Background: an optimization exercise with open tools, aiming at small area. Do not read the settings as production practice. RTL that was checked went through simulation tests only; none was proved equivalent to the original. Not every run is shown, and edits may drop behaviour that the tests do not exercise. Only the layout flow was run in runs 6 to 8; the RTL was not checked for function there. No activity file was given, so power comes from the tool's default toggle rates.

run_1/port_nets.png
(1 px per um)
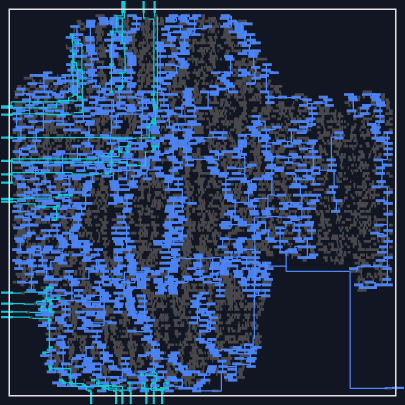
run_1/final_worst_path.png
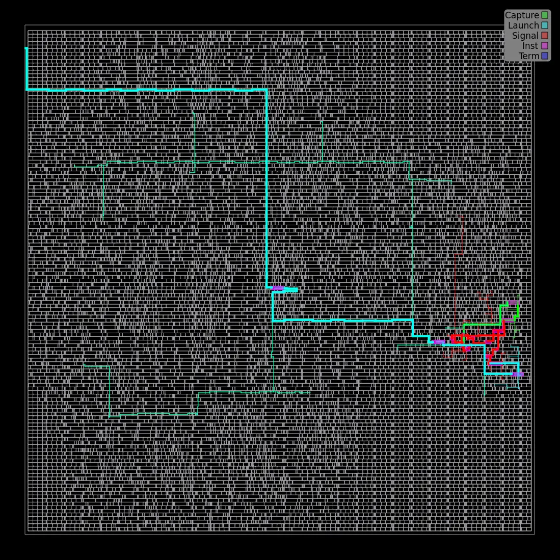
run_1/final_congestion.png
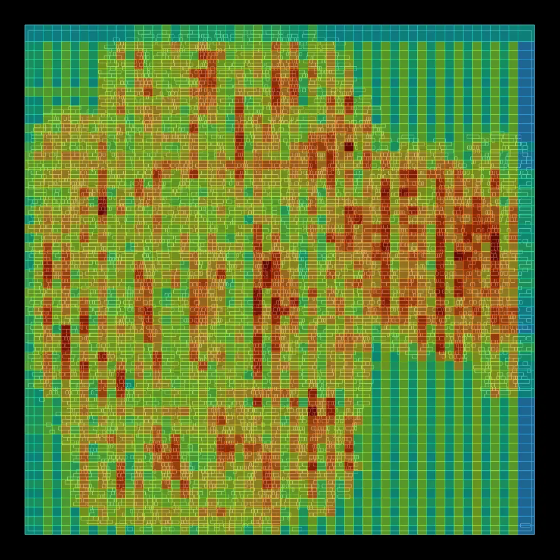
==> design/flow/design.v <==
module Booth_Encoder #(
    parameter radix = 3
) (
    input [radix-1:0] input_num,
    output reg [5-1:0] NUM_CODE  
);
    always @(*) begin
        case (input_num)
            3'b000, 3'b111: NUM_CODE = 5'b10000;
            3'b001, 3'b010: NUM_CODE = 5'b00010;
            3'b101, 3'b110: NUM_CODE = 5'b00001;
            3'b011: NUM_CODE = 5'b01000;
            3'b100: NUM_CODE = 5'b00100;
        endcase
    end
endmodule
`timescale 1ns / 1ps
module Booth_MUL #(
    parameter INPUT_WIDTH = 8,
    parameter NUM_CODE_WIDTH = 5,
    parameter MATRIX_SIZE = 3,
    parameter OUTPUT_WIDTH=$clog2(MATRIX_SIZE*(2**INPUT_WIDTH))-1
) (
    input clk,reset_n,
    input signed [INPUT_WIDTH-1:0] input_q,
    input [NUM_CODE_WIDTH-1:0] NUM_CODE,
    input signed [OUTPUT_WIDTH-1:0] input_partialmul,
    output signed [OUTPUT_WIDTH-1:0] partialmul_out,
    output signed [INPUT_WIDTH-1:0] input_q_next
);
    wire signed [OUTPUT_WIDTH-1:0] input_partialmul_opshift;
    assign input_partialmul_opshift = input_partialmul <<< 2;
    reg signed [OUTPUT_WIDTH-1:0] pipeline_reg_input_partialmul_opshift;
    reg signed [INPUT_WIDTH-1:0] pipeline_reg_input_q;
    reg [NUM_CODE_WIDTH-1:0] pipeline_reg_NUM_CODE;
    reg signed [OUTPUT_WIDTH-1:0] partialmul_out_inner;
    wire signed [OUTPUT_WIDTH-1:0] q_ext, q_rev_ext;
    assign q_ext = pipeline_reg_input_q;
    assign q_rev_ext = -q_ext;
    always @(posedge clk or negedge reset_n) begin
        if (!reset_n)begin
            pipeline_reg_input_partialmul_opshift<=0;
            pipeline_reg_input_q<=0;
            pipeline_reg_NUM_CODE<=0;
        end
        else begin
            pipeline_reg_input_partialmul_opshift<=input_partialmul_opshift;
            pipeline_reg_input_q<=input_q;
            pipeline_reg_NUM_CODE<=NUM_CODE;
        end
    end
    reg signed [INPUT_WIDTH-1:0] input_q_state2;
    always @(posedge clk or negedge reset_n) begin
        if (!reset_n) begin
            partialmul_out_inner<=0;
            input_q_state2<=0;
        end
        else begin
            case (pipeline_reg_NUM_CODE)
                5'b01000:partialmul_out_inner<=(q_ext<<<1)+pipeline_reg_input_partialmul_opshift;
                5'b00100:partialmul_out_inner<=(q_rev_ext<<<1)+pipeline_reg_input_partialmul_opshift;
                5'b00010:partialmul_out_inner<=q_ext+pipeline_reg_input_partialmul_opshift;
                5'b00001:partialmul_out_inner<=q_rev_ext+pipeline_reg_input_partialmul_opshift;
                default:partialmul_out_inner<=pipeline_reg_input_partialmul_opshift;
            endcase
            input_q_state2<=pipeline_reg_input_q;
        end
    end
    assign input_q_next=input_q_state2;
    assign partialmul_out=partialmul_out_inner;
endmodule
`timescale 1ns / 1ps
module Booth_top #(
    parameter INPUT_WIDTH = 8,
    parameter NUM_CODE_WIDTH = 5,
    parameter MATRIX_SIZE = 3,
    parameter OUTPUT_WIDTH=$clog2(MATRIX_SIZE*(2**INPUT_WIDTH))-1
) (
    input clk,
    input reset_n,
    input signed [INPUT_WIDTH-1:0] input_q,
    input signed [INPUT_WIDTH-1:0] input_k,
    input signed [OUTPUT_WIDTH-1:0] left_final_partialmul_out,  
    output reg signed [OUTPUT_WIDTH-1:0] final_partialmul_out
);
    wire [NUM_CODE_WIDTH-1:0] NUM_CODE_0, NUM_CODE_1, NUM_CODE_2, NUM_CODE_3;
    wire signed [OUTPUT_WIDTH-1:0] partialmul_out_0;
    wire signed [OUTPUT_WIDTH-1:0] partialmul_out_1;
    wire signed [OUTPUT_WIDTH-1:0] partialmul_out_2;
    wire signed [OUTPUT_WIDTH-1:0] partialmul_out_3;
    wire signed [INPUT_WIDTH-1:0] q_next_0;
    wire signed [INPUT_WIDTH-1:0] q_next_1;
    wire signed [INPUT_WIDTH-1:0] q_next_2;
    Booth_Encoder booth_enc0 (
        .input_num($unsigned(input_k[7:5])),
        .NUM_CODE(NUM_CODE_0)
    );
    Booth_Encoder booth_enc1 (
        .input_num($unsigned(input_k[5:3])),
        .NUM_CODE(NUM_CODE_1)
    );
    Booth_Encoder booth_enc2 (
        .input_num($unsigned(input_k[3:1])),
        .NUM_CODE(NUM_CODE_2)
    );
    Booth_Encoder booth_enc3 (
        .input_num({$unsigned(input_k[1:0]), 1'b0}),
        .NUM_CODE(NUM_CODE_3)
    );
    Booth_MUL #(.MATRIX_SIZE(MATRIX_SIZE), .OUTPUT_WIDTH(OUTPUT_WIDTH),
                .INPUT_WIDTH(INPUT_WIDTH), .NUM_CODE_WIDTH(NUM_CODE_WIDTH)) Booth_MUL_0 (
        .clk(clk),
        .reset_n(reset_n),
        .input_q(input_q),
        .NUM_CODE(NUM_CODE_0),
        .input_partialmul({OUTPUT_WIDTH{1'b0}}),
        .partialmul_out(partialmul_out_0),
        .input_q_next(q_next_0)
    );
    Booth_MUL #(.MATRIX_SIZE(MATRIX_SIZE), .OUTPUT_WIDTH(OUTPUT_WIDTH),
                .INPUT_WIDTH(INPUT_WIDTH), .NUM_CODE_WIDTH(NUM_CODE_WIDTH)) Booth_MUL_1 (
        .clk(clk),
        .reset_n(reset_n),
        .input_q(q_next_0),
        .NUM_CODE(NUM_CODE_1),
        .input_partialmul(partialmul_out_0),
        .partialmul_out(partialmul_out_1),
        .input_q_next(q_next_1)
    );
    Booth_MUL #(.MATRIX_SIZE(MATRIX_SIZE), .OUTPUT_WIDTH(OUTPUT_WIDTH),
                .INPUT_WIDTH(INPUT_WIDTH), .NUM_CODE_WIDTH(NUM_CODE_WIDTH)) Booth_MUL_2 (
        .clk(clk),
        .reset_n(reset_n),
        .input_q(q_next_1),
        .NUM_CODE(NUM_CODE_2),
        .input_partialmul(partialmul_out_1),
        .partialmul_out(partialmul_out_2),
        .input_q_next(q_next_2)
    );
    Booth_MUL #(.MATRIX_SIZE(MATRIX_SIZE), .OUTPUT_WIDTH(OUTPUT_WIDTH),
                .INPUT_WIDTH(INPUT_WIDTH), .NUM_CODE_WIDTH(NUM_CODE_WIDTH)) Booth_MUL_3 (
        .clk(clk),
        .reset_n(reset_n),
        .input_q(q_next_2),
        .NUM_CODE(NUM_CODE_3),
        .input_partialmul(partialmul_out_2),
        .partialmul_out(partialmul_out_3),
        .input_q_next()
    );
    always @(posedge clk or negedge reset_n) begin
        if (!reset_n) final_partialmul_out <= 0;
        else final_partialmul_out <= partialmul_out_3 + left_final_partialmul_out;
    end
endmodule
module PE_Array #(
    parameter INPUT_WIDTH = 8,
    parameter NUM_CODE_WIDTH = 5,
    parameter MATRIX_SIZE = 3,
    parameter OUTPUT_WIDTH=$clog2(MATRIX_SIZE*(2**INPUT_WIDTH))-1
)(
    input clk,
    input reset_n,
    input [INPUT_WIDTH*MATRIX_SIZE-1:0] input_q,  
    input [INPUT_WIDTH*MATRIX_SIZE*MATRIX_SIZE-1:0] input_k,  
    output [OUTPUT_WIDTH*MATRIX_SIZE-1:0] final_partialmul_out   
);
    wire [OUTPUT_WIDTH*MATRIX_SIZE*(MATRIX_SIZE+1)-1:0] psum;
    genvar i, j;
    generate
        for (i = 0; i < MATRIX_SIZE; i = i + 1) begin : row
            assign psum[OUTPUT_WIDTH*(i*(MATRIX_SIZE+1))+:OUTPUT_WIDTH] = {OUTPUT_WIDTH{1'b0}};
            for (j = 0; j < MATRIX_SIZE; j = j + 1) begin : col
                Booth_top #(
                    .INPUT_WIDTH(INPUT_WIDTH),
                    .NUM_CODE_WIDTH(NUM_CODE_WIDTH),
                    .MATRIX_SIZE(MATRIX_SIZE),
                    .OUTPUT_WIDTH(OUTPUT_WIDTH)
                ) pe (
                    .clk(clk),
                    .reset_n(reset_n),
                    .input_q(input_q[INPUT_WIDTH*(MATRIX_SIZE-j)-1-:INPUT_WIDTH]),  
                    .input_k(input_k[INPUT_WIDTH*(MATRIX_SIZE*MATRIX_SIZE-MATRIX_SIZE*i-j)-1-:INPUT_WIDTH]),  
                    .left_final_partialmul_out(psum[OUTPUT_WIDTH*(i*(MATRIX_SIZE+1)+j)+:OUTPUT_WIDTH]),  
                    .final_partialmul_out(psum[OUTPUT_WIDTH*(i*(MATRIX_SIZE+1)+j+1)+:OUTPUT_WIDTH])  
                );
                if(j==MATRIX_SIZE-1) assign final_partialmul_out[(MATRIX_SIZE-i)*OUTPUT_WIDTH-1-:OUTPUT_WIDTH]=psum[OUTPUT_WIDTH*(i*(MATRIX_SIZE+1)+j+1)+:OUTPUT_WIDTH];
            end
        end
    endgenerate
endmodule
module Array_control#(
    parameter INPUT_WIDTH = 8,
    parameter NUM_CODE_WIDTH = 5,
    parameter MATRIX_SIZE = 3,
    parameter ADDR_WIDTH = $clog2(MATRIX_SIZE**2<<2),
    parameter OUTPUT_WIDTH=$clog2(MATRIX_SIZE*(2**INPUT_WIDTH))-1
)(
    input start,clk,reset_n,
    input        [INPUT_WIDTH*MATRIX_SIZE-1:0]      buffer_input_q, 
    input        [INPUT_WIDTH*MATRIX_SIZE*MATRIX_SIZE-1:0]           buffer_input_k,
    output       job_start,
    output reg         buffer_read_K_EN,
    output             buffer_read_Q_EN,
    output reg      write_enable,
    output reg     [ADDR_WIDTH-1:0]        write_addr,
    output     [ADDR_WIDTH-1:0]        buffer_Q_addr,
    output   [MATRIX_SIZE*OUTPUT_WIDTH-1:0]             QK_RESULT
);
localparam IDLE=1'b0;
localparam ROLLING=1'b1;
localparam PIPE_LATENCY = 1 + 2*4 + 1 + (MATRIX_SIZE-1);
localparam LAST_CNT = PIPE_LATENCY + MATRIX_SIZE - 1;
reg state;
reg [5:0] cnt;
assign job_start = (state==IDLE) & start;
assign buffer_read_Q_EN = (state==ROLLING) && (cnt < 2*MATRIX_SIZE-1);
assign buffer_Q_addr = cnt[ADDR_WIDTH-1:0];
wire [OUTPUT_WIDTH*MATRIX_SIZE-1:0] final_partialmul_out;
    PE_Array #(
        .INPUT_WIDTH(INPUT_WIDTH),
        .NUM_CODE_WIDTH(NUM_CODE_WIDTH),
        .MATRIX_SIZE(MATRIX_SIZE),
        .OUTPUT_WIDTH(OUTPUT_WIDTH)
    ) pe_array_inst (
        .clk(clk),
        .reset_n(reset_n),
        .input_q(buffer_input_q),
        .input_k(buffer_input_k),
        .final_partialmul_out(final_partialmul_out)
    );
assign QK_RESULT=final_partialmul_out;
always @(posedge clk or negedge reset_n) begin
    if(!reset_n)begin
        state<=IDLE;
        cnt<=0;
        buffer_read_K_EN<=0;
        write_enable<=0;
        write_addr<=0;
    end
    else case (state)
    IDLE: begin
        write_enable<=0;
        if(start) begin
            state<=ROLLING;
            cnt<=0;
            buffer_read_K_EN<=1;
        end
    end
    ROLLING:begin
        cnt<=cnt+1;
        buffer_read_K_EN<=0;
        if(cnt>=PIPE_LATENCY-1 && cnt<LAST_CNT) begin
            write_enable<=1;
            write_addr<=cnt-(PIPE_LATENCY-1);
        end
        else write_enable<=0;
        if(cnt==LAST_CNT-1) state<=IDLE;
    end
    endcase
end
endmodule
module matrix_buffer #(
    parameter INPUT_WIDTH = 8,
    parameter MATRIX_SIZE = 3,
    parameter ADDR_WIDTH = $clog2(MATRIX_SIZE**2 << 2)
)(
    input clk,
    input reset_n,
    input K_V_read_EN, K_V_write_EN, K_V_clear,
    input signed [INPUT_WIDTH*MATRIX_SIZE-1:0] MATRIX_INPUT,
    output reg signed [INPUT_WIDTH*MATRIX_SIZE*MATRIX_SIZE-1:0] MATRIX_OUTPUT  
);
    integer i, j;
    reg signed [INPUT_WIDTH*MATRIX_SIZE-1:0] BUFFER [MATRIX_SIZE-1:0];
    reg [ADDR_WIDTH-1:0] K_offset;
    always @(posedge clk or negedge reset_n) begin
        if (~reset_n) begin
            MATRIX_OUTPUT <= 0;
            K_offset <= 0;
           for (j = 0; j < MATRIX_SIZE; j = j + 1) begin
               BUFFER[j] <= {MATRIX_SIZE*INPUT_WIDTH{1'b0}};
           end
        end
        else begin
            if (K_V_read_EN) begin
                for (i = 0; i < MATRIX_SIZE; i = i + 1) begin
                    MATRIX_OUTPUT[(MATRIX_SIZE-i) * INPUT_WIDTH * MATRIX_SIZE -1 -: MATRIX_SIZE * INPUT_WIDTH] <= BUFFER[i];
                end
            end
            if (K_V_clear) K_offset <= 0;
            else if (K_V_write_EN) begin
                if (K_offset < MATRIX_SIZE) BUFFER[K_offset] <= MATRIX_INPUT;
                K_offset <= K_offset + 1;  
            end
        end
    end
endmodule
module row_buffer #(
    parameter INPUT_WIDTH = 8,          
    parameter MATRIX_SIZE = 3,          
    parameter ADDR_WIDTH = $clog2(MATRIX_SIZE**2<<2)  
)(
    input clk,
    input reset_n,
    input write_en, clear,                            
    input [MATRIX_SIZE*INPUT_WIDTH-1:0] ROW_INPUT,
    input read_en,                                      
    input [ADDR_WIDTH-1:0] read_addr,                   
    output reg [MATRIX_SIZE*INPUT_WIDTH-1:0] read_data       
);
    localparam DEPTH = 2*MATRIX_SIZE-1;
    reg [MATRIX_SIZE*INPUT_WIDTH-1:0] buffer_data [DEPTH-1:0];  
    reg [ADDR_WIDTH-1:0] offset;
    integer j;
    always @(posedge clk or negedge  reset_n) begin
        if (~reset_n) begin
           for (j = 0; j < DEPTH; j = j + 1) begin
               buffer_data[j] <= {MATRIX_SIZE*INPUT_WIDTH{1'b0}};
           end
            offset <= 0;
            read_data <= {MATRIX_SIZE*INPUT_WIDTH{1'b0}};
        end
        else begin
            if (clear) offset <= 0;
            else if (write_en) begin
                for (j = 0; j < MATRIX_SIZE; j = j + 1) begin
                    if (offset + j < DEPTH)
                        buffer_data[offset + j][(MATRIX_SIZE - j) * INPUT_WIDTH - 1 -: INPUT_WIDTH]
                            <= ROW_INPUT[(MATRIX_SIZE - j) * INPUT_WIDTH - 1 -: INPUT_WIDTH];
                end
                offset <= offset + 1;  
            end
            if (read_en) begin
                if (read_addr < DEPTH) read_data <= buffer_data[read_addr];
            end
        end
    end
endmodule
module OutputBuffer #(
    parameter MATRIX_SIZE = 3,
    parameter INPUT_WIDTH=8,
    parameter ADDR_WIDTH = $clog2(MATRIX_SIZE**2<<2),
    parameter OUTPUT_WIDTH = $clog2(MATRIX_SIZE*(2**INPUT_WIDTH))-1
)(
    input clk,
    input reset_n,
    input read_en,
    input [ADDR_WIDTH-1:0] READ_ADDR,
    input write_enable,
    input [ADDR_WIDTH-1:0] write_addr,
    input [OUTPUT_WIDTH*MATRIX_SIZE-1:0] QK_RESULT ,  
    output reg [MATRIX_SIZE*OUTPUT_WIDTH-1:0] QK_RESULT_READ
);
reg [OUTPUT_WIDTH-1:0] BUFFER [MATRIX_SIZE-1:0][MATRIX_SIZE-1:0];  
integer i,j;
always @(posedge clk or negedge  reset_n) begin
    if (~reset_n) begin
        QK_RESULT_READ<=0;
        for(i=0;i<MATRIX_SIZE;i=i+1) for(j=0;j<MATRIX_SIZE;j=j+1) BUFFER[i][j]<=0;
    end else begin
        if(write_enable) begin
            for(i=0;i<MATRIX_SIZE;i=i+1)
                if(write_addr<MATRIX_SIZE)
                    BUFFER[i][write_addr]<=QK_RESULT[(MATRIX_SIZE-i)*OUTPUT_WIDTH-1-:OUTPUT_WIDTH];
        end
        if(read_en && READ_ADDR<MATRIX_SIZE) begin
            for (i = 0; i < MATRIX_SIZE; i = i + 1) begin
                QK_RESULT_READ[(MATRIX_SIZE-i) * OUTPUT_WIDTH -1 -: OUTPUT_WIDTH] <= BUFFER[READ_ADDR][i]; 
            end
        end
    end
end
endmodule
module Attention_top #(
    parameter INPUT_WIDTH = 8,
    parameter NUM_CODE_WIDTH = 5,
    parameter MATRIX_SIZE = 3,
    parameter ADDR_WIDTH = $clog2(MATRIX_SIZE**2<<2),
    parameter OUTPUT_WIDTH = $clog2(MATRIX_SIZE*(2**INPUT_WIDTH))-1
)(
    input clk,
    input reset_n,
    input start,
    input softmax_req,DATA_write_EN,
    input  [INPUT_WIDTH*MATRIX_SIZE-1:0] Q_INPUT,
    input [INPUT_WIDTH*MATRIX_SIZE-1:0] MATRIX_INPUT,
    output reg [MATRIX_SIZE*OUTPUT_WIDTH-1:0] Output_RESULT,
    input output_req
);
wire [ADDR_WIDTH-1:0] Q_S_addr, write_addr;
wire [MATRIX_SIZE*OUTPUT_WIDTH-1:0] QK_RESULT;
wire write_enable;
wire job_start;
wire [INPUT_WIDTH*MATRIX_SIZE*MATRIX_SIZE-1:0] MATRIX_OUTPUT;
wire [OUTPUT_WIDTH*MATRIX_SIZE-1:0] output_buffer_READ_VALUE;
wire [INPUT_WIDTH*MATRIX_SIZE-1:0] Q_S_date;
wire K_V_read_EN;
wire Q_S_read_EN;
reg output_buffer_READ_EN;
reg [ADDR_WIDTH-1:0] output_buffer_READ_ADDR;
reg [ADDR_WIDTH-1:0] output_READ_ADDR;
    Array_control #(
        .INPUT_WIDTH(INPUT_WIDTH),
        .NUM_CODE_WIDTH(NUM_CODE_WIDTH),
        .MATRIX_SIZE(MATRIX_SIZE),
        .ADDR_WIDTH(ADDR_WIDTH),
        .OUTPUT_WIDTH(OUTPUT_WIDTH)
    ) array_control_inst (
        .start(start),
        .clk(clk),
        .reset_n(reset_n),
        .buffer_input_q(Q_S_date),
        .buffer_input_k(MATRIX_OUTPUT),
        .job_start(job_start),
        .buffer_read_K_EN(K_V_read_EN),
        .buffer_read_Q_EN(Q_S_read_EN),
        .write_enable(write_enable),
        .write_addr(write_addr),
        .buffer_Q_addr(Q_S_addr),
        .QK_RESULT(QK_RESULT)
    );
    matrix_buffer #(
        .INPUT_WIDTH(INPUT_WIDTH),
        .MATRIX_SIZE(MATRIX_SIZE),
        .ADDR_WIDTH(ADDR_WIDTH)
    ) matrix_buffer_inst (
        .clk(clk),
        .reset_n(reset_n),
        .K_V_read_EN(K_V_read_EN),
        .K_V_write_EN(DATA_write_EN),
        .K_V_clear(job_start),
        .MATRIX_INPUT(MATRIX_INPUT),
        .MATRIX_OUTPUT(MATRIX_OUTPUT)
    );
    row_buffer #(
        .INPUT_WIDTH(INPUT_WIDTH),
        .MATRIX_SIZE(MATRIX_SIZE),
        .ADDR_WIDTH(ADDR_WIDTH)
    ) row_buffer_inst (
        .clk(clk),
        .reset_n(reset_n),
        .write_en(DATA_write_EN),
        .clear(job_start),
        .ROW_INPUT(Q_INPUT),
        .read_en(Q_S_read_EN),
        .read_addr(Q_S_addr),
        .read_data(Q_S_date)
    );
    OutputBuffer #(
        .MATRIX_SIZE(MATRIX_SIZE),
        .INPUT_WIDTH(INPUT_WIDTH),
        .ADDR_WIDTH(ADDR_WIDTH),
        .OUTPUT_WIDTH(OUTPUT_WIDTH)
    ) output_buffer_inst (
        .clk(clk),
        .reset_n(reset_n),
        .write_enable(write_enable),
        .write_addr(write_addr),
        .QK_RESULT(QK_RESULT),
        .read_en(output_buffer_READ_EN),
        .READ_ADDR(output_buffer_READ_ADDR),
        .QK_RESULT_READ(output_buffer_READ_VALUE)
    );
    always @(posedge clk or negedge reset_n) begin
        if(~reset_n) begin
            output_READ_ADDR<=0;
            output_buffer_READ_EN<=0;
            output_buffer_READ_ADDR<=0;
            Output_RESULT<=0;
        end
        else if(output_req) begin
            output_buffer_READ_EN<=1;
            output_buffer_READ_ADDR<=output_READ_ADDR;
            output_READ_ADDR<=output_READ_ADDR+1;
            Output_RESULT<=output_buffer_READ_VALUE;
        end
        else begin
            output_READ_ADDR<=0;
            output_buffer_READ_EN<=0;
            Output_RESULT<=0;
        end
    end
endmodule
==> design/flow/run.sh <==
#!/bin/bash
# synth_recipe.tcl (not shown) runs the flow's synth.tcl, then flattens the netlist and writes it again
# the make line also repeats each setting of config.mk as NAME=value (left out here)
make -C /OpenROAD-flow-scripts/flow DESIGN_CONFIG=/design/flow/config.mk WORK_HOME=/design/flow/orfs CLKGATE_MAP_FILE= SYNTH_SCRIPT=/design/flow/synth_recipe.tcl finish
==> design/flow/config.mk <==
export PLATFORM = sky130hd
export DESIGN_NAME = Attention_top
export DESIGN_NICKNAME = Attention_top
export VERILOG_FILES = /design/flow/design.v
export SDC_FILE = /design/flow/constraint.sdc
export NUM_CORES = 4
export LEC_CHECK = 0
export CAP_MARGIN = 20
export CORE_MARGIN = 2
export CORE_UTILIZATION = 40
export SLEW_MARGIN = 20
==> design/flow/constraint.sdc <==
create_clock -name core_clock -period 5.0 [get_ports {clk}]
set_input_delay 1.0000 -clock core_clock [delete_from_list [all_inputs] [get_ports {clk}]]
set_output_delay 1.0000 -clock core_clock [all_outputs]
set_load 0.01 [all_outputs]
==> results.sh, run 1 <==
export IMPL_postSynth_asyncResetShare=1.000
export IMPL_multi_input_cells=3527
export IMPL_r2r_end="output_buffer_inst.QK_RESULT_READ[24]$_DFFE_PN0P_"
export IMPL_yosys_register_bits=1234
export IMPL_finalNonFillerCells=7332
export IMPL_dieArea_um2=148300
export IMPL_rsz0062_at_grt="no"
export IMPL_synth_top_area_share=0.5316
export IMPL_grt_ovfl_total=0
export IMPL_placed_area_um2=61190
export IMPL_worst_setup_path_type="register to register"
export IMPL_tap_cell_count=1903
export IMPL_multi_input_area_share=0.3837
export IMPL_synth_edf_count=0
export IMPL_cts_path_max_buffers=3
export IMPL_multiInputGateArea_um2=25410
export IMPL_p_seq_uw=17800
export IMPL_nNonClkBuffers=161
export IMPL_p_comb_uw=16500
export IMPL_drc=0
export IMPL_hold_path_class="primary input to async pin"
export IMPL_combinationalPowerShare=0.366
export IMPL_seq_area_um2=30880
export IMPL_largest_class="flip-flops and latches"
export IMPL_crit_path_start_kind="register"
export IMPL_status="finished clean"
export IMPL_synth_most_common_cell="dfrtp_1"
export IMPL_clk_pin_slew_ns=0.06
export IMPL_grt_pass1_vias=39620
export IMPL_switching_share=0.3862
export IMPL_cp_arrival_ns=4.65
export IMPL_syn_area_per_cell_um2=11.11
export IMPL_reg2reg_slack_ns=0.97
export IMPL_dpl_hpwl_um=98860
export IMPL_seqPwrFrac=0.395
export IMPL_crit_path_end_kind="register"
export IMPL_die_width_um=385.1
export IMPL_reg2reg_depth=13
-- port_nets.png (at the start) --
port	color	direction	end cells	wire
reset_n	blue	input	1234	8280 um
MATRIX_INPUT	cyan	input	72	2160 um
port bufs: 79
I/O Pins: 81

-- final_worst_path.png (at the start) --
setup ws final: 0.9667 ns
final setup TNS: 0 ns
final worst path period need: 4.033 ns

-- final_congestion.png (at the start) --
GRT Overall Usage: 0.1865
busiest grt layer: met2

[run 1: cell usage in the layout, fill, tap and decap left out, types with 55 or more instances in the layout]
cell | synthesis | final
buf_4 | 2 | 70
nor2b_1 | 99 | 97
xnor2_1 | 157 | 157
a31oi_1 | 55 | 55
ha_1 | 250 | 249
nand2_1 | 397 | 397
nand3_1 | 92 | 92
a22oi_1 | 108 | 108
o21ai_0 | 217 | 217
o22ai_1 | 55 | 55
dfrtp_1 | 1234 | 1233
nor2_1 | 366 | 366
clkdlybuf4s50_1 | 0 | 78
and2_1 | 112 | 112
xor2_1 | 79 | 79
a21o_1 | 66 | 66
clkbuf_16 | 0 | 137
inv_1 | 254 | 254
mux2_2 | 320 | 320
a21oi_1 | 364 | 364
[run 1: layer usage]
metal  track usage  wire (um)
met1        0.2429      59840
met2        0.3143      66700
met3       0.02994       5752
met4       0.06576       4218
met5             0         47
[run 1: logic make-up (layout without fill, tap and decap cells)]
family,after synthesis,after routing,share of synthesized area
and+or+nand+nor,1390,1390,0.1217
muxes,350,350,0.06721
adders and majority gates,284,284,0.06557
buffers and inverters,468,668,0.03136
AOI/OAI and AO/OA,1259,1259,0.1439
xor gates and xnor gates,244,244,0.03860
DFF,1234,1234,0.5316
## Run 2: files that changed since run 1, shown whole
==> design/flow/design.v <==
module Attention_top #(
    parameter INPUT_WIDTH = 8,
    parameter NUM_CODE_WIDTH = 5,
    parameter MATRIX_SIZE = 3,
    parameter ADDR_WIDTH = $clog2(MATRIX_SIZE**2<<2),
    parameter OUTPUT_WIDTH = $clog2(MATRIX_SIZE*(2**INPUT_WIDTH))-1
)(
    input clk,
    input reset_n,
    input start,
    input softmax_req,DATA_write_EN,
    input  [INPUT_WIDTH*MATRIX_SIZE-1:0] Q_INPUT,
    input [INPUT_WIDTH*MATRIX_SIZE-1:0] MATRIX_INPUT,
    output [MATRIX_SIZE*OUTPUT_WIDTH-1:0] Output_RESULT,
    input output_req
);
    reg [3:0] cnt;           
    reg [2:0] ph;            
    reg       oreq_d;
    reg [2:0] osel;          
    wire [2:0] jsel;
    assign jsel[0] = (cnt == 4'd1) | (cnt == 4'd2) | (cnt == 4'd3);
    assign jsel[1] = (cnt == 4'd4) | (cnt == 4'd5) | (cnt == 4'd6);
    assign jsel[2] = (cnt == 4'd7) | (cnt == 4'd8) | (cnt == 4'd9);
    wire clr = jsel[0];
    always @(posedge clk or negedge reset_n) begin
        if (!reset_n) begin
            cnt <= 4'd0;
            oreq_d <= 1'b0;
        end else begin
            if (start) cnt <= 4'd1;
            else if (cnt == 4'd9) cnt <= 4'd0;
            else if (cnt != 4'd0) cnt <= cnt + 4'd1;
            oreq_d <= output_req;
        end
    end
    always @(posedge clk) begin
        ph <= start ? 3'b100 : {ph[1:0], ph[2]};
        if (output_req & ~oreq_d) osel <= ph;
    end
    reg [23:0] qw0, qw1, qw2;
    always @(posedge clk) begin
        if (DATA_write_EN) begin
            qw0 <= Q_INPUT;
            qw1 <= qw0;
            qw2 <= qw1;
        end
    end
    reg [7:0] kc0 [0:2];    
    reg [7:0] kc1 [0:2];
    reg [7:0] kc2 [0:2];
    always @(posedge clk) begin
        if (DATA_write_EN | jsel[0]) begin
            kc0[0] <= kc0[1]; kc0[1] <= kc0[2]; kc0[2] <= MATRIX_INPUT[23:16];
        end
        if (DATA_write_EN | jsel[1]) begin
            kc1[0] <= kc1[1]; kc1[1] <= kc1[2]; kc1[2] <= MATRIX_INPUT[15:8];
        end
        if (DATA_write_EN | jsel[2]) begin
            kc2[0] <= kc2[1]; kc2[1] <= kc2[2]; kc2[2] <= MATRIX_INPUT[7:0];
        end
    end
    wire [7:0] kop = ({8{jsel[0]}} & kc0[0]) | ({8{jsel[1]}} & kc1[0]) | ({8{jsel[2]}} & kc2[0]);
    function [7:0] qsel;
        input [23:0] w;
        input [2:0] s;
        qsel = ({8{s[0]}} & w[23:16]) | ({8{s[1]}} & w[15:8]) | ({8{s[2]}} & w[7:0]);
    endfunction
    wire [7:0] q0op = qsel(qw2, jsel);
    wire [7:0] q1op = qsel(qw1, jsel);
    wire [7:0] q2op = qsel(qw0, jsel);
    reg [26:0] rs0, rs1, rs2;
    wire [8:0] a0 = rs2[26:18] & {9{~clr}};
    wire [8:0] a1 = rs2[17:9]  & {9{~clr}};
    wire [8:0] a2 = rs2[8:0]   & {9{~clr}};
    wire signed [8:0] ks  = {kop[7], kop};
    wire signed [8:0] q0s = {q0op[7], q0op};
    wire signed [8:0] q1s = {q1op[7], q1op};
    wire signed [8:0] q2s = {q2op[7], q2op};
    wire [8:0] p0 = ks * q0s;
    wire [8:0] p1 = ks * q1s;
    wire [8:0] p2 = ks * q2s;
    always @(posedge clk) begin
        rs0 <= {a0 + p0, a1 + p1, a2 + p2};
        rs1 <= rs0;
        rs2 <= rs1;
    end
    assign Output_RESULT = ({27{osel[0]}} & rs0) | ({27{osel[1]}} & rs1) | ({27{osel[2]}} & rs2);
endmodule
==> design/flow/config.mk <==
export PLATFORM = sky130hd
export DESIGN_NAME = Attention_top
export DESIGN_NICKNAME = Attention_top
export VERILOG_FILES = /design/flow/design.v
export SDC_FILE = /design/flow/constraint.sdc
export NUM_CORES = 4
export LEC_CHECK = 0
export ABC_AREA = 1
export CAP_MARGIN = 20
export CORE_MARGIN = 2
export CORE_UTILIZATION = 60
export SLEW_MARGIN = 20
run_2/port_nets.png
(2 px per um)
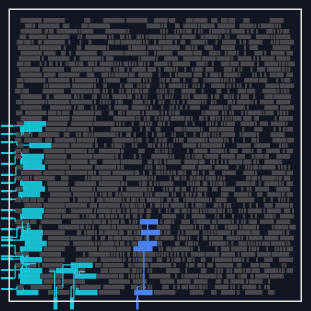
port	color	direction	end cells	wire
MATRIX_INPUT	cyan	input	24	303 um
reset_n	blue	input	5	45.1 um

run_2/final_congestion.png
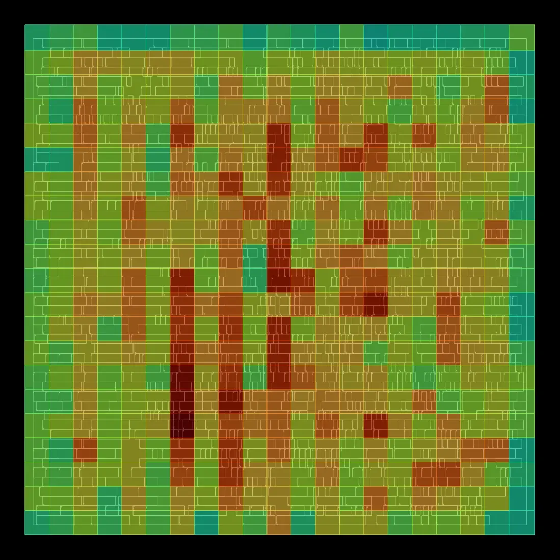
GRT Overall Usage: 0.2352
Global Route met1 Usage: 0.3120
Util after Layout: 0.7677
drt wl/cell: 14.87 um
met3 Resource Use GR: 0.03459

==> run 2 against run 1 <==
  * Now fails the layout checks on negative setup slack
  * Die area is 86% lower
  * Core utilization is 31 points higher
  * Maximum frequency is 24% lower
  * Global-route usage is 4.9 points higher
  * Count of clock-buffer cells in the layout is 156 lower
  * Register-to-register slack worse by 1.3 ns
  * Synthesized cell count is 78% lower
  * Sequential power is 84% lower
  * Largest cell class unchanged
  * Highest routed layer is now met4
==> results.sh, run 2 <==
export IMPL_synthXorXnorAreaFrac=0.01682
export IMPL_status="complete, but fails checks"
export IMPL_synthAdderAreaFrac=0.1962
export IMPL_yosys_register_bits=236
export IMPL_synth_edf_count=147
export IMPL_synth_most_common_cell="nand2_1"
export IMPL_seqPwrFrac=0.318
export IMPL_drive_gt1_frac=0.1672
export IMPL_syn_nets=1364
export IMPL_netlist_area_um2=11980
export IMPL_setup_viol=2
export IMPL_cts_path_max_buffers=3
export IMPL_combinationalPowerShare=0.492
export IMPL_portBuffers=79
export IMPL_synth_top_family_by_area="adder cells"
export IMPL_reg2reg_slack_ns=-0.31
export IMPL_crit_path_start_kind="register"
export IMPL_cts_inserted_buffers=24
export IMPL_peakVddDrop_mv=0.3604
export IMPL_synthMuxAreaShare=0
export IMPL_final_cell_mix="nand2_1 (391), inv_1 (183), edfxtp_1 (147)"
export IMPL_worst_setup_path_type="register to register"
export IMPL_finalMaxSlewViolations=0
export IMPL_r2r_end="rs0[26]$_DFF_P_"
export IMPL_final_common_cell="nand2_1"
export IMPL_power_internal_uw=5568
export IMPL_initial_core_util=0.6134
export IMPL_yosys_area_share_simple=0.1875
export IMPL_pin_count=81
export IMPL_viasPerCell=4.949
export IMPL_dieArea_um2=21110
export IMPL_violations="negative setup slack"
export IMPL_p_comb_uw=4310
export IMPL_grt_busiest_layer="met2"
export IMPL_switching_share=0.3638
export IMPL_period_share=1.062
export IMPL_hold_violations=0
export IMPL_die_width_um=145.3
export IMPL_p_seq_uw=2780
export IMPL_grt_ovfl_total=0
export IMPL_syn_area_per_cell_um2=10.25
export IMPL_dpl_hpwl_um=17610
export IMPL_postSynth_asyncResetShare=0.02119
export IMPL_cp_arrival_ns=5.74
export IMPL_drc=0
export IMPL_grt_pass1_vias=8109
export IMPL_synth_top_area_share=0.3685
export IMPL_placed_area_um2=13780
export IMPL_clk_pin_slew_ns=0.06
export IMPL_rsz0062_at_grt="yes"
export IMPL_hold_path_class="register to register"
export IMPL_finalNonFillerCells=1641
export IMPL_crit_path_end_kind="register"
export IMPL_setup_ws_ns=-0.3120
run_2/met3.png
(4 px per um) Cells faint in the background.
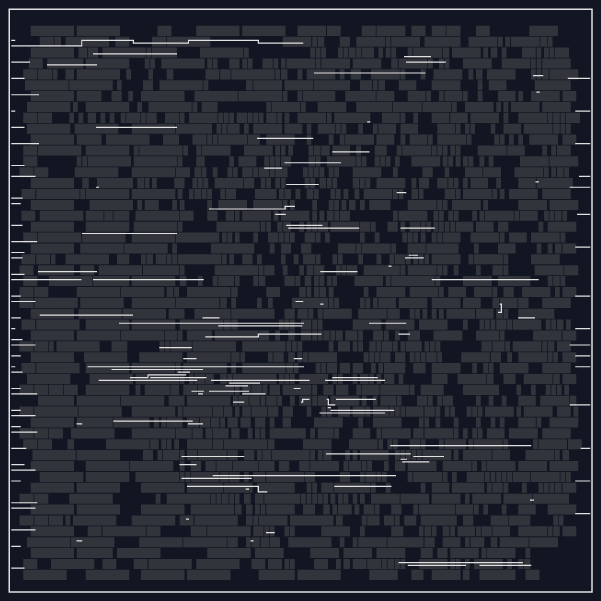
main direction	horizontal
longest straight run	53.8 um
routed vias: 8121
final wirelength: 24410 um

run_2/final_worst_path.png
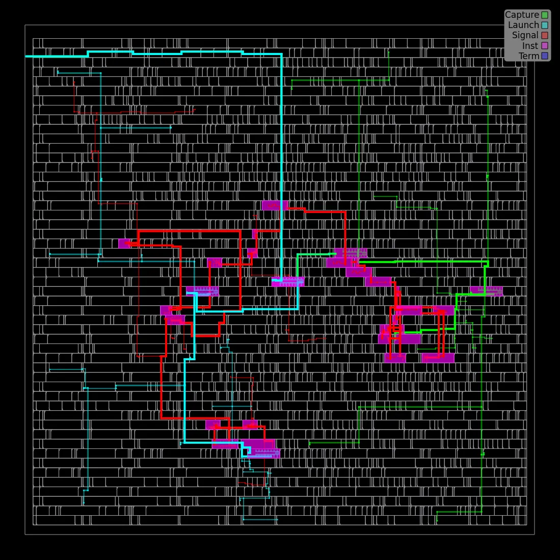
setup ws final: -0.3120 ns
final setup TNS: -0.5966 ns
final worst path period need: 5.312 ns

[run 2: layer usage]
metal  share of wire  vias up
met5               0        -
met2            0.50      211
met3           0.053       48
met1            0.42     3835
met4           0.024        0
li1                -     4027
[run 2: critical path: stages (launching register included)]
cell and delay, ns:
dfrtp_2 0.46, nor2_4 0.15, nor2_4 0.05, buf_12 0.14
buf_8 0.13, a22o_1 0.26, a21oi_2 0.15, buf_6 0.14
buf_4 0.11, nand2_1 0.06, fa_1 0.49, fa_1 0.49
inv_1 0.05, fa_1 0.45, fa_1 0.50, fa_1 0.58
ha_4 0.23, a21oi_4 0.16, xor2_2 0.17, inv_1 0.06
nand2_1 0.07, nand2_1 0.06, nand2_1 0.05, nand2_1 0.05
xor2_1 0.15
[run 2: area by class of cell]
type                       instances  area (um^2)
clock buffer                      31        626.9
clock inverter                    11        108.9
fill                            1377         4537
inverter                         194        737.0
multi-input combinational        711         5218
sequential                       236         6225
tap                              265        331.6
timing repair buffer             193         1743
[run 2: what timing repair did]
action | CTS | global route
gates cloned | 1 | 0
buffers inserted | 6 | 5
pin swaps | 12 | 27
resized for setup | 36 | 42
endpoints found under the setup margin | 3 | 4
--- run 3 (changed files replaced; the others as in run 2) ---
==> design/flow/design.v <==
module mac_lane (
    input  [8:0] a,
    input  [7:0] k,
    input  [7:0] q,
    output [8:0] y
);
    wire t1 = k[0] & q[0];
    wire t2 = k[0] & q[1];
    wire t3 = k[1] & q[0];
    wire t4 = k[0] & q[2];
    wire t5 = k[1] & q[1];
    wire t6 = k[2] & q[0];
    wire t7 = k[0] & q[3];
    wire t8 = k[1] & q[2];
    wire t9 = k[2] & q[1];
    wire t10 = k[3] & q[0];
    wire t11 = k[0] & q[4];
    wire t12 = k[1] & q[3];
    wire t13 = k[2] & q[2];
    wire t14 = k[3] & q[1];
    wire t15 = k[4] & q[0];
    wire t16 = k[0] & q[5];
    wire t17 = k[1] & q[4];
    wire t18 = k[2] & q[3];
    wire t19 = k[3] & q[2];
    wire t20 = k[4] & q[1];
    wire t21 = k[5] & q[0];
    wire t22 = k[0] & q[6];
    wire t23 = k[1] & q[5];
    wire t24 = k[2] & q[4];
    wire t25 = k[3] & q[3];
    wire t26 = k[4] & q[2];
    wire t27 = k[5] & q[1];
    wire t28 = k[6] & q[0];
    wire t29 = k[0] & q[7];
    wire t30 = k[1] & q[6];
    wire t31 = k[2] & q[5];
    wire t32 = k[3] & q[4];
    wire t33 = k[4] & q[3];
    wire t34 = k[5] & q[2];
    wire t35 = k[6] & q[1];
    wire t36 = k[0] & q[7];
    wire t37 = k[1] & q[7];
    wire t38 = k[2] & q[6];
    wire t39 = k[3] & q[5];
    wire t40 = k[4] & q[4];
    wire t41 = k[5] & q[3];
    wire t42 = k[6] & q[2];
    wire t43 = k[7] & q[0];
    wire t44 = k[7] & (q[1] ^ q[0]);
    wire t45 = a[1] ^ t2;
    wire t46 = a[1] & t2;
    wire t47 = a[2] ^ t4 ^ t5;
    wire t48 = (a[2] & t4) | (a[2] & t5) | (t4 & t5);
    wire t49 = t6 ^ t46;
    wire t50 = t6 & t46;
    wire t51 = a[3] ^ t7 ^ t8;
    wire t52 = (a[3] & t7) | (a[3] & t8) | (t7 & t8);
    wire t53 = t9 ^ t10 ^ t48;
    wire t54 = (t9 & t10) | (t9 & t48) | (t10 & t48);
    wire t55 = t50 ^ t51;
    wire t56 = t50 & t51;
    wire t57 = a[4] ^ t11 ^ t12;
    wire t58 = (a[4] & t11) | (a[4] & t12) | (t11 & t12);
    wire t59 = t13 ^ t14 ^ t15;
    wire t60 = (t13 & t14) | (t13 & t15) | (t14 & t15);
    wire t61 = t52 ^ t57 ^ t59;
    wire t62 = (t52 & t57) | (t52 & t59) | (t57 & t59);
    wire t63 = t56 ^ t54;
    wire t64 = t56 & t54;
    wire t65 = a[5] ^ t16 ^ t17;
    wire t66 = (a[5] & t16) | (a[5] & t17) | (t16 & t17);
    wire t67 = t18 ^ t19 ^ t20;
    wire t68 = (t18 & t19) | (t18 & t20) | (t19 & t20);
    wire t69 = t21 ^ t58 ^ t60;
    wire t70 = (t21 & t58) | (t21 & t60) | (t58 & t60);
    wire t71 = t65 ^ t67 ^ t62;
    wire t72 = (t65 & t67) | (t65 & t62) | (t67 & t62);
    wire t73 = t69 ^ t64;
    wire t74 = t69 & t64;
    wire t75 = a[6] ^ t22 ^ t23;
    wire t76 = (a[6] & t22) | (a[6] & t23) | (t22 & t23);
    wire t77 = t24 ^ t25 ^ t26;
    wire t78 = (t24 & t25) | (t24 & t26) | (t25 & t26);
    wire t79 = t27 ^ t28 ^ t66;
    wire t80 = (t27 & t28) | (t27 & t66) | (t28 & t66);
    wire t81 = t68 ^ t75 ^ t77;
    wire t82 = (t68 & t75) | (t68 & t77) | (t75 & t77);
    wire t83 = t79 ^ t70 ^ t81;
    wire t84 = (t79 & t70) | (t79 & t81) | (t70 & t81);
    wire t85 = t74 ^ t72;
    wire t86 = t74 & t72;
    wire t87 = a[7] ^ t29 ^ t30;
    wire t88 = (a[7] & t29) | (a[7] & t30) | (t29 & t30);
    wire t89 = t31 ^ t32 ^ t33;
    wire t90 = (t31 & t32) | (t31 & t33) | (t32 & t33);
    wire t91 = t34 ^ t35 ^ t43;
    wire t92 = (t34 & t35) | (t34 & t43) | (t35 & t43);
    wire t93 = t76 ^ t78 ^ t87;
    wire t94 = (t76 & t78) | (t76 & t87) | (t78 & t87);
    wire t95 = t89 ^ t91 ^ t80;
    wire t96 = (t89 & t91) | (t89 & t80) | (t91 & t80);
    wire t97 = t82 ^ t93 ^ t95;
    wire t98 = (t82 & t93) | (t82 & t95) | (t93 & t95);
    wire t99 = t84 ^ t86;
    wire t100 = t84 & t86;
    wire t101 = a[8] ^ t36 ^ t37;
    wire t102 = t38 ^ t39 ^ t40;
    wire t103 = t41 ^ t42 ^ t44;
    wire t104 = t88 ^ t90 ^ t92;
    wire t105 = t101 ^ t102 ^ t103;
    wire t106 = t94 ^ t104 ^ t105;
    wire t107 = t96 ^ t106 ^ t98;
    wire t108 = a[0] & t1;
    wire t109 = a[0] ^ t1;
    wire t110 = t3 & t45;
    wire t111 = t3 ^ t45;
    wire t112 = t47 & t49;
    wire t113 = t47 ^ t49;
    wire t114 = t55 & t53;
    wire t115 = t55 ^ t53;
    wire t116 = t61 & t63;
    wire t117 = t61 ^ t63;
    wire t118 = t71 & t73;
    wire t119 = t71 ^ t73;
    wire t120 = t83 & t85;
    wire t121 = t83 ^ t85;
    wire t122 = t97 & t99;
    wire t123 = t97 ^ t99;
    wire t124 = t100 & t107;
    wire t125 = t100 ^ t107;
    wire t126 = t108 | (t109 & 1'b0);
    wire t127 = t110 | (t111 & t126);
    wire t128 = t112 | (t113 & t127);
    wire t129 = t114 | (t115 & t128);
    wire t130 = t116 | (t117 & t129);
    wire t131 = t118 | (t119 & t130);
    wire t132 = t120 | (t121 & t131);
    wire t133 = t122 | (t123 & t132);
    wire t134 = t109 ^ 1'b0;
    wire t135 = t111 ^ t126;
    wire t136 = t113 ^ t127;
    wire t137 = t115 ^ t128;
    wire t138 = t117 ^ t129;
    wire t139 = t119 ^ t130;
    wire t140 = t121 ^ t131;
    wire t141 = t123 ^ t132;
    wire t142 = t125 ^ t133;
    assign y = {t142, t141, t140, t139, t138, t137, t136, t135, t134};
endmodule
module Attention_top #(
    parameter INPUT_WIDTH = 8,
    parameter NUM_CODE_WIDTH = 5,
    parameter MATRIX_SIZE = 3,
    parameter ADDR_WIDTH = $clog2(MATRIX_SIZE**2<<2),
    parameter OUTPUT_WIDTH = $clog2(MATRIX_SIZE*(2**INPUT_WIDTH))-1
)(
    input clk,
    input reset_n,
    input start,
    input softmax_req,DATA_write_EN,
    input  [INPUT_WIDTH*MATRIX_SIZE-1:0] Q_INPUT,
    input [INPUT_WIDTH*MATRIX_SIZE-1:0] MATRIX_INPUT,
    output [MATRIX_SIZE*OUTPUT_WIDTH-1:0] Output_RESULT,
    input output_req
);
    reg [2:0] jsel;          
    reg [2:0] ph;            
    reg       oreq_d;
    reg [2:0] osel;          
    wire clr = jsel[0];
    always @(posedge clk or negedge reset_n) begin
        if (!reset_n) begin
            jsel <= 3'b000;
            oreq_d <= 1'b0;
        end else begin
            if (start) jsel <= 3'b001;
            else if (ph[1]) jsel <= {jsel[1:0], 1'b0};
            oreq_d <= output_req;
        end
    end
    always @(posedge clk) begin
        ph <= start ? 3'b100 : {ph[1:0], ph[2]};
        if (output_req & ~oreq_d) osel <= ph;
    end
    reg [23:0] qw0, qw1, qw2;
    always @(posedge clk) begin
        if (DATA_write_EN) begin
            qw0 <= Q_INPUT;
            qw1 <= qw0;
            qw2 <= qw1;
        end
    end
    reg [7:0] kc0 [0:2];    
    reg [7:0] kc1 [0:2];
    reg [7:0] kc2 [0:2];
    always @(posedge clk) begin
        if (DATA_write_EN | jsel[0]) begin
            kc0[0] <= kc0[1]; kc0[1] <= kc0[2]; kc0[2] <= MATRIX_INPUT[23:16];
        end
        if (DATA_write_EN | jsel[1]) begin
            kc1[0] <= kc1[1]; kc1[1] <= kc1[2]; kc1[2] <= MATRIX_INPUT[15:8];
        end
        if (DATA_write_EN | jsel[2]) begin
            kc2[0] <= kc2[1]; kc2[1] <= kc2[2]; kc2[2] <= MATRIX_INPUT[7:0];
        end
    end
    wire [7:0] kop = ({8{jsel[0]}} & kc0[0]) | ({8{jsel[1]}} & kc1[0]) | ({8{jsel[2]}} & kc2[0]);
    function [7:0] qsel;
        input [23:0] w;
        input [2:0] s;
        qsel = ({8{s[0]}} & w[23:16]) | ({8{s[1]}} & w[15:8]) | ({8{s[2]}} & w[7:0]);
    endfunction
    wire [7:0] q0op = qsel(qw2, jsel);
    wire [7:0] q1op = qsel(qw1, jsel);
    wire [7:0] q2op = qsel(qw0, jsel);
    reg [26:0] rs0, rs1, rs2;
    wire [8:0] a0 = rs2[26:18] & {9{~clr}};
    wire [8:0] a1 = rs2[17:9]  & {9{~clr}};
    wire [8:0] a2 = rs2[8:0]   & {9{~clr}};
    wire [8:0] y0, y1, y2;
    mac_lane lane0 (.a(a0), .k(kop), .q(q0op), .y(y0));
    mac_lane lane1 (.a(a1), .k(kop), .q(q1op), .y(y1));
    mac_lane lane2 (.a(a2), .k(kop), .q(q2op), .y(y2));
    always @(posedge clk) begin
        rs0 <= {y0, y1, y2};
        rs1 <= rs0;
        rs2 <= rs1;
    end
    assign Output_RESULT = ({27{osel[0]}} & rs0) | ({27{osel[1]}} & rs1) | ({27{osel[2]}} & rs2);
endmodule
==> design/flow/config.mk <==
export PLATFORM = sky130hd
export DESIGN_NAME = Attention_top
export DESIGN_NICKNAME = Attention_top
export VERILOG_FILES = /design/flow/design.v
export SDC_FILE = /design/flow/constraint.sdc
export NUM_CORES = 4
export LEC_CHECK = 0
export ABC_AREA = 1
export CAP_MARGIN = 0
export CORE_MARGIN = 2
export CORE_UTILIZATION = 70
export CTS_BUF_LIST = sky130_fd_sc_hd__clkbuf_4
export SLEW_MARGIN = 0
run_3/met3.png
(4 px per um) Cells faint in the background.
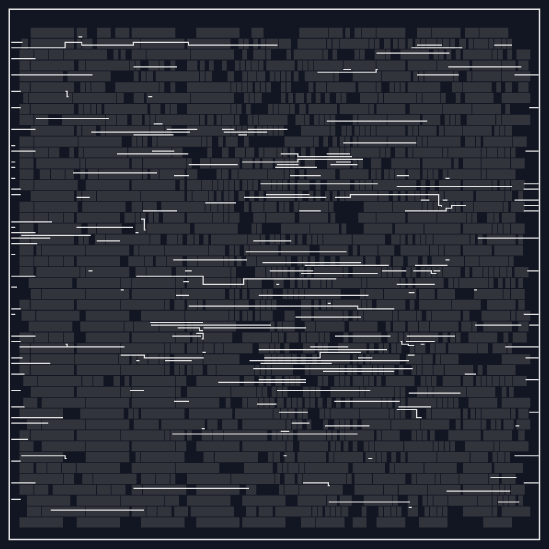
main direction	horizontal
share of all routed wire	7.7%
met3 Resource Use GR: 0.06344
routed vias: 7881
final wirelength: 24370 um

run_3/port_nets.png
(3 px per um)
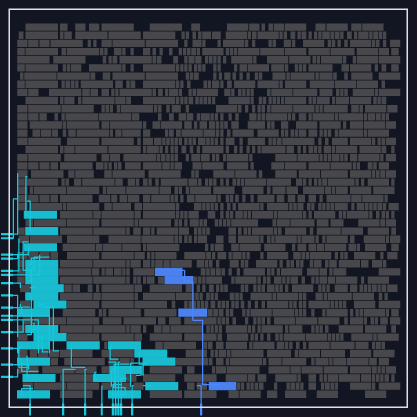

==> run 3 against run 2 <==
  * The run now finishes clean
  * Clock skew rose by 0.040 ns
  * Synthesized cell count shrank 6.2%
  * Count of clock-buffer cells in the layout increased by 50
  * Via count decreased by 3.0%
  * Power shrank 28%
  * First-iteration DRC count increased by 36%
  * Final cell count fell by 7.3%
  * Global-route usage grew 4.6 points
  * Critical path depth decreased by 1
  * Non-clock buffer count down 52
  * Register-to-register slack improved by 0.41 ns
==> results.sh, run 3 <==
export IMPL_grt_busiest_layer="met2"
export IMPL_wl_met2_um=12400
export IMPL_cts_setup_buffers=3
export IMPL_crit_chain="buf_12, buf_12, nand2_4, nand3_4, nand2_2, inv_2, ha_4, fa_2, fa_2, fa_2, fa_2, fa_2, fa_2, fa_2, xnor2_2, xor2_2, inv_1, nand2_1, nand3_1, nand2_1, inv_1, nand3_1, nand2_1"
export IMPL_period_share=0.9797
export IMPL_initial_core_util=0.7188
export IMPL_grt_ovfl_total=0
export IMPL_synth_most_common_cell="nand2_1"
export IMPL_grt_pass1_vias=8171
export IMPL_finalSetupTns_ns=0
export IMPL_cp_slowest_cell="dfrtp_2"
export IMPL_drc=0
export IMPL_yosys_register_bits=235
export IMPL_hold_path_class="register to register"
export IMPL_syn_nets=1258
export IMPL_crit_family="adder cells"
export IMPL_highest_layer="met4"
export IMPL_finalCriticalPeriod_ns=4.899
export IMPL_dieArea_um2=17470
export IMPL_cp_arrival_ns=5.48
export IMPL_combinationalPowerShare=0.327
export IMPL_die_width_um=132.2
export IMPL_status="finished clean"
export IMPL_m1WireLength_um=9534
export IMPL_wl_per_cell_um=16.01
export IMPL_finalMaxSlewViolations=0
export IMPL_pin_count=81
export IMPL_multiInputGateArea_um2=4574
export IMPL_yosys_area_share_simple=0.1891
export IMPL_rsz0062_at_grt="yes"
export IMPL_cts_path_max_buffers=3
export IMPL_wl_met3_um=1872
export IMPL_crit_path_start_kind="register"
export IMPL_setup_viol=0
export IMPL_clk_pin_slew_ns=0.08
export IMPL_dpl_hpwl_um=16380
export IMPL_hold_violations=0
export IMPL_drive_gt1_frac=0.1741
run_3/gate_families.png
(4 px per um)
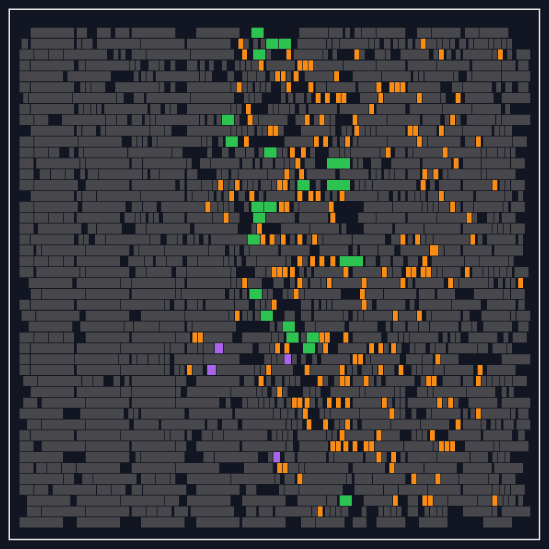
family	color	cells
XOR/XNOR gates	green	22
inverters	orange	190
inverting AOI/OAI gates	purple	4
fraction of area in multi-input gates: 0.3291
fin cells: 1522
commonest non-fill, non-tap cell in the layout: nand2_1

run_3/final_congestion.png
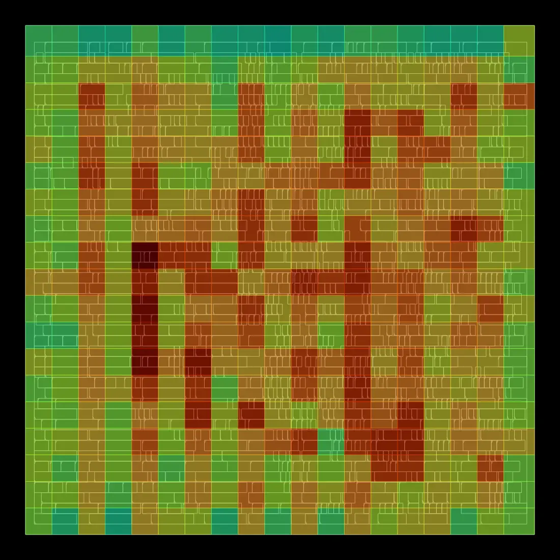
Util after Layout: 0.8688
Global Route met1 Usage: 0.3524
GRT Overall Usage: 0.2811

[run 3: cell types whose count changed after synthesis, sizes merged, moves of 3 or more]
cell / delta
a21oi: -4
buf: +7
fa: +6
ha: -39
nand2: -19
nand3: -12
nor2: +8
or2: -3
xnor2: +3
xor2: -4
[run 3: final timing paths]
path,slack [ns],endpoint,startpoint,cells past startpoint
setup reg to reg,0.10,rs0[17]$_DFF_P_,jsel[0]$_DFFE_PN0P_,23
hold reg to reg,0.34,rs1[1]$_DFF_P_,rs0[1]$_DFF_P_,0
max in group asynchronous,4.26,jsel[2]$_DFFE_PN0P_,reset_n,1
hold / removal,0.34,rs1[1]$_DFF_P_,rs0[1]$_DFF_P_,0
setup / recovery,0.10,rs0[17]$_DFF_P_,jsel[0]$_DFFE_PN0P_,23
min in group asynchronous,0.51,oreq_d$_DFF_PN0_,reset_n,1
[run 3: final cells by class]
| class | instances | area share |
|---|---|---|
| sequential | 235 | 0.4459 |
| inverter | 190 | 0.05149 |
| clock inverter | 20 | 0.008371 |
| timing repair buffer | 141 | 0.1016 |
| antenna | 2 | 0.0003600 |
| multi-input combinational | 637 | 0.3291 |
| clock buffer | 81 | 0.04374 |
| tap | 216 | 0.01944 |
==> run 4, diff against run 3 <==
--- a/design/flow/config.mk
+++ b/design/flow/config.mk
@@ -8,6 +8,6 @@
 export ABC_AREA = 1
 export CAP_MARGIN = 0
 export CORE_MARGIN = 2
-export CORE_UTILIZATION = 70
-export CTS_BUF_LIST = sky130_fd_sc_hd__clkbuf_4
+export CORE_UTILIZATION = 60
+export GPL_TIMING_DRIVEN = 0
 export SLEW_MARGIN = 0
run_4/final_congestion.png
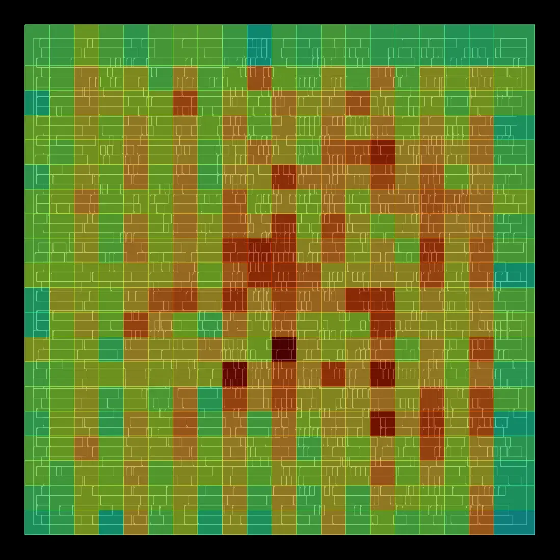
met3 Resource Use GR: 0.03028
global routing usage on met2: 0.4006
drt wl/cell: 15.16 um
Util after Layout: 0.7318
GRT Overall Usage: 0.2292

run_4/port_nets.png
(3 px per um)
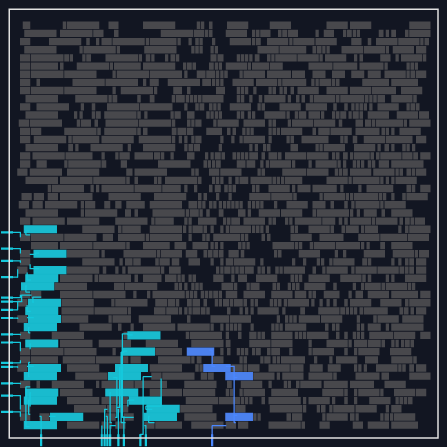
port	color	direction	end cells	wire
MATRIX_INPUT	cyan	input	24	339 um
reset_n	blue	input	4	39.2 um

==> run 4 against run 3 <==
  * Count of clock-buffer cells in the layout fell by 53
  * Routed wire length fell by 9.1%
  * Hold slack improved by 0.0073 ns
  * First-iteration DRC count fell by 25%
  * Core utilization fell by 14 points
  * Maximum frequency rose by 0.15%
  * Largest cell class unchanged
  * Synthesized cell count did not move
  * Clock power rose by 14%
==> results.sh, run 4 <==
export IMPL_sh_seq_area=0.4511
export IMPL_finalMaxSlewViolations=0
export IMPL_hold_violations=0
export IMPL_pin_count=81
export IMPL_cp_slowest_cell="dfrtp_1"
export IMPL_crit_family="adder cells"
export IMPL_highest_layer="met4"
export IMPL_rsz0062_at_grt="yes"
export IMPL_dpl_hpwl_um=15950
export IMPL_hold_depth=0
export IMPL_drc=0
export IMPL_seq_cell_count=235
export IMPL_clock_cell_area_share=0.05694
export IMPL_status="finished clean"
export IMPL_n_antenna_cell=0
export IMPL_n_all_inverters=190
export IMPL_wl_met2_um=11050
export IMPL_finalCriticalPeriod_ns=4.891
export IMPL_initial_core_util=0.6128
export IMPL_grt_ovfl_total=0
export IMPL_drive_gt1_frac=0.1206
export IMPL_clk_pin_slew_ns=0.06
export IMPL_combinationalPowerShare=0.317
export IMPL_largest_class="flip-flops and latches"
export IMPL_grt_busiest_layer="met2"
export IMPL_hold_start="rs0[21]$_DFF_P_"
export IMPL_synth_most_common_cell="nand2_1"
export IMPL_finalSetupTns_ns=0
export IMPL_m1WireLength_um=9712
export IMPL_wl_met3_um=923
export IMPL_multiInputGateArea_um2=4557
export IMPL_r2r_end="rs0[17]$_DFF_P_"
export IMPL_setup_viol=0
export IMPL_crit_start="jsel[0]$_DFFE_PN0P_"
export IMPL_nClkBuffers=28
export IMPL_die_width_um=142.5
export IMPL_grt_pass1_vias=7234
export IMPL_layout_nonclk_buf_frac=0.08691
export IMPL_cts_path_max_buffers=3
export IMPL_cts_setup_buffers=6
export IMPL_hold_path_class="register to register"
export IMPL_grtUsageMet1=0.3038
export IMPL_crit_path_start_kind="register"
export IMPL_reg2reg_depth=25
export IMPL_multi_input_cells=637
export IMPL_timing_rr_start="jsel[0]$_DFFE_PN0P_"
run_4/met3.png
(4 px per um) Cells faint in the background.
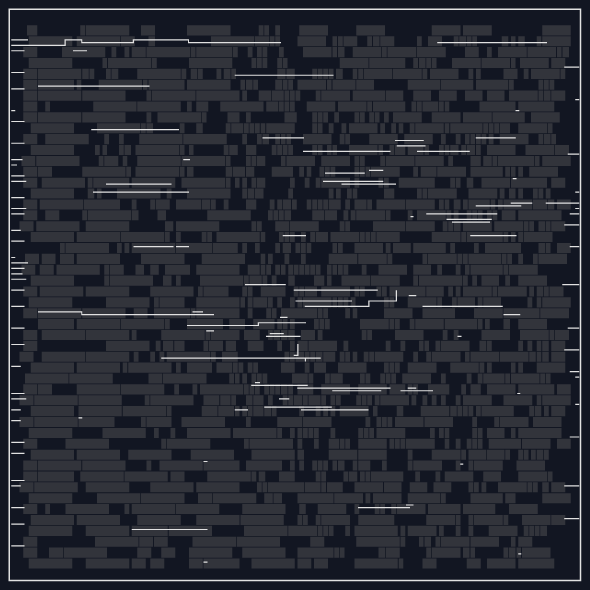
longest straight run	39.6 um
nets with wire on the layer	98
main direction	horizontal
share of all routed wire	4.2%
wire length on this layer	924 um
final wirelength: 22140 um
routed vias: 7285

run_4/gate_families.png
(4 px per um)
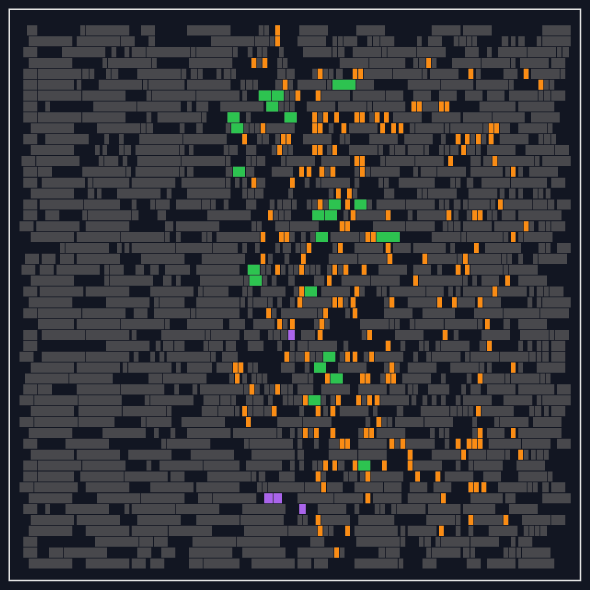
family	color	cells
XOR/XNOR gates	green	22
inverting AOI/OAI gates	purple	4
inverters	orange	190
fraction of area in multi-input gates: 0.3318
fin cells: 1461

run 4: cell count changes in the layout (fill, tap and decap cells not counted), moves of 3 or more:
cell / delta
buf_12: -7
nand2_2: +7
clkbuf_1: +13
clkinv_1: -8
buf_6: +12
clkbuf_16: +23
nand2_1: -3
nand2_4: -4
buf_4: -34
clkbuf_4: -80
run 4: worst max-delay path by stage:
stage | cells past startpoint | endpoint
global placement | 21 | rs0[8]$_DFF_P_
global route | 25 | rs0[17]$_DFF_P_
floorplan | 24 | rs0[17]$_DFF_P_
finish | 25 | rs0[17]$_DFF_P_
detailed placement | 21 | rs0[8]$_DFF_P_
CTS | 26 | rs0[26]$_DFF_P_
run 4: kinds of logic after synthesis:
logic type / Yosys count / synth area share
xor gates and xnor gates: 22 / 0.01675
DFF: 235 / 0.5387
AOI/OAI and AO/OA: 4 / 0.001957
buffers and inverters: 224 / 0.08116
and+or+nand+nor: 503 / 0.1891
adders and majority gates: 108 / 0.1723
run 4: per-stage QoR:
step	power [uW]	setup WS, ns
floorplan	3970	0.009152
global placement	4537	-0.6461
detailed placement	4607	-0.6806
CTS	6455	0.008181
global route	6941	-0.1152
finish	6482	0.1086
==> run 5, diff against run 4 <==
--- a/design/flow/config.mk
+++ b/design/flow/config.mk
@@ -6,8 +6,7 @@
 export NUM_CORES = 4
 export LEC_CHECK = 0
 export ABC_AREA = 1
-export CAP_MARGIN = 0
+export CAP_MARGIN = 20
 export CORE_MARGIN = 2
 export CORE_UTILIZATION = 60
-export GPL_TIMING_DRIVEN = 0
-export SLEW_MARGIN = 0
+export SLEW_MARGIN = 20
run_5/drive_strength.png
(3 px per um)
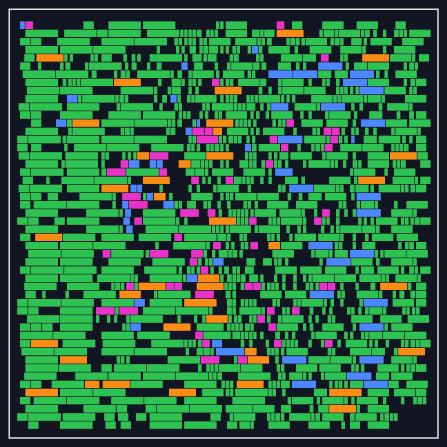
size	color	cells	share
drive 3 to 4	magenta	57	4.6%
drive 2	blue	52	4.2%
drive 1 or less	green	1087	88%
drive 6 and up	orange	39	3.2%
Signal buffers: 130
P&R area growth vs syn: 19.48%
design area: 13740 um^2
setup ws final: 0.1812 ns

run_5/final_congestion.png
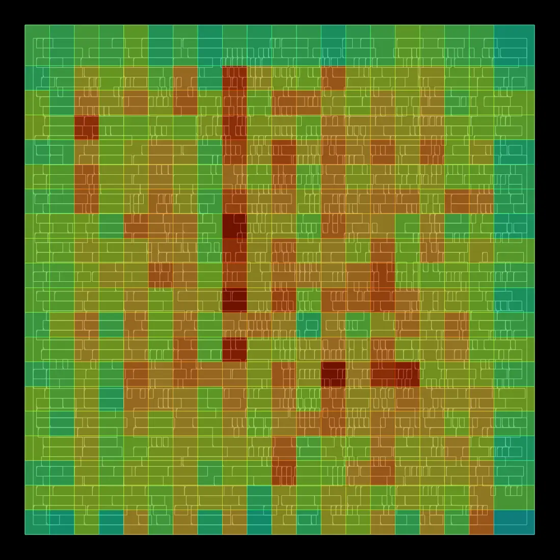
met3 Resource Use GR: 0.03567
Util after Layout: 0.7322

==> run 5 against run 4 <==
  * Combinational power shrank 2%
  * Hold slack got worse by 0.00076 ns
  * Global-route usage decreased by 0.25 points
  * Sequential cell count is the same
  * Routed wire length fell by 1.5%
  * Synthesized cell count stayed put
  * Core utilization about the same
  * Largest cell class unchanged
  * Largest power group unchanged
==> results.sh, run 5 <==
export IMPL_yosys_area_share_simple=0.1891
export IMPL_dpl_hpwl_um=15750
export IMPL_multi_input_area_share=0.3278
export IMPL_hold_violations=0
export IMPL_m1WireLength_um=9645
export IMPL_n_antenna_cell=0
export IMPL_layout_nonclk_buf_frac=0.09005
export IMPL_vias=7285
export IMPL_clock_cell_area_share=0.05800
export IMPL_grt_busiest_layer="met2"
export IMPL_largest_class="flip-flops and latches"
export IMPL_hold_start="rs0[10]$_DFF_P_"
export IMPL_wl_met2_um=10540
export IMPL_rsz0062_at_grt="yes"
export IMPL_status="finished clean"
export IMPL_grtUsageTotal=0.2267
export IMPL_wl_met3_um=1233
export IMPL_grt_ovfl_total=0
export IMPL_grt_pass1_vias=7275
export IMPL_sh_seq_area=0.4510
export IMPL_setup_viol=0
export IMPL_met2_usage=0.3839
export IMPL_cp_endpoint="rs0[17]$_DFF_P_"
export IMPL_pin_count=81
export IMPL_multi_input_cells=637
export IMPL_synth_compound_area_share=0.001958
export IMPL_synth_top_family_by_area="simple AND/OR/NAND/NOR gates"
run_5/met3.png
(4 px per um) Cells faint in the background.
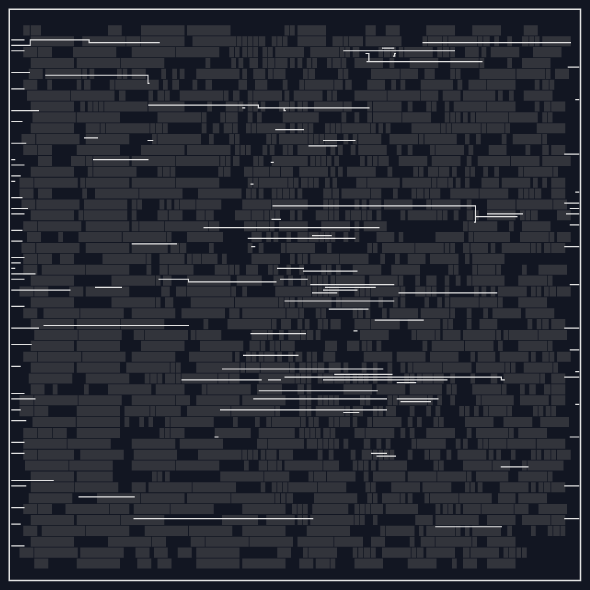
longest straight run	54.1 um
nets with wire on the layer	93
share of all routed wire	5.7%
main direction	horizontal
final wirelength: 21800 um

run_5/port_nets.png
(3 px per um)
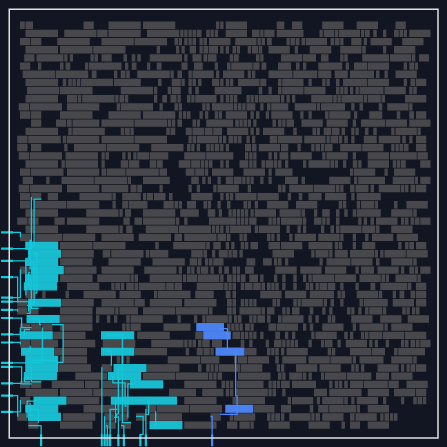
port	color	direction	end cells	wire
reset_n	blue	input	4	44.8 um
MATRIX_INPUT	cyan	input	24	505 um

==> run 5: worst max-delay path: cells and delay by family, from the launching register on <==
kind	cells	cell delay, ns
flip-flops	1	0.47
buffers and inverters	5	0.49
AND/OR/NAND/NOR	8	0.60
adder cells (fa/ha/maj)	7	2.78
XOR/XNOR	2	0.37
==> run 5: repair_timing <==
action | CTS | global route
resized for setup | 15 | 20
setup buffers | 3 | 0
gates cloned | 0 | 0
pin swaps | 5 | 17
setup endpoints to repair | 3 | 3
==> run 5: metrics by stage <==
step | instances | total power (uW) | TNS (ns) | util | hold WS [ns]
floorplan | 1096 | 3970 | 0 | - | 0.3306
global placement | 1424 | 4557 | -0.3362 | 0.6819 | 0.3314
detailed placement | 1424 | 4646 | -0.5080 | 0.6819 | 0.3363
CTS | 1469 | 6486 | 0 | 0.7279 | 0.3493
global route | 1469 | 6948 | -0.04629 | 0.7322 | 0.3520
finish | 1469 | 6459 | 0 | 0.7322 | 0.3475
==> run 5: kinds of logic after synthesis <==
logic type | count (synthesis)
buffers and inverters | 224
adders and majority gates | 108
and+or+nand+nor | 503
xor gates and xnor gates | 22
DFF | 235
AOI/OAI and AO/OA | 4
==> run 6: a larger rewrite; changed files in full <==
==> design/flow/design.v <==
module booth_enc4 (
    input  [7:0] k,
    output [3:0] one,
    output [3:0] two,
    output [3:0] neg
);
    wire [8:0] kx = {k, 1'b0};
    genvar i;
    generate
        for (i = 0; i < 4; i = i + 1) begin : dig
            wire b0 = kx[2*i];
            wire b1 = kx[2*i+1];
            wire b2 = kx[2*i+2];
            assign one[i] = b1 ^ b0;
            assign two[i] = (b2 & ~b1 & ~b0) | (~b2 & b1 & b0);
            assign neg[i] = b2;
        end
    endgenerate
endmodule
module mac_lane (
    input  [8:0] a,
    input  [3:0] one,
    input  [3:0] two,
    input  [3:0] neg,
    input  [7:0] q,
    output [8:0] y
);
    wire t1 = (one[0] & q[0]) ^ neg[0];
    wire t2 = ((one[0] & q[1]) | (two[0] & q[0])) ^ neg[0];
    wire t3 = ((one[0] & q[2]) | (two[0] & q[1])) ^ neg[0];
    wire t4 = ((one[0] & q[3]) | (two[0] & q[2])) ^ neg[0];
    wire t5 = ((one[0] & q[4]) | (two[0] & q[3])) ^ neg[0];
    wire t6 = ((one[0] & q[5]) | (two[0] & q[4])) ^ neg[0];
    wire t7 = ((one[0] & q[6]) | (two[0] & q[5])) ^ neg[0];
    wire t8 = ((one[0] & q[7]) | (two[0] & q[6])) ^ neg[0];
    wire t9 = ((one[0] & q[7]) | (two[0] & q[7])) ^ neg[0];
    wire t10 = (one[1] & q[0]) ^ neg[1];
    wire t11 = ((one[1] & q[1]) | (two[1] & q[0])) ^ neg[1];
    wire t12 = ((one[1] & q[2]) | (two[1] & q[1])) ^ neg[1];
    wire t13 = ((one[1] & q[3]) | (two[1] & q[2])) ^ neg[1];
    wire t14 = ((one[1] & q[4]) | (two[1] & q[3])) ^ neg[1];
    wire t15 = ((one[1] & q[5]) | (two[1] & q[4])) ^ neg[1];
    wire t16 = ((one[1] & q[6]) | (two[1] & q[5])) ^ neg[1];
    wire t17 = (one[2] & q[0]) ^ neg[2];
    wire t18 = ((one[2] & q[1]) | (two[2] & q[0])) ^ neg[2];
    wire t19 = ((one[2] & q[2]) | (two[2] & q[1])) ^ neg[2];
    wire t20 = ((one[2] & q[3]) | (two[2] & q[2])) ^ neg[2];
    wire t21 = ((one[2] & q[4]) | (two[2] & q[3])) ^ neg[2];
    wire t22 = (one[3] & q[0]) ^ neg[3];
    wire t23 = ((one[3] & q[1]) | (two[3] & q[0])) ^ neg[3];
    wire t24 = ((one[3] & q[2]) | (two[3] & q[1])) ^ neg[3];
    wire t25 = a[0] ^ neg[0];
    wire t26 = a[0] & neg[0];
    wire t27 = a[1] ^ t26;
    wire t28 = a[1] & t26;
    wire t29 = a[2] ^ neg[1] ^ t3;
    wire t30 = (a[2] & neg[1]) | (a[2] & t3) | (neg[1] & t3);
    wire t31 = t10 ^ t28;
    wire t32 = t10 & t28;
    wire t33 = a[3] ^ t4 ^ t11;
    wire t34 = (a[3] & t4) | (a[3] & t11) | (t4 & t11);
    wire t35 = t32 ^ t30;
    wire t36 = t32 & t30;
    wire t37 = a[4] ^ neg[2] ^ t5;
    wire t38 = (a[4] & neg[2]) | (a[4] & t5) | (neg[2] & t5);
    wire t39 = t12 ^ t17 ^ t37;
    wire t40 = (t12 & t17) | (t12 & t37) | (t17 & t37);
    wire t41 = t34 ^ t36;
    wire t42 = t34 & t36;
    wire t43 = a[5] ^ t6 ^ t13;
    wire t44 = (a[5] & t6) | (a[5] & t13) | (t6 & t13);
    wire t45 = t18 ^ t38 ^ t43;
    wire t46 = (t18 & t38) | (t18 & t43) | (t38 & t43);
    wire t47 = t40 ^ t42;
    wire t48 = t40 & t42;
    wire t49 = a[6] ^ neg[3] ^ t7;
    wire t50 = (a[6] & neg[3]) | (a[6] & t7) | (neg[3] & t7);
    wire t51 = t14 ^ t19 ^ t22;
    wire t52 = (t14 & t19) | (t14 & t22) | (t19 & t22);
    wire t53 = t49 ^ t44 ^ t51;
    wire t54 = (t49 & t44) | (t49 & t51) | (t44 & t51);
    wire t55 = t46 ^ t53;
    wire t56 = t46 & t53;
    wire t57 = a[7] ^ t8 ^ t15;
    wire t58 = (a[7] & t8) | (a[7] & t15) | (t8 & t15);
    wire t59 = t20 ^ t23 ^ t50;
    wire t60 = (t20 & t23) | (t20 & t50) | (t23 & t50);
    wire t61 = t52 ^ t57 ^ t59;
    wire t62 = (t52 & t57) | (t52 & t59) | (t57 & t59);
    wire t63 = t54 ^ t56;
    wire t64 = t54 & t56;
    wire t65 = a[8] ^ t9 ^ t16;
    wire t66 = t21 ^ t24 ^ t58;
    wire t67 = t65 ^ t66 ^ t60;
    wire t68 = t62 ^ t67;
    wire t69 = t1 ^ t25;
    wire t70 = t1 & t25;
    wire t71 = t2 ^ t27 ^ t70;
    wire t72 = (t2 & t27) | (t2 & t70) | (t27 & t70);
    wire t73 = t29 ^ t31 ^ t72;
    wire t74 = (t29 & t31) | (t29 & t72) | (t31 & t72);
    wire t75 = t33 ^ t35 ^ t74;
    wire t76 = (t33 & t35) | (t33 & t74) | (t35 & t74);
    wire t77 = t39 ^ t41 ^ t76;
    wire t78 = (t39 & t41) | (t39 & t76) | (t41 & t76);
    wire t79 = t45 ^ t47 ^ t78;
    wire t80 = (t45 & t47) | (t45 & t78) | (t47 & t78);
    wire t81 = t48 ^ t55 ^ t80;
    wire t82 = (t48 & t55) | (t48 & t80) | (t55 & t80);
    wire t83 = t61 ^ t63 ^ t82;
    wire t84 = (t61 & t63) | (t61 & t82) | (t63 & t82);
    wire t85 = t64 ^ t68 ^ t84;
    assign y = {t85, t83, t81, t79, t77, t75, t73, t71, t69};
endmodule
module Attention_top #(
    parameter INPUT_WIDTH = 8,
    parameter NUM_CODE_WIDTH = 5,
    parameter MATRIX_SIZE = 3,
    parameter ADDR_WIDTH = $clog2(MATRIX_SIZE**2<<2),
    parameter OUTPUT_WIDTH = $clog2(MATRIX_SIZE*(2**INPUT_WIDTH))-1
)(
    input clk,
    input reset_n,
    input start,
    input softmax_req,DATA_write_EN,
    input  [INPUT_WIDTH*MATRIX_SIZE-1:0] Q_INPUT,
    input [INPUT_WIDTH*MATRIX_SIZE-1:0] MATRIX_INPUT,
    output [MATRIX_SIZE*OUTPUT_WIDTH-1:0] Output_RESULT,
    input output_req
);
    reg [2:0] jsel;          
    reg [2:0] ph;            
    reg       oreq_d;
    reg [2:0] osel;          
    wire clr = jsel[0];
    always @(posedge clk or negedge reset_n) begin
        if (!reset_n) begin
            jsel <= 3'b000;
            oreq_d <= 1'b0;
        end else begin
            if (start) jsel <= 3'b001;
            else if (ph[1]) jsel <= {jsel[1:0], 1'b0};
            oreq_d <= output_req;
        end
    end
    always @(posedge clk) begin
        ph <= start ? 3'b100 : {ph[1:0], ph[2]};
        if (output_req & ~oreq_d) osel <= ph;
    end
    reg [23:0] qw0, qw1, qw2;
    always @(posedge clk) begin
        if (DATA_write_EN) begin
            qw0 <= Q_INPUT;
            qw1 <= qw0;
            qw2 <= qw1;
        end
    end
    reg [7:0] kc0 [0:2];    
    reg [7:0] kc1 [0:2];
    reg [7:0] kc2 [0:2];
    always @(posedge clk) begin
        if (DATA_write_EN | jsel[0]) begin
            kc0[0] <= kc0[1]; kc0[1] <= kc0[2]; kc0[2] <= MATRIX_INPUT[23:16];
        end
        if (DATA_write_EN | jsel[1]) begin
            kc1[0] <= kc1[1]; kc1[1] <= kc1[2]; kc1[2] <= MATRIX_INPUT[15:8];
        end
        if (DATA_write_EN | jsel[2]) begin
            kc2[0] <= kc2[1]; kc2[1] <= kc2[2]; kc2[2] <= MATRIX_INPUT[7:0];
        end
    end
    wire [7:0] kop = ({8{jsel[0]}} & kc0[0]) | ({8{jsel[1]}} & kc1[0]) | ({8{jsel[2]}} & kc2[0]);
    function [7:0] qsel;
        input [23:0] w;
        input [2:0] s;
        qsel = ({8{s[0]}} & w[23:16]) | ({8{s[1]}} & w[15:8]) | ({8{s[2]}} & w[7:0]);
    endfunction
    wire [7:0] q0op = qsel(qw2, jsel);
    wire [7:0] q1op = qsel(qw1, jsel);
    wire [7:0] q2op = qsel(qw0, jsel);
    reg [26:0] rs0, rs1, rs2;
    wire [8:0] a0 = rs2[26:18] & {9{~clr}};
    wire [8:0] a1 = rs2[17:9]  & {9{~clr}};
    wire [8:0] a2 = rs2[8:0]   & {9{~clr}};
    wire [8:0] y0, y1, y2;
    wire [3:0] b_one, b_two, b_neg;
    booth_enc4 kenc (.k(kop), .one(b_one), .two(b_two), .neg(b_neg));
    mac_lane lane0 (.a(a0), .one(b_one), .two(b_two), .neg(b_neg), .q(q0op), .y(y0));
    mac_lane lane1 (.a(a1), .one(b_one), .two(b_two), .neg(b_neg), .q(q1op), .y(y1));
    mac_lane lane2 (.a(a2), .one(b_one), .two(b_two), .neg(b_neg), .q(q2op), .y(y2));
    always @(posedge clk) begin
        rs0 <= {y0, y1, y2};
        rs1 <= rs0;
        rs2 <= rs1;
    end
    assign Output_RESULT = ({27{osel[0]}} & rs0) | ({27{osel[1]}} & rs1) | ({27{osel[2]}} & rs2);
endmodule
==> design/flow/config.mk <==
export PLATFORM = sky130hd
export DESIGN_NAME = Attention_top
export DESIGN_NICKNAME = Attention_top
export VERILOG_FILES = /design/flow/design.v
export SDC_FILE = /design/flow/constraint.sdc
export NUM_CORES = 4
export LEC_CHECK = 0
export ABC_AREA = 1
export CAP_MARGIN = 20
export CORE_MARGIN = 2
export CORE_UTILIZATION = 60
export CTS_CLUSTER_DIAMETER = 100
export CTS_CLUSTER_SIZE = 30
export SLEW_MARGIN = 20
run_6/met3.png
(4 px per um) Cells faint in the background.
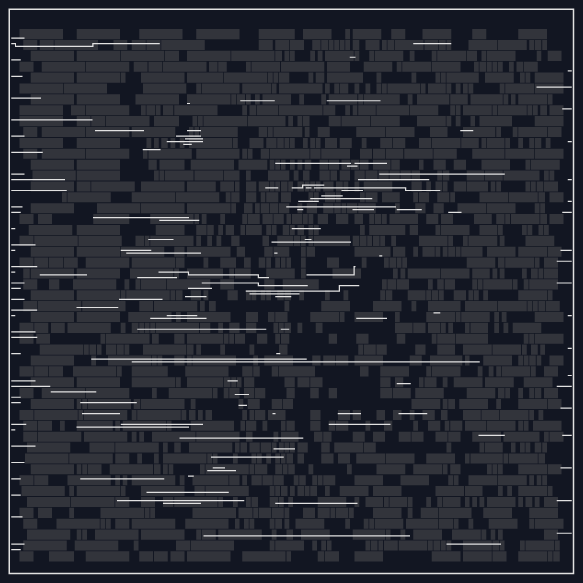
main direction	horizontal
share of all routed wire	5.6%
wire length on this layer	1340 um
longest straight run	86.7 um
final wirelength: 23880 um
met3 Resource Use GR: 0.04552
routed vias: 7430

run_6/gate_families.png
(4 px per um)
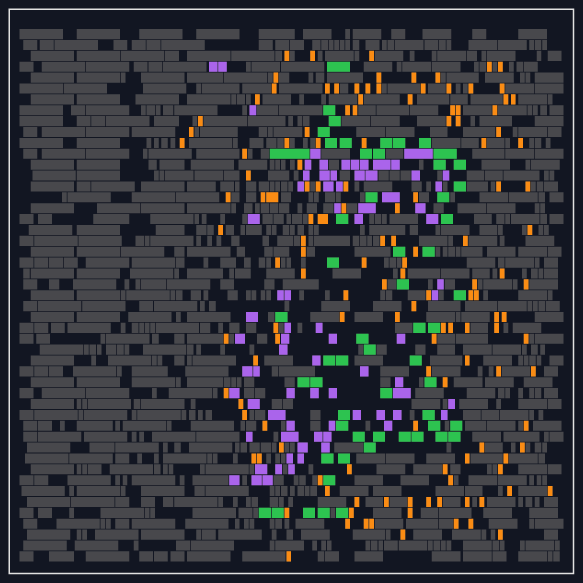
family	color	cells
inverting AOI/OAI gates	purple	76
inverters	orange	137
XOR/XNOR gates	green	57
fin cells: 1408
fraction of area in multi-input gates: 0.3371

==> run 6 against run 5 <==
  * Still clean
  * Setup slack gained 0.028 ns
  * Hold slack gained 0.0016 ns
  * First-iteration DRC count grew 13%
  * Sequential power grew 3%
  * Core utilization grew 0.39 points
  * Area after synthesis shrank 2.6%
  * Combinational power grew 53%
  * Non-clock buffer count grew 23
  * Power grew 5.7%
  * Die area shrank 2.5%
  * Cell area shrank 2.8%
  * Clock power shrank 44%
==> results.sh, run 6 <==
export IMPL_dpl_hpwl_um=17020
export IMPL_pin_count=81
export IMPL_status="finished clean"
export IMPL_grt_pass1_vias=7288
export IMPL_m1WireLength_um=10350
export IMPL_layout_nonclk_buf_frac=0.1146
export IMPL_ys_warn_count=4
export IMPL_nNonClkBuffers=153
export IMPL_insertion_delay_ns=0.48
export IMPL_setup_viol=0
export IMPL_multi_input_cells=638
export IMPL_sh_seq_area=0.4641
export IMPL_crit_cells=27
export IMPL_synth_top_area_share=0.3939
export IMPL_hold_start="rs0[12]$_DFF_P_"
export IMPL_area_delta_synth_final_pct=19.20
export IMPL_stdcell_area_um2=13360
export IMPL_synth_common_cells="nand2_1 (281), edfxtp_1 (147), inv_1 (132)"
export IMPL_pwr_density_cell_nw_per_um2=511.1
export IMPL_synth_most_common_cell="nand2_1"
export IMPL_hold_violations=0
export IMPL_finalPower_uw=6827
export IMPL_wl_met3_um=1341
export IMPL_cp_endpoint="rs0[8]$_DFF_P_"
export IMPL_crit_family="adder cells"
export IMPL_largest_class="flip-flops and latches"
export IMPL_switching_share=0.3604
export IMPL_setup_ws_ns=0.2095
export IMPL_n_antenna_cell=0
export IMPL_wl_met2_um=11570
run_6/port_nets.png
(3 px per um)
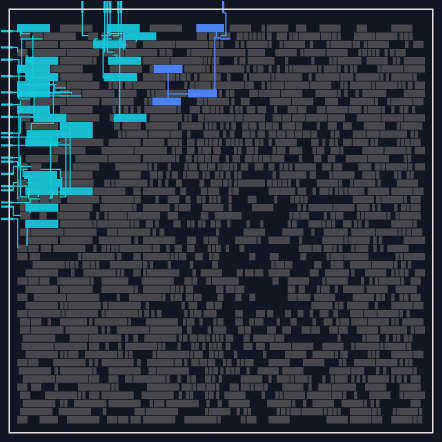

run_6/final_congestion.png
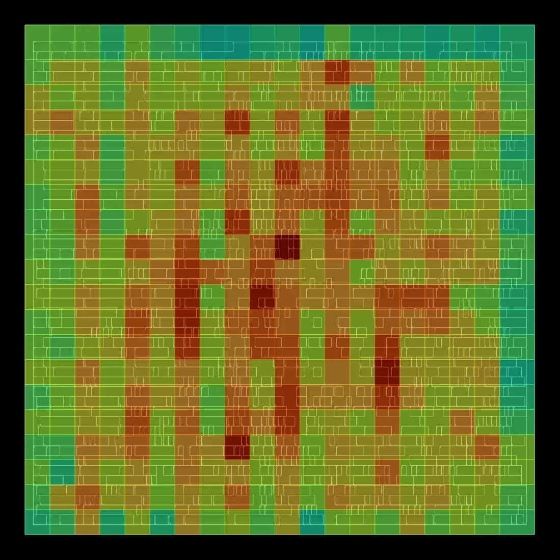
Util after Layout: 0.7361
GRT Overall Usage: 0.2379

## run 6: what timing repair did
action                     CTS  global route
resized for setup            4            86
hold buffers                 0             0
cloned                       0             5
pin swaps                    0            27
setup endpoints to repair    2             3
buffers inserted             0            18
## run 6: power by group through the flow
| stage | Sequential (uW) | Combinational, uW | Clock (uW) |
|---|---|---|---|
| after detailed placement | 2800 | 2810 | 0 |
| after CTS | 2760 | 2850 | 1020 |
| after floorplan | 2730 | 2000 | 0 |
| final | 2760 | 3060 | 1000 |
| after global routing | 2810 | 3510 | 1080 |
| after global placement | 2780 | 2700 | 0 |
## run 6: cells by family after synthesis
family	Yosys count	share of synthesized area
xor+xnor	57	0.04622
simple gates	421	0.1609
flops	235	0.5529
fa+ha+maj	84	0.1320
compound gates	76	0.04243
buf+inv	175	0.06565
## run 6: stage by stage
stage                     std cells    util
after global routing           1408  0.7361
after CTS                      1385  0.7068
after global placement         1369  0.6890
final                          1408  0.7361
after floorplan                1048       -
after detailed placement       1369  0.6890
## run 6: layer usage
metal  GRT usage  vias up
li1            -     3627
met1      0.3200     3552
met2      0.4000      215
met3     0.04552       36
met4     0.06842        0
met5           0        -
==> run 7, diff against run 6 <==
--- a/design/flow/design.v
+++ b/design/flow/design.v
@@ -132,7 +132,7 @@
     reg [2:0] ph;            
     reg       oreq_d;
     reg [2:0] osel;          
-    wire clr = jsel[0];
+    wire clr = start | (jsel[0] & ~ph[1]);
     always @(posedge clk or negedge reset_n) begin
         if (!reset_n) begin
             jsel <= 3'b000;
@@ -179,9 +179,9 @@
     wire [7:0] q1op = qsel(qw1, jsel);
     wire [7:0] q2op = qsel(qw0, jsel);
     reg [26:0] rs0, rs1, rs2;
-    wire [8:0] a0 = rs2[26:18] & {9{~clr}};
-    wire [8:0] a1 = rs2[17:9]  & {9{~clr}};
-    wire [8:0] a2 = rs2[8:0]   & {9{~clr}};
+    wire [8:0] a0 = rs2[26:18];
+    wire [8:0] a1 = rs2[17:9];
+    wire [8:0] a2 = rs2[8:0];
     wire [8:0] y0, y1, y2;
     wire [3:0] b_one, b_two, b_neg;
     booth_enc4 kenc (.k(kop), .one(b_one), .two(b_two), .neg(b_neg));
@@ -191,7 +191,7 @@
     always @(posedge clk) begin
         rs0 <= {y0, y1, y2};
         rs1 <= rs0;
-        rs2 <= rs1;
+        rs2 <= rs1 & {27{~clr}};
     end
     assign Output_RESULT = ({27{osel[0]}} & rs0) | ({27{osel[1]}} & rs1) | ({27{osel[2]}} & rs2);
 endmodule
run_7/port_nets.png
(3 px per um)
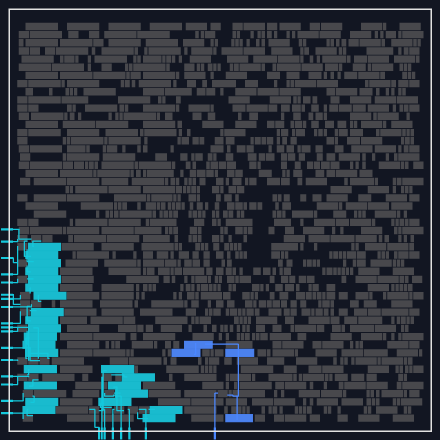
port	color	direction	end cells	wire
reset_n	blue	input	4	57.4 um
MATRIX_INPUT	cyan	input	24	325 um

run_7/final_worst_path.png
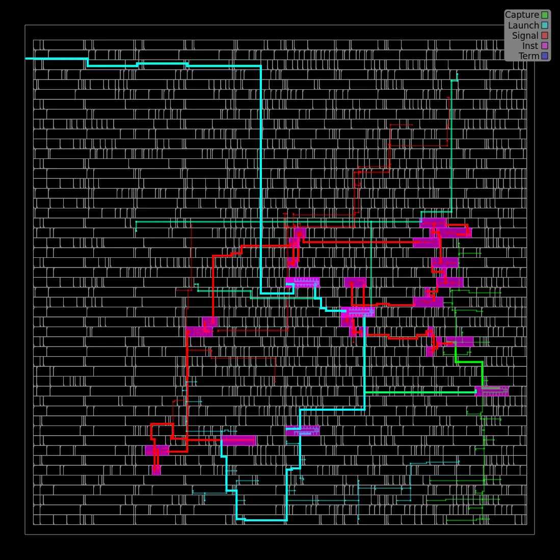
final worst path period need: 4.774 ns
fin cells: 1419
setup ws final: 0.2264 ns
final setup TNS: 0 ns

==> run 7 against run 6 <==
  * Still clean on timing, DRC and antenna
  * Sequential cell count is the same
  * Register-to-register slack improved by 0.02 ns
  * Synthesized cell count grew 0.38%
  * Cell area shrank 1.0%
  * Core utilization decreased by 0.50 points
  * Routed wire length is 4.9% lower
  * Hold slack worse by 0.0035 ns
  * First-iteration DRC count grew 36%
  * Count of clock-buffer cells in the layout shrank 1
  * Combinational power fell by 6%
  * Critical endpoint is now rs0[17]$_DFF_P_
  * Highest routed layer unchanged
==> results.sh, run 7 <==
export IMPL_power_group_top="combinational cells"
export IMPL_met2_usage=0.3894
export IMPL_ys_warn_count=4
export IMPL_powerClk_uw=951
export IMPL_skew_ns=0.03243
export IMPL_grtUsageTotal=0.2324
export IMPL_fin_util=0.7312
export IMPL_cp_endpoint="rs0[17]$_DFF_P_"
export IMPL_final_cell_mix="nand2_1 (294), edfxtp_1 (147), inv_1 (135)"
export IMPL_hold_start="rs0[4]$_DFF_P_"
export IMPL_m1WireLength_um=9824
export IMPL_worst_path_max_fanout=8
export IMPL_pwr_density_cell_nw_per_um2=489.2
export IMPL_wl_met2_um=11030
export IMPL_reg2reg_slack_ns=0.23
export IMPL_vias=7397
export IMPL_crit_chain="nand2_2, nand3_4, buf_12, buf_6, buf_4, buf_4, o21ai_2, fa_1, inv_1, fa_1, inv_1, fa_2, fa_1, inv_1, fa_1, inv_1, fa_2, xnor2_2, xor2_1, nand3_1, nand2_2, inv_1, nand3_1, nand2_1"
export IMPL_synth_top_area_share=0.3970
export IMPL_fmax_ghz=0.2095
export IMPL_grt_busiest_layer="met2"
export IMPL_pin_count=81
export IMPL_synth_common_cells="nand2_1 (304), edfxtp_1 (147), inv_1 (137)"
export IMPL_grt_pass1_vias=7085
export IMPL_crit_family="adder cells"
export IMPL_met3_usage=0.03761
export IMPL_setup_viol=0
export IMPL_dpl_hpwl_um=16480
export IMPL_grtUsageMet1=0.3265
export IMPL_finalPower_uw=6469
export IMPL_drt_wl_total_um=22700
export IMPL_area_delta_synth_final_pct=18.93
export IMPL_cts_inserted_buffers=11
export IMPL_insertion_delay_ns=0.49
export IMPL_status="finished clean"
export IMPL_first_pass_iters=18
export IMPL_dp_cells=1386
run_7/drive_strength.png
(3 px per um)
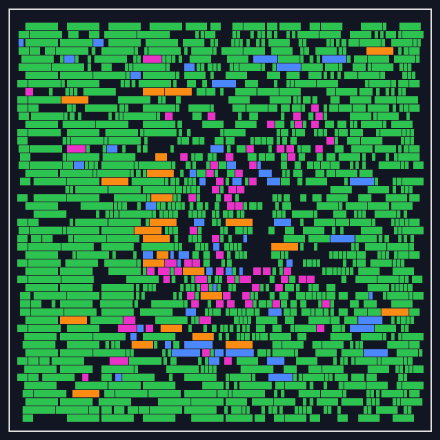
size	color	cells	share
drive 2	blue	52	4.4%
drive 1 or less	green	1041	87%
drive 3 to 4	magenta	73	6.1%
drive 6 and up	orange	24	2.0%
design area: 13220 um^2
Signal buffers: 153

run_7/gate_families.png
(4 px per um)
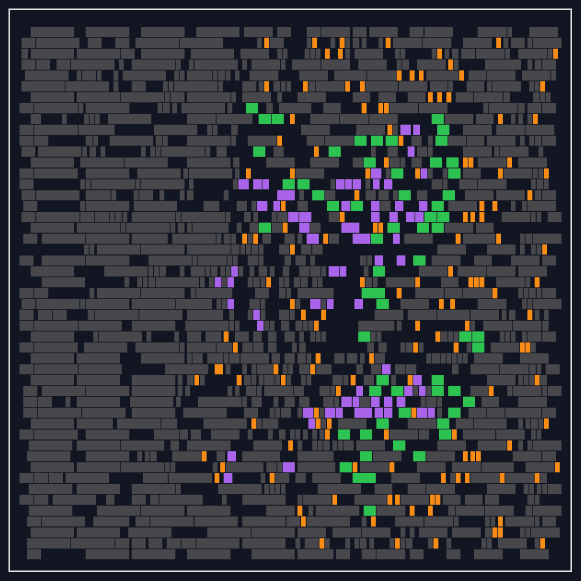
family	color	cells
inverting AOI/OAI gates	purple	66
XOR/XNOR gates	green	59
inverters	orange	143
fraction of area in multi-input gates: 0.3328

[run 7: cell count changes after synthesis, moves of 4 or more]
cell     change
o22ai_1      -5
buf_2        -4
nand4_1      +6
nand2_2     -12
nand2_1     +23
inv_1        +5
a21oi_1      -4
buf_6        -5
[run 7: cell families (layout without fill, tap and decap cells)]
logic type | Yosys count | count (layout) | share of synthesized area
adder cells (fa/ha/maj) | 84 | 84 | 0.1330
buffers and inverters | 175 | 312 | 0.06358
AO/OA/AOI/OAI | 66 | 66 | 0.03770
AND/OR/NAND/NOR | 433 | 434 | 0.1620
XOR/XNOR | 59 | 59 | 0.04647
flip-flops | 235 | 235 | 0.5572
[run 7: layout make-up]
class	instances	area [um^2]
Clock buffer	15	290.3
Clock inverter	1	6.256
Fill cell	1304	4862
Inverter	143	539.3
Multi-Input combinational cell	643	4400
Sequential cell	235	6200
Tap cell	229	286.5
Timing Repair Buffer	153	1501
[run 7: what timing repair did]
item / in CTS / in global routing
buffers inserted: 0 / 13
gates resized for setup: 4 / 55
setup endpoints to repair: 3 / 3
hold endpoints to repair: 0 / 0
pin swaps: 0 / 18
cloned: 0 / 4
==> run 8, diff against run 7 <==
==> design/flow/flow/run.sh (new file) <==
#!/bin/bash
# Own layout flow: the standard ORFS flow (standard.sh, unchanged synthesis),
# with the port buffers made of the smallest buffer cell (sky130_fd_sc_hd__buf_1)
# instead of the default choice. Every input and output port still gets a buffer.
set -euo pipefail
cd "$(dirname "$0")/.."
bash standard.sh "BUFFER_PORTS_ARGS=-buffer_cell sky130_fd_sc_hd__buf_1" finish > flow_standard.log 2>&1
==> design/flow/standard.sh (new file) <==
#!/bin/bash
# synth_recipe.tcl (not shown) runs the flow's synth.tcl, then flattens the netlist and writes it again
# the make line also repeats each setting of config.mk as NAME=value (left out here)
make -C /OpenROAD-flow-scripts/flow DESIGN_CONFIG=/design/flow/config.mk WORK_HOME=/design/flow/orfs CLKGATE_MAP_FILE= SYNTH_SCRIPT=/design/flow/synth_recipe.tcl "${@:-finish}"
removed: design/flow/run.sh
run_8/final_congestion.png
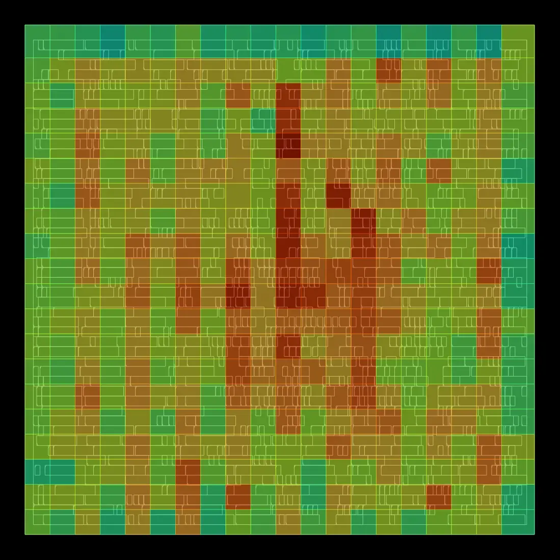
drt wl/cell: 15.57 um
Global Route met1 Usage: 0.3231
GRT Overall Usage: 0.2274

run_8/gate_families.png
(4 px per um)
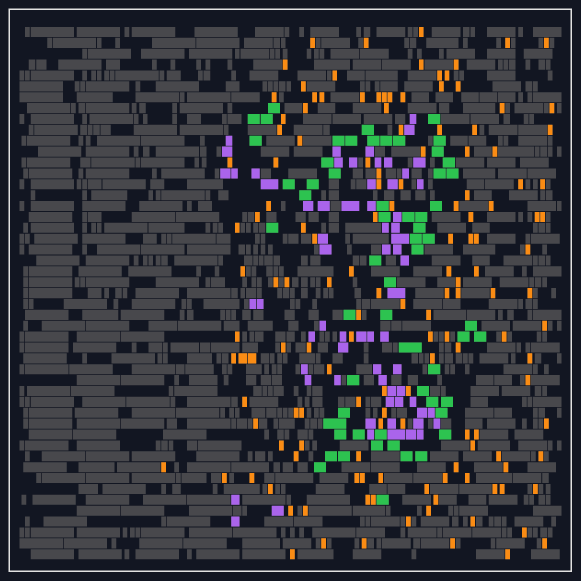
family	color	cells
XOR/XNOR gates	green	59
inverters	orange	143
inverting AOI/OAI gates	purple	66
fin cells: 1422
fraction of area in multi-input gates: 0.3443

==> run 8 against run 7 <==
  * Still clean
  * Clock skew is 0.012 ns lower
  * Count of clock-buffer cells in the layout is 1 higher
  * Global-route usage is 0.50 points lower
  * First-iteration DRC count is 1.4% lower
  * Hold slack improved by 0.0011 ns
  * Routed wire length decreased by 2.5%
  * Synthesized cell count did not move
  * Non-clock buffer count increased by 3
  * Core utilization is 2.7 points lower
  * Sequential power about the same
  * Largest power group unchanged
==> results.sh, run 8 <==
export IMPL_netlist_area_um2=11120
export IMPL_yosys_register_bits=235
export IMPL_crit_chain="buf_12, nand2_1, nand3_2, inv_1, o211ai_1, o21ai_2, fa_1, inv_1, fa_1, inv_1, fa_2, fa_1, inv_1, fa_1, inv_1, fa_1, xnor2_1, xnor2_1, xor2_1, nand3_1, nand2_1, inv_1, nand2_1, nand2_1"
export IMPL_worst_setup_path_type="register to register"
export IMPL_r2r_end="rs0[8]$_DFF_P_"
export IMPL_cts_setup_buffers=0
export IMPL_clk_pin_slew_ns=0.11
export IMPL_power_group_top="combinational cells"
export IMPL_timing_slew_headroom=0.3185
export IMPL_dpl_hpwl_um=16220
export IMPL_pin_count=81
export IMPL_vias=7327
export IMPL_ys_warn_count=4
export IMPL_setup_viol=0
export IMPL_crit_path_start_kind="register"
export IMPL_cts_inserted_buffers=11
export IMPL_status="finished clean"
export IMPL_pwr_density_cell_nw_per_um2=498.6
export IMPL_drt_wl_total_um=22140
export IMPL_power_internal_uw=4064
export IMPL_first_pass_iters=22
export IMPL_grt_pass1_vias=6885
export IMPL_worst_path_max_fanout=8
export IMPL_synth_top_area_share=0.3970
export IMPL_final_cell_mix="nand2_1 (298), edfxtp_1 (147), inv_1 (135)"
export IMPL_cp_endpoint="rs0[8]$_DFF_P_"
export IMPL_synth_area_top_cells="edfxtp_1 (40%), dfxtp_1 (15%), fa_1 (10%)"
export IMPL_finalSetupTns_ns=0
export IMPL_post_cts_resized=3
export IMPL_fmax_ghz=0.2074
export IMPL_crit_family="adder cells"
export IMPL_final_fill_count=1429
export IMPL_reg2reg_slack_ns=0.18
export IMPL_synth_common_cells="nand2_1 (304), edfxtp_1 (147), inv_1 (137)"
export IMPL_p_sw_uw=2285
export IMPL_final_common_cell="nand2_1"
export IMPL_synth_most_common_cell="nand2_1"
export IMPL_area_delta_synth_final_pct=14.49
export IMPL_insertion_delay_ns=0.48
export IMPL_powerClk_uw=973
export IMPL_skew_ns=0.02008
run_8/final_worst_path.png
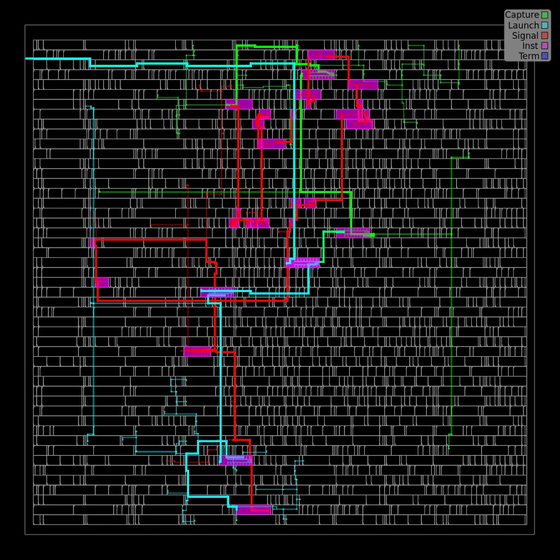
Util after Layout: 0.7039
final worst path period need: 4.821 ns
setup ws final: 0.1791 ns

run_8/drive_strength.png
(3 px per um)
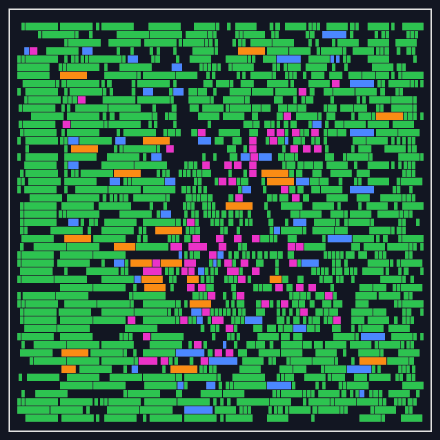
size	color	cells	share
drive 3 to 4	magenta	75	6.3%
drive 2	blue	53	4.4%
drive 1 or less	green	1042	87%
drive 6 and up	orange	23	1.9%
Signal buffers: 156
design area: 12730 um^2

## run 8: cells by family after synthesis
logic type	synth area share
buf+inv	0.06358
xor+xnor	0.04647
fa+ha+maj	0.1330
simple gates	0.1620
flops	0.5572
compound gates	0.03770
## run 8: stage by stage
step / area, um^2 / std cells / power (uW) / util
6_report: 12730 / 1422 / 6348 / 0.7039
5_1_grt: 12730 / 1422 / 6911 / 0.7039
4_1_cts: 12360 / 1406 / 6268 / 0.6836
3_5_place_dp: 12040 / 1389 / 5284 / 0.6659
3_3_place_gp: 12040 / 1389 / 5196 / 0.6659
2_1_floorplan: 11120 / 1052 / 4576 / -
## run 8: final cells by class
type | count | area (um^2) | share of cell area
multi-input combinational | 642 | 4383 | 0.3443
clock inverter | 1 | 5.005 | 0.0003931
timing repair buffer | 156 | 1011 | 0.07941
inverter | 143 | 541.8 | 0.04256
sequential | 235 | 6200 | 0.4870
tap | 229 | 286.5 | 0.02251
clock buffer | 16 | 304.0 | 0.02388
## run 8: layer usage
metal | vias to the layer above | GRT usage | wire length [um]
li1 | 3656 | - | -
met1 | 3486 | 0.3231 | 10060
met2 | 165 | 0.3861 | 10840
met3 | 20 | 0.02393 | 885
met4 | 0 | 0.04997 | 357
met5 | - | 0 | 0
==> run 9, diff against run 8 <==
--- a/design/flow/design.v
+++ b/design/flow/design.v
@@ -2,7 +2,7 @@
     input  [7:0] k,
     output [3:0] one,
     output [3:0] two,
-    output [3:0] neg
+    output [3:0] negn
 );
     wire [8:0] kx = {k, 1'b0};
     genvar i;
@@ -13,7 +13,7 @@
             wire b2 = kx[2*i+2];
             assign one[i] = b1 ^ b0;
             assign two[i] = (b2 & ~b1 & ~b0) | (~b2 & b1 & b0);
-            assign neg[i] = b2;
+            assign negn[i] = ~b2;
         end
     endgenerate
 endmodule
@@ -184,14 +184,14 @@
     wire [8:0] a2 = rs2[8:0];
     wire [8:0] y0, y1, y2;
     wire [3:0] b_one, b_two, b_neg;
-    booth_enc4 kenc (.k(kop), .one(b_one), .two(b_two), .neg(b_neg));
+    booth_enc4 kenc (.k(kop), .one(b_one), .two(b_two), .negn(b_neg));
     mac_lane lane0 (.a(a0), .one(b_one), .two(b_two), .neg(b_neg), .q(q0op), .y(y0));
     mac_lane lane1 (.a(a1), .one(b_one), .two(b_two), .neg(b_neg), .q(q1op), .y(y1));
     mac_lane lane2 (.a(a2), .one(b_one), .two(b_two), .neg(b_neg), .q(q2op), .y(y2));
     always @(posedge clk) begin
         rs0 <= {y0, y1, y2};
         rs1 <= rs0;
-        rs2 <= rs1 & {27{~clr}};
+        rs2 <= rs1 | {27{clr}};
     end
-    assign Output_RESULT = ({27{osel[0]}} & rs0) | ({27{osel[1]}} & rs1) | ({27{osel[2]}} & rs2);
+    assign Output_RESULT = ~(({27{osel[0]}} & rs0) | ({27{osel[1]}} & rs1) | ({27{osel[2]}} & rs2));
 endmodule
==> design/flow/run.sh (new file) <==
#!/bin/bash
# synth_recipe.tcl (not shown) runs the flow's synth.tcl, then flattens the netlist and writes it again
# the make line also repeats each setting of config.mk as NAME=value (left out here)
make -C /OpenROAD-flow-scripts/flow DESIGN_CONFIG=/design/flow/config.mk WORK_HOME=/design/flow/orfs CLKGATE_MAP_FILE= SYNTH_SCRIPT=/design/flow/synth_recipe.tcl finish
removed: design/flow/flow/run.sh
removed: design/flow/standard.sh
run_9/drive_strength.png
(3 px per um)
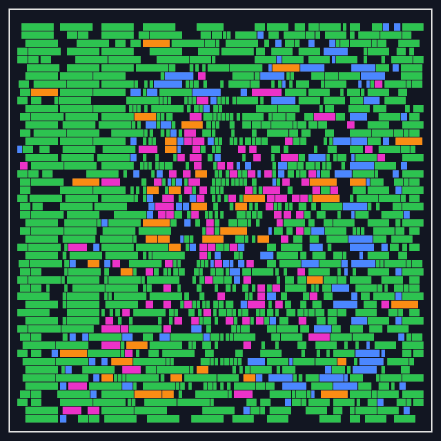
size	color	cells	share
drive 2	blue	145	12%
drive 6 and up	orange	40	3.4%
drive 3 to 4	magenta	108	9.3%
drive 1 or less	green	874	75%
Signal buffers: 184
setup ws final: 0.1765 ns
design area: 13860 um^2
P&R area growth vs syn: 24.31%

run_9/gate_families.png
(4 px per um)
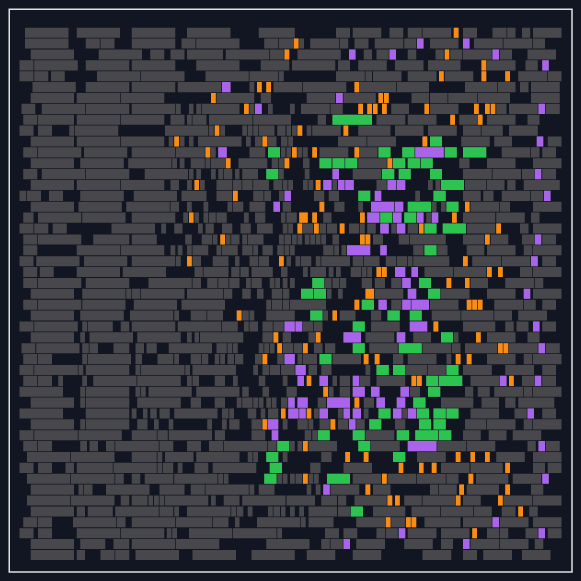
family	color	cells
inverting AOI/OAI gates	purple	86
XOR/XNOR gates	green	68
inverters	orange	121
fraction of area in multi-input gates: 0.3485
fin cells: 1396

==> run 9 against run 8 <==
  * Maximum frequency hardly changed
  * Cell area is 8.9% higher
  * Routed wire length is 2.6% higher
  * Still clean
  * Sequential share of layout area is 4.0 points lower
  * Clock power is 9% higher
==> results.sh, run 9 <==
export IMPL_status="finished clean"
export IMPL_crit_family="adder cells"
export IMPL_m1WireLength_um=9658
export IMPL_worst_path_max_fanout=15
export IMPL_synth_most_common_cell="nand2_1"
export IMPL_skew_ns=0.02508
export IMPL_timing_slew_headroom=0.3086
export IMPL_insertion_delay_ns=0.49
export IMPL_final_cell_mix="nand2_1 (182), edfxtp_1 (147), inv_1 (94)"
export IMPL_whs_ns=0.3532
export IMPL_wl_met3_um=1191
export IMPL_fmax_ghz=0.2073
export IMPL_netlist_area_um2=11150
export IMPL_post_cts_resized=46
export IMPL_powerClk_uw=1060
export IMPL_finalPower_uw=7341
export IMPL_clk_pin_slew_ns=0.10
export IMPL_power_internal_uw=4618
export IMPL_placed_area_um2=12790
export IMPL_highest_layer="met4"
export IMPL_setup_viol=0
export IMPL_p_sw_uw=2723
export IMPL_pwr_density_cell_nw_per_um2=529.7
export IMPL_r2r_end="rs0[8]$_DFF_P_"
export IMPL_wl_met2_um=11020
export IMPL_final_fill_count=1224
export IMPL_ys_warn_count=4
export IMPL_hold_start="rs0[23]$_DFF_P_"
export IMPL_cts_num_sinks=235
export IMPL_cts_inserted_buffers=12
export IMPL_pin_count=81
export IMPL_dpl_hpwl_um=16830
export IMPL_fin_util=0.7663
export IMPL_cp_endpoint="rs0[8]$_DFF_P_"
export IMPL_reg2reg_slack_ns=0.18
export IMPL_synth_top_area_share=0.3959
export IMPL_yosys_register_bits=235
export IMPL_power_group_top="combinational cells"
export IMPL_synth_common_cells="nand2_1 (219), edfxtp_1 (147), inv_1 (116)"
export IMPL_finalSetupTns_ns=0
export IMPL_worst_setup_path_type="register to register"
export IMPL_cts_setup_buffers=4
export IMPL_synth_area_top_cells="edfxtp_1 (40%), dfxtp_1 (15%), fa_1 (10%)"
run_9/met3.png
(4 px per um) Cells faint in the background.
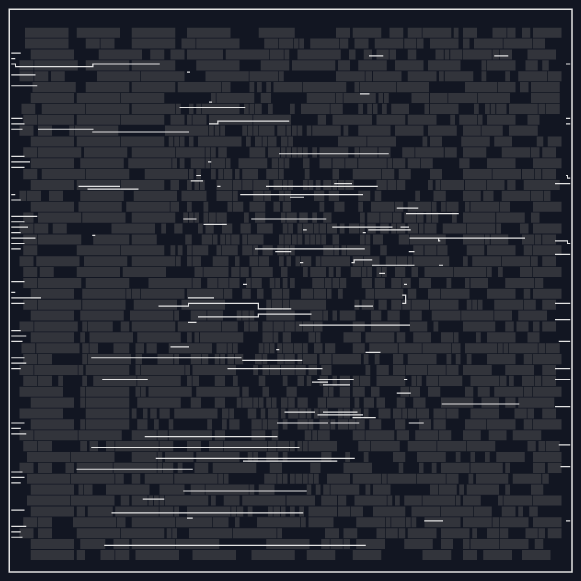
longest straight run	65.1 um
nets with wire on the layer	103
share of all routed wire	5.2%
wire length on this layer	1190 um
routed vias: 7296
final wirelength: 22710 um
met3 Resource Use GR: 0.04547

run_9/final_congestion.png
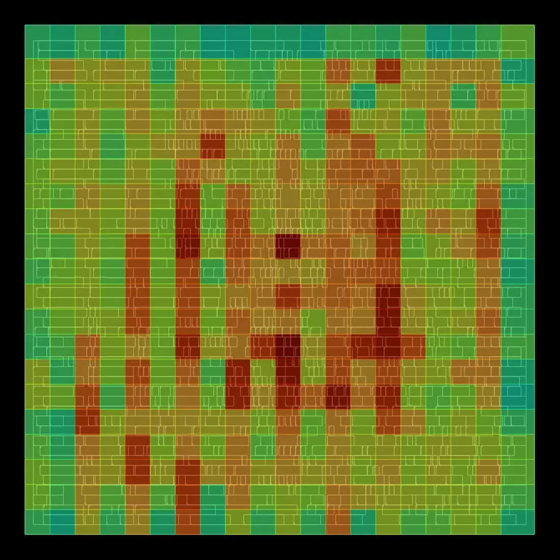
drt wl/cell: 16.27 um
Global Route met1 Usage: 0.3110
GRT Overall Usage: 0.2355
global routing usage on met2: 0.3927

-- run 9: cell types whose count changed in the layout (fill, tap and decap cells not counted), moves of 19 or more --
cell / change
inv_2: +19
buf_1: -78
a22o_1: +27
nand2_2: +35
a21oi_1: +23
nor2_1: -23
clkdlybuf4s50_1: +78
nand3_1: -22
or2_2: +27
nand2_1: -116
inv_1: -41
-- run 9: area by class of cell --
| cell class | count | area (um^2) | share of cell area |
|---|---|---|---|
| repair buffers | 184 | 1723 | 0.1243 |
| clock buffers | 17 | 340.3 | 0.02456 |
| flip-flops and latches | 235 | 6200 | 0.4473 |
| clock inverters | 3 | 21.27 | 0.001535 |
| well taps | 229 | 286.5 | 0.02067 |
| multi-input cells | 607 | 4830 | 0.3485 |
| inverters | 121 | 459.2 | 0.03313 |
-- run 9: cells by family after synthesis --
kind of cell | count (synthesis) | synth area share
simple gates | 341 | 0.1368
flops | 235 | 0.5557
buf+inv | 154 | 0.05589
compound gates | 113 | 0.06464
fa+ha+maj | 84 | 0.1326
xor+xnor | 68 | 0.05342
mux | 1 | 0.0008978
==> run 10, diff against run 9 <==
--- a/design/flow/design.v
+++ b/design/flow/design.v
@@ -54,39 +54,39 @@
     wire t27 = a[1] ^ t26;
     wire t28 = a[1] & t26;
     wire t29 = a[2] ^ neg[1] ^ t3;
-    wire t30 = (a[2] & neg[1]) | (a[2] & t3) | (neg[1] & t3);
+    wire t30 = (a[2] & neg[1]) | (t3 & (a[2] ^ neg[1]));
     wire t31 = t10 ^ t28;
     wire t32 = t10 & t28;
     wire t33 = a[3] ^ t4 ^ t11;
-    wire t34 = (a[3] & t4) | (a[3] & t11) | (t4 & t11);
+    wire t34 = (a[3] & t4) | (t11 & (a[3] ^ t4));
     wire t35 = t32 ^ t30;
     wire t36 = t32 & t30;
     wire t37 = a[4] ^ neg[2] ^ t5;
-    wire t38 = (a[4] & neg[2]) | (a[4] & t5) | (neg[2] & t5);
+    wire t38 = (a[4] & neg[2]) | (t5 & (a[4] ^ neg[2]));
     wire t39 = t12 ^ t17 ^ t37;
-    wire t40 = (t12 & t17) | (t12 & t37) | (t17 & t37);
+    wire t40 = (t12 & t17) | (t37 & (t12 ^ t17));
     wire t41 = t34 ^ t36;
     wire t42 = t34 & t36;
     wire t43 = a[5] ^ t6 ^ t13;
-    wire t44 = (a[5] & t6) | (a[5] & t13) | (t6 & t13);
+    wire t44 = (a[5] & t6) | (t13 & (a[5] ^ t6));
     wire t45 = t18 ^ t38 ^ t43;
-    wire t46 = (t18 & t38) | (t18 & t43) | (t38 & t43);
+    wire t46 = (t18 & t38) | (t43 & (t18 ^ t38));
     wire t47 = t40 ^ t42;
     wire t48 = t40 & t42;
     wire t49 = a[6] ^ neg[3] ^ t7;
-    wire t50 = (a[6] & neg[3]) | (a[6] & t7) | (neg[3] & t7);
+    wire t50 = (a[6] & neg[3]) | (t7 & (a[6] ^ neg[3]));
     wire t51 = t14 ^ t19 ^ t22;
-    wire t52 = (t14 & t19) | (t14 & t22) | (t19 & t22);
+    wire t52 = (t14 & t19) | (t22 & (t14 ^ t19));
     wire t53 = t49 ^ t44 ^ t51;
-    wire t54 = (t49 & t44) | (t49 & t51) | (t44 & t51);
+    wire t54 = (t49 & t44) | (t51 & (t49 ^ t44));
     wire t55 = t46 ^ t53;
     wire t56 = t46 & t53;
     wire t57 = a[7] ^ t8 ^ t15;
-    wire t58 = (a[7] & t8) | (a[7] & t15) | (t8 & t15);
+    wire t58 = (a[7] & t8) | (t15 & (a[7] ^ t8));
     wire t59 = t20 ^ t23 ^ t50;
-    wire t60 = (t20 & t23) | (t20 & t50) | (t23 & t50);
+    wire t60 = (t20 & t23) | (t50 & (t20 ^ t23));
     wire t61 = t52 ^ t57 ^ t59;
-    wire t62 = (t52 & t57) | (t52 & t59) | (t57 & t59);
+    wire t62 = (t52 & t57) | (t59 & (t52 ^ t57));
     wire t63 = t54 ^ t56;
     wire t64 = t54 & t56;
     wire t65 = a[8] ^ t9 ^ t16;
@@ -96,19 +96,19 @@
     wire t69 = t1 ^ t25;
     wire t70 = t1 & t25;
     wire t71 = t2 ^ t27 ^ t70;
-    wire t72 = (t2 & t27) | (t2 & t70) | (t27 & t70);
+    wire t72 = (t2 & t27) | (t70 & (t2 ^ t27));
     wire t73 = t29 ^ t31 ^ t72;
-    wire t74 = (t29 & t31) | (t29 & t72) | (t31 & t72);
+    wire t74 = (t29 & t31) | (t72 & (t29 ^ t31));
     wire t75 = t33 ^ t35 ^ t74;
-    wire t76 = (t33 & t35) | (t33 & t74) | (t35 & t74);
+    wire t76 = (t33 & t35) | (t74 & (t33 ^ t35));
     wire t77 = t39 ^ t41 ^ t76;
-    wire t78 = (t39 & t41) | (t39 & t76) | (t41 & t76);
+    wire t78 = (t39 & t41) | (t76 & (t39 ^ t41));
     wire t79 = t45 ^ t47 ^ t78;
-    wire t80 = (t45 & t47) | (t45 & t78) | (t47 & t78);
+    wire t80 = (t45 & t47) | (t78 & (t45 ^ t47));
     wire t81 = t48 ^ t55 ^ t80;
-    wire t82 = (t48 & t55) | (t48 & t80) | (t55 & t80);
+    wire t82 = (t48 & t55) | (t80 & (t48 ^ t55));
     wire t83 = t61 ^ t63 ^ t82;
-    wire t84 = (t61 & t63) | (t61 & t82) | (t63 & t82);
+    wire t84 = (t61 & t63) | (t82 & (t61 ^ t63));
     wire t85 = t64 ^ t68 ^ t84;
     assign y = {t85, t83, t81, t79, t77, t75, t73, t71, t69};
 endmodule
==> design/flow/flow/run.sh (new file) <==
#!/bin/bash
# Own layout flow: the standard ORFS flow (standard.sh, unchanged synthesis),
# with the port buffers made of the smallest buffer cell (sky130_fd_sc_hd__buf_1)
# instead of the default choice. Every input and output port still gets a buffer.
set -euo pipefail
cd "$(dirname "$0")/.."
bash standard.sh "BUFFER_PORTS_ARGS=-buffer_cell sky130_fd_sc_hd__buf_1" finish > flow_standard.log 2>&1
==> design/flow/standard.sh (new file) <==
#!/bin/bash
# synth_recipe.tcl (not shown) runs the flow's synth.tcl, then flattens the netlist and writes it again
# the make line also repeats each setting of config.mk as NAME=value (left out here)
make -C /OpenROAD-flow-scripts/flow DESIGN_CONFIG=/design/flow/config.mk WORK_HOME=/design/flow/orfs CLKGATE_MAP_FILE= SYNTH_SCRIPT=/design/flow/synth_recipe.tcl "${@:-finish}"
removed: design/flow/run.sh
run_10/port_nets.png
(3 px per um)
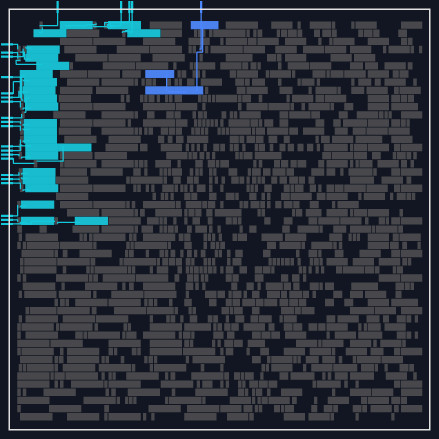

run_10/met3.png
(4 px per um) Cells faint in the background.
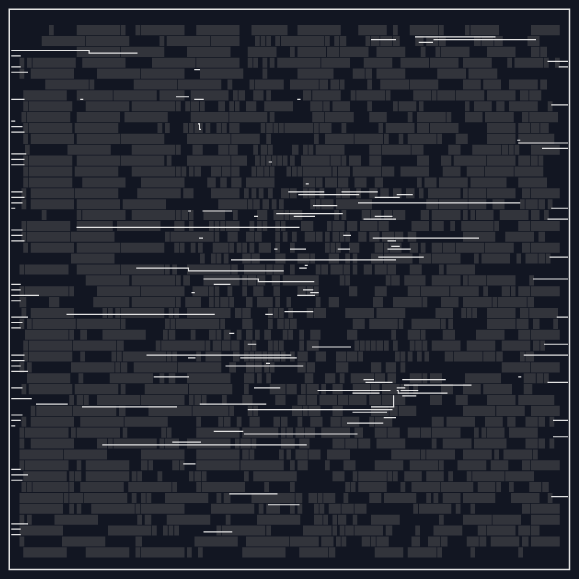
wire length on this layer	1110 um
main direction	horizontal
share of all routed wire	5.1%
nets with wire on the layer	109
longest straight run	55.4 um
met3 Resource Use GR: 0.03372
final wirelength: 21560 um

==> run 10 against run 9 <==
  * Combinational power down about 20%
  * Clock skew about the same
  * Critical endpoint is now rs0[17]$_DFF_P_
  * Global-route usage down 1.1 points
  * Routed wire length shrank 5.1%
  * Non-clock buffer count is 38 lower
  * Register-to-register slack worse by 0.02 ns
  * Hold slack worse by 0.023 ns
  * Sequential power is essentially flat
  * Still clean on timing, DRC and antenna
==> results.sh, run 10 <==
export IMPL_area_delta_synth_final_pct=13.92
export IMPL_placed_area_um2=11960
export IMPL_yosys_register_bits=235
export IMPL_cts_setup_buffers=2
export IMPL_wl_met3_um=1107
export IMPL_power_internal_uw=4179
export IMPL_final_cell_mix="nand2_1 (192), edfxtp_1 (147), inv_1 (118)"
export IMPL_timing_slew_headroom=0.3104
export IMPL_wl_met2_um=10040
export IMPL_skew_ns=0.02473
export IMPL_synth_top_area_share=0.3997
export IMPL_dpl_hpwl_um=16140
export IMPL_dp_cells=1314
export IMPL_status="finished clean"
export IMPL_netlist_area_um2=11040
export IMPL_vias=7023
export IMPL_cp_endpoint="rs0[17]$_DFF_P_"
export IMPL_clk_pin_slew_ns=0.11
export IMPL_m1WireLength_um=9610
export IMPL_synth_area_top_cells="edfxtp_1 (40%), dfxtp_1 (15%), fa_1 (10%)"
export IMPL_p_sw_uw=2358
export IMPL_r2r_end="rs0[17]$_DFF_P_"
export IMPL_post_cts_resized=21
export IMPL_met2_usage=0.3643
export IMPL_cts_num_sinks=235
export IMPL_stdcell_area_um2=12580
export IMPL_ys_warn_count=4
export IMPL_insertion_delay_ns=0.48
export IMPL_setup_viol=0
export IMPL_highest_layer="met4"
export IMPL_whs_ns=0.3302
export IMPL_final_fill_count=1351
run_10/final_congestion.png
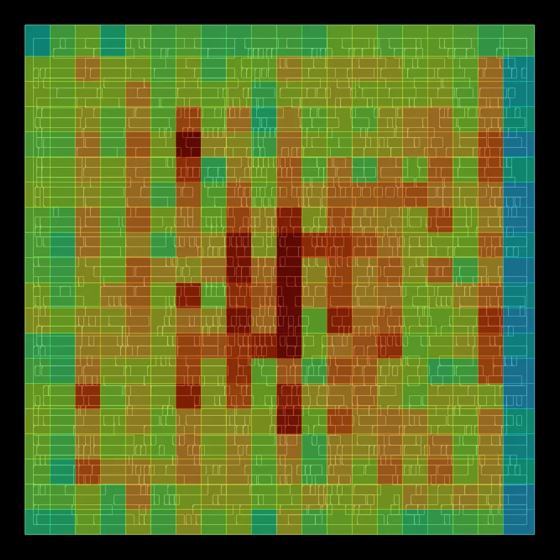
GRT Overall Usage: 0.2249
Global Route met1 Usage: 0.3163
drt wl/cell: 16.11 um

run_10/final_worst_path.png
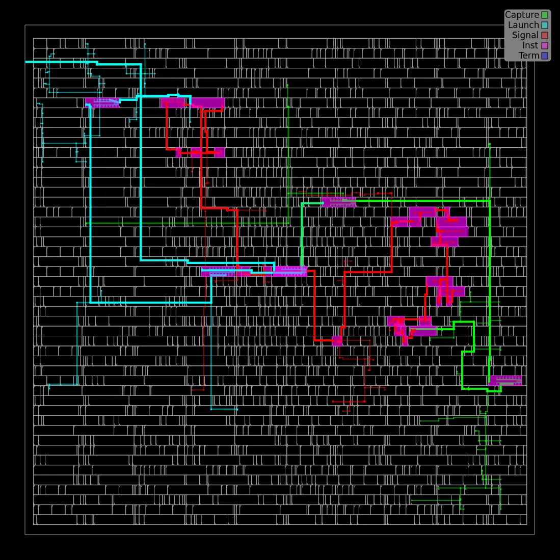
Util after Layout: 0.6980
final worst path period need: 4.839 ns
setup ws final: 0.1611 ns
fin cells: 1338

run 10: stage by stage:
step                      utilization  power, uW  setup slack, ns  TNS, ns
final                          0.6980       6537           0.1611        0
after global routing           0.6980       7170         -0.07872  -0.1411
after CTS                      0.6845       6535          0.01960        0
after detailed placement       0.6635       5492          -0.2365  -0.3754
after global placement         0.6635       5380          -0.1519  -0.2114
after floorplan                     -       4760         0.007484        0
run 10: cells by family (layout without fill, tap and decap cells):
logic type | Yosys count | in the layout | share of synthesized area
buffers and inverters | 159 | 291 | 0.06016
DFF | 235 | 235 | 0.5611
AOI/OAI and AO/OA | 118 | 118 | 0.07047
and+or+nand+nor | 322 | 322 | 0.1269
adders and majority gates | 84 | 84 | 0.1339
xor gates and xnor gates | 59 | 59 | 0.04747
run 10: cell type report:
class,instances,share of cell area
flip-flops and latches,235,0.4928
inverters,128,0.03859
well taps,229,0.02277
clock buffers,17,0.02536
multi-input cells,583,0.3488
repair buffers,146,0.07171
run 10: power groups by stage:
stage	Sequential (uW)	Combinational [uW]	Clock (uW)
2_1_floorplan	2620	2140	0
3_3_place_gp	2660	2720	0
3_5_place_dp	2680	2810	0
4_1_cts	2640	2870	1020
5_1_grt	2690	3400	1090
6_report	2640	2900	997
==> run 11, diff against run 10 <==
--- a/design/flow/config.mk
+++ b/design/flow/config.mk
@@ -8,7 +8,7 @@
 export ABC_AREA = 1
 export CAP_MARGIN = 20
 export CORE_MARGIN = 2
-export CORE_UTILIZATION = 60
+export CORE_UTILIZATION = 75
 export CTS_CLUSTER_DIAMETER = 100
 export CTS_CLUSTER_SIZE = 30
 export SLEW_MARGIN = 20
run_11/port_nets.png
(3 px per um)
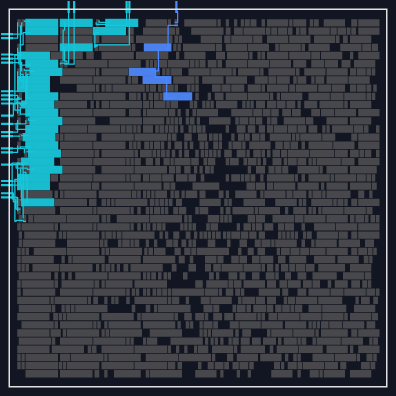

run_11/final_worst_path.png
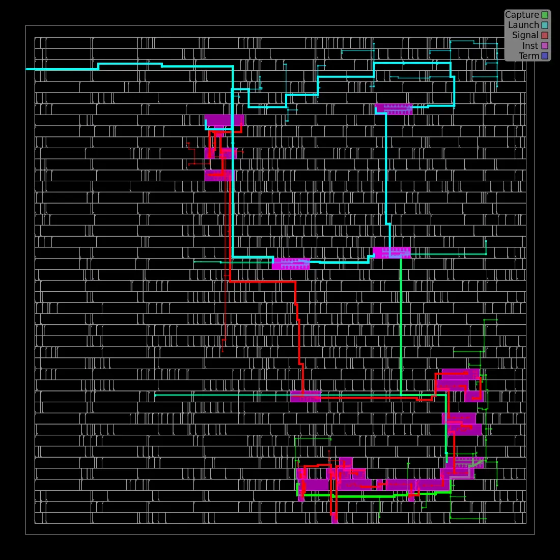
final worst path period need: 4.863 ns
setup ws final: 0.1374 ns
Util after Layout: 0.8625
fin cells: 1291

==> run 11 against run 10 <==
  * Still clean on timing, DRC and antenna
  * Setup slack got worse by 0.024 ns
  * Clock skew fell by 0.0092 ns
  * Clock power fell by 2%
  * Core utilization rose by 16 points
  * Combinational power rose by 3%
  * Maximum frequency fell by 0.49%
  * Hold slack improved by 0.0096 ns
  * Critical path type unchanged
==> results.sh, run 11 <==
export IMPL_status="finished clean"
export IMPL_hold_path_class="primary input to async pin"
export IMPL_drt_wl_total_um=25100
export IMPL_setup_viol=0
export IMPL_peakVddDrop_mv=0.4318
export IMPL_portBuffers=79
export IMPL_synth_top_area_share=0.3997
export IMPL_synth_area_top_cells="edfxtp_1 (40%), dfxtp_1 (15%), fa_1 (10%)"
export IMPL_clk_pin_slew_ns=0.11
export IMPL_cp_endpoint="rs0[26]$_DFF_P_"
export IMPL_skew_ns=0.01556
export IMPL_vias=7623
export IMPL_insertion_delay_ns=0.48
export IMPL_first_pass_iters=8
export IMPL_final_fill_count=708
export IMPL_ys_seq_area_frac=0.5611
export IMPL_yosys_register_bits=235
export IMPL_grtUsageTotal=0.3251
export IMPL_finalMaxSlewViolations=0
export IMPL_period_share=0.9725
export IMPL_finalPower_uw=6627
export IMPL_yosysTopAreaCell="edfxtp_1"
export IMPL_final_cell_mix="nand2_1 (189), edfxtp_1 (147), inv_1 (116)"
export IMPL_hold_violations=0
export IMPL_drc=0
export IMPL_timing_rr_start="jsel[1]$_DFFE_PN0P_"
export IMPL_ys_warn_count=4
export IMPL_timing_slew_headroom=0.3037
export IMPL_cp_slowest_stage_delay_ns=0.47
export IMPL_synth_common_cells="nand2_1 (200), edfxtp_1 (147), inv_1 (125)"
export IMPL_whs_ns=0.3397
export IMPL_cts_num_sinks=235
export IMPL_grt_first_pass_wirelength_um=39640
export IMPL_r2r_end="rs0[26]$_DFF_P_"
export IMPL_wl_per_cell_um=19.44
export IMPL_cp_buffers_inverters=5
export IMPL_post_cts_resized=15
export IMPL_finalSetupTns_ns=0
export IMPL_dp_slack_ns=-0.2089
export IMPL_final_common_cell="nand2_1"
export IMPL_dpl_hpwl_um=17140
export IMPL_cts_tree="yes"
export IMPL_pwr_density_cell_nw_per_um2=530.7
export IMPL_dp_cells=1264
export IMPL_netlist_area_um2=11040
export IMPL_cts_setup_buffers=2
export IMPL_n_antenna_cell=0
export IMPL_multiInputGateArea_um2=4369
export IMPL_crit_path_start_kind="register"
export IMPL_met3_usage=0.05862
run_11/final_congestion.png
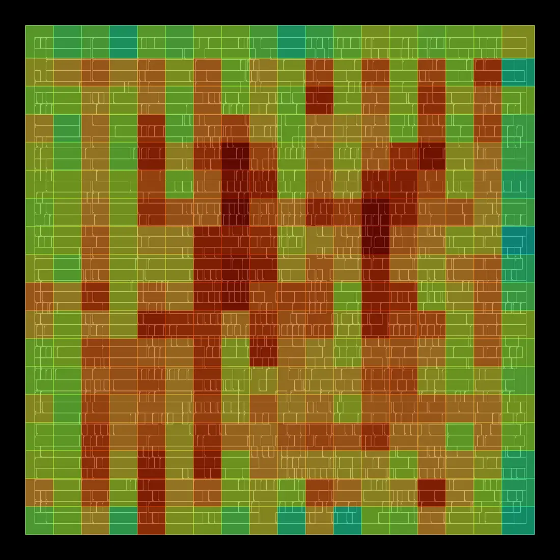
global routing usage on met2: 0.5700
Global Route met1 Usage: 0.4227

run_11/drive_strength.png
(3 px per um)
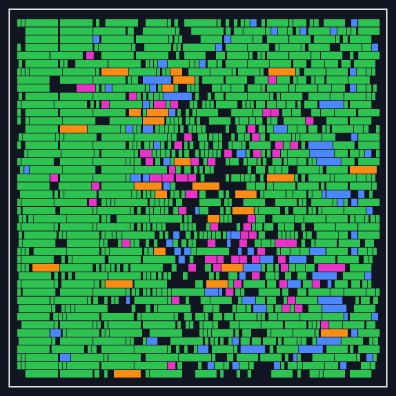
design area: 12490 um^2
P&R area growth vs syn: 13.09%
Signal buffers: 144

run 11: per-layer routing:
metal / part of all wire / vias to the layer above / routed length, um
met1: 0.38 / 3664 / 9542
li1: - / 3480 / -
met5: 0 / - / 0
met2: 0.51 / 403 / 12740
met4: 0.034 / 0 / 864
met3: 0.078 / 76 / 1953
run 11: power breakdown:
group | internal [uW] | total [uW] | switching (uW)
logic | 1270 | 2990 | 1720
clock network | 417 | 979 | 562
registers | 2470 | 2660 | 181
run 11: cells by family after synthesis:
logic type	Yosys count	synth area share
compound gates	118	0.07047
simple gates	322	0.1269
fa+ha+maj	84	0.1339
xor+xnor	59	0.04747
buf+inv	159	0.06016
flops	235	0.5611
run 11: final cells by class:
class	count	area share
well taps	184	0.01844
inverters	128	0.03887
multi-input cells	583	0.3499
repair buffers	144	0.07234
flip-flops and latches	235	0.4963
clock inverters	1	0.0006011
clock buffers	16	0.02354
run 11: per-stage QoR:
step	instance area [um^2]	util
4_1_cts	12250	0.8463
2_1_floorplan	11070	-
5_1_grt	12490	0.8625
3_3_place_gp	11890	0.8215
6_report	12490	0.8625
3_5_place_dp	11890	0.8215

afterwards: timing with drivers on the ports:
The results above use ideal ports. As a check the final layouts listed here were re-extracted and re-timed, cells and wires unchanged.
Step 1: set_driving_cell puts a clkbuf_16 on clk and a buf_2 on each other input, an assumption about the parent block.
Step 2, shift: input delay + t, output delay - t, t = (earliest + latest rising clock arrival at the registers) / 2. This alone moves slack from input paths to output paths.
a / b / c = no drivers / after step 1 / after step 2; a / b = the first two.
| run | t (ns) | slack for setup (ns) | worst setup path after step 2 | pins driven straight from the clock port |
|---|---|---|---|---|
| run 1 | 0.849 | 0.967 / 0.967 / 0.967 | register to register | 1 |
| run 2 | 0.573 | -0.312 / -0.312 / -0.312 | register to register | 1 |
| run 3 | 0.715 | 0.101 / 0.101 / 0.101 | register to register | 1 |
| run 4 | 0.572 | 0.109 / 0.109 / 0.109 | register to register | 1 |
| run 5 | 0.552 | 0.181 / 0.181 / 0.181 | register to register | 1 |
| run 6 | 0.514 | 0.209 / 0.209 / 0.209 | register to register | 1 |
| run 7 | 0.518 | 0.226 / 0.226 / 0.226 | register to register | 1 |
| run 8 | 0.517 | 0.179 / 0.179 / 0.179 | register to register | 1 |
| run 9 | 0.521 | 0.177 / 0.176 / 0.176 | register to register | 1 |
| run 10 | 0.510 | 0.161 / 0.161 / 0.161 | register to register | 1 |
| run 11 | 0.512 | 0.137 / 0.137 / 0.137 | register to register | 1 |
The setup slack of run 9, which loses most, moves by -0.001 ns with the drivers and by -0.001 ns with both steps.
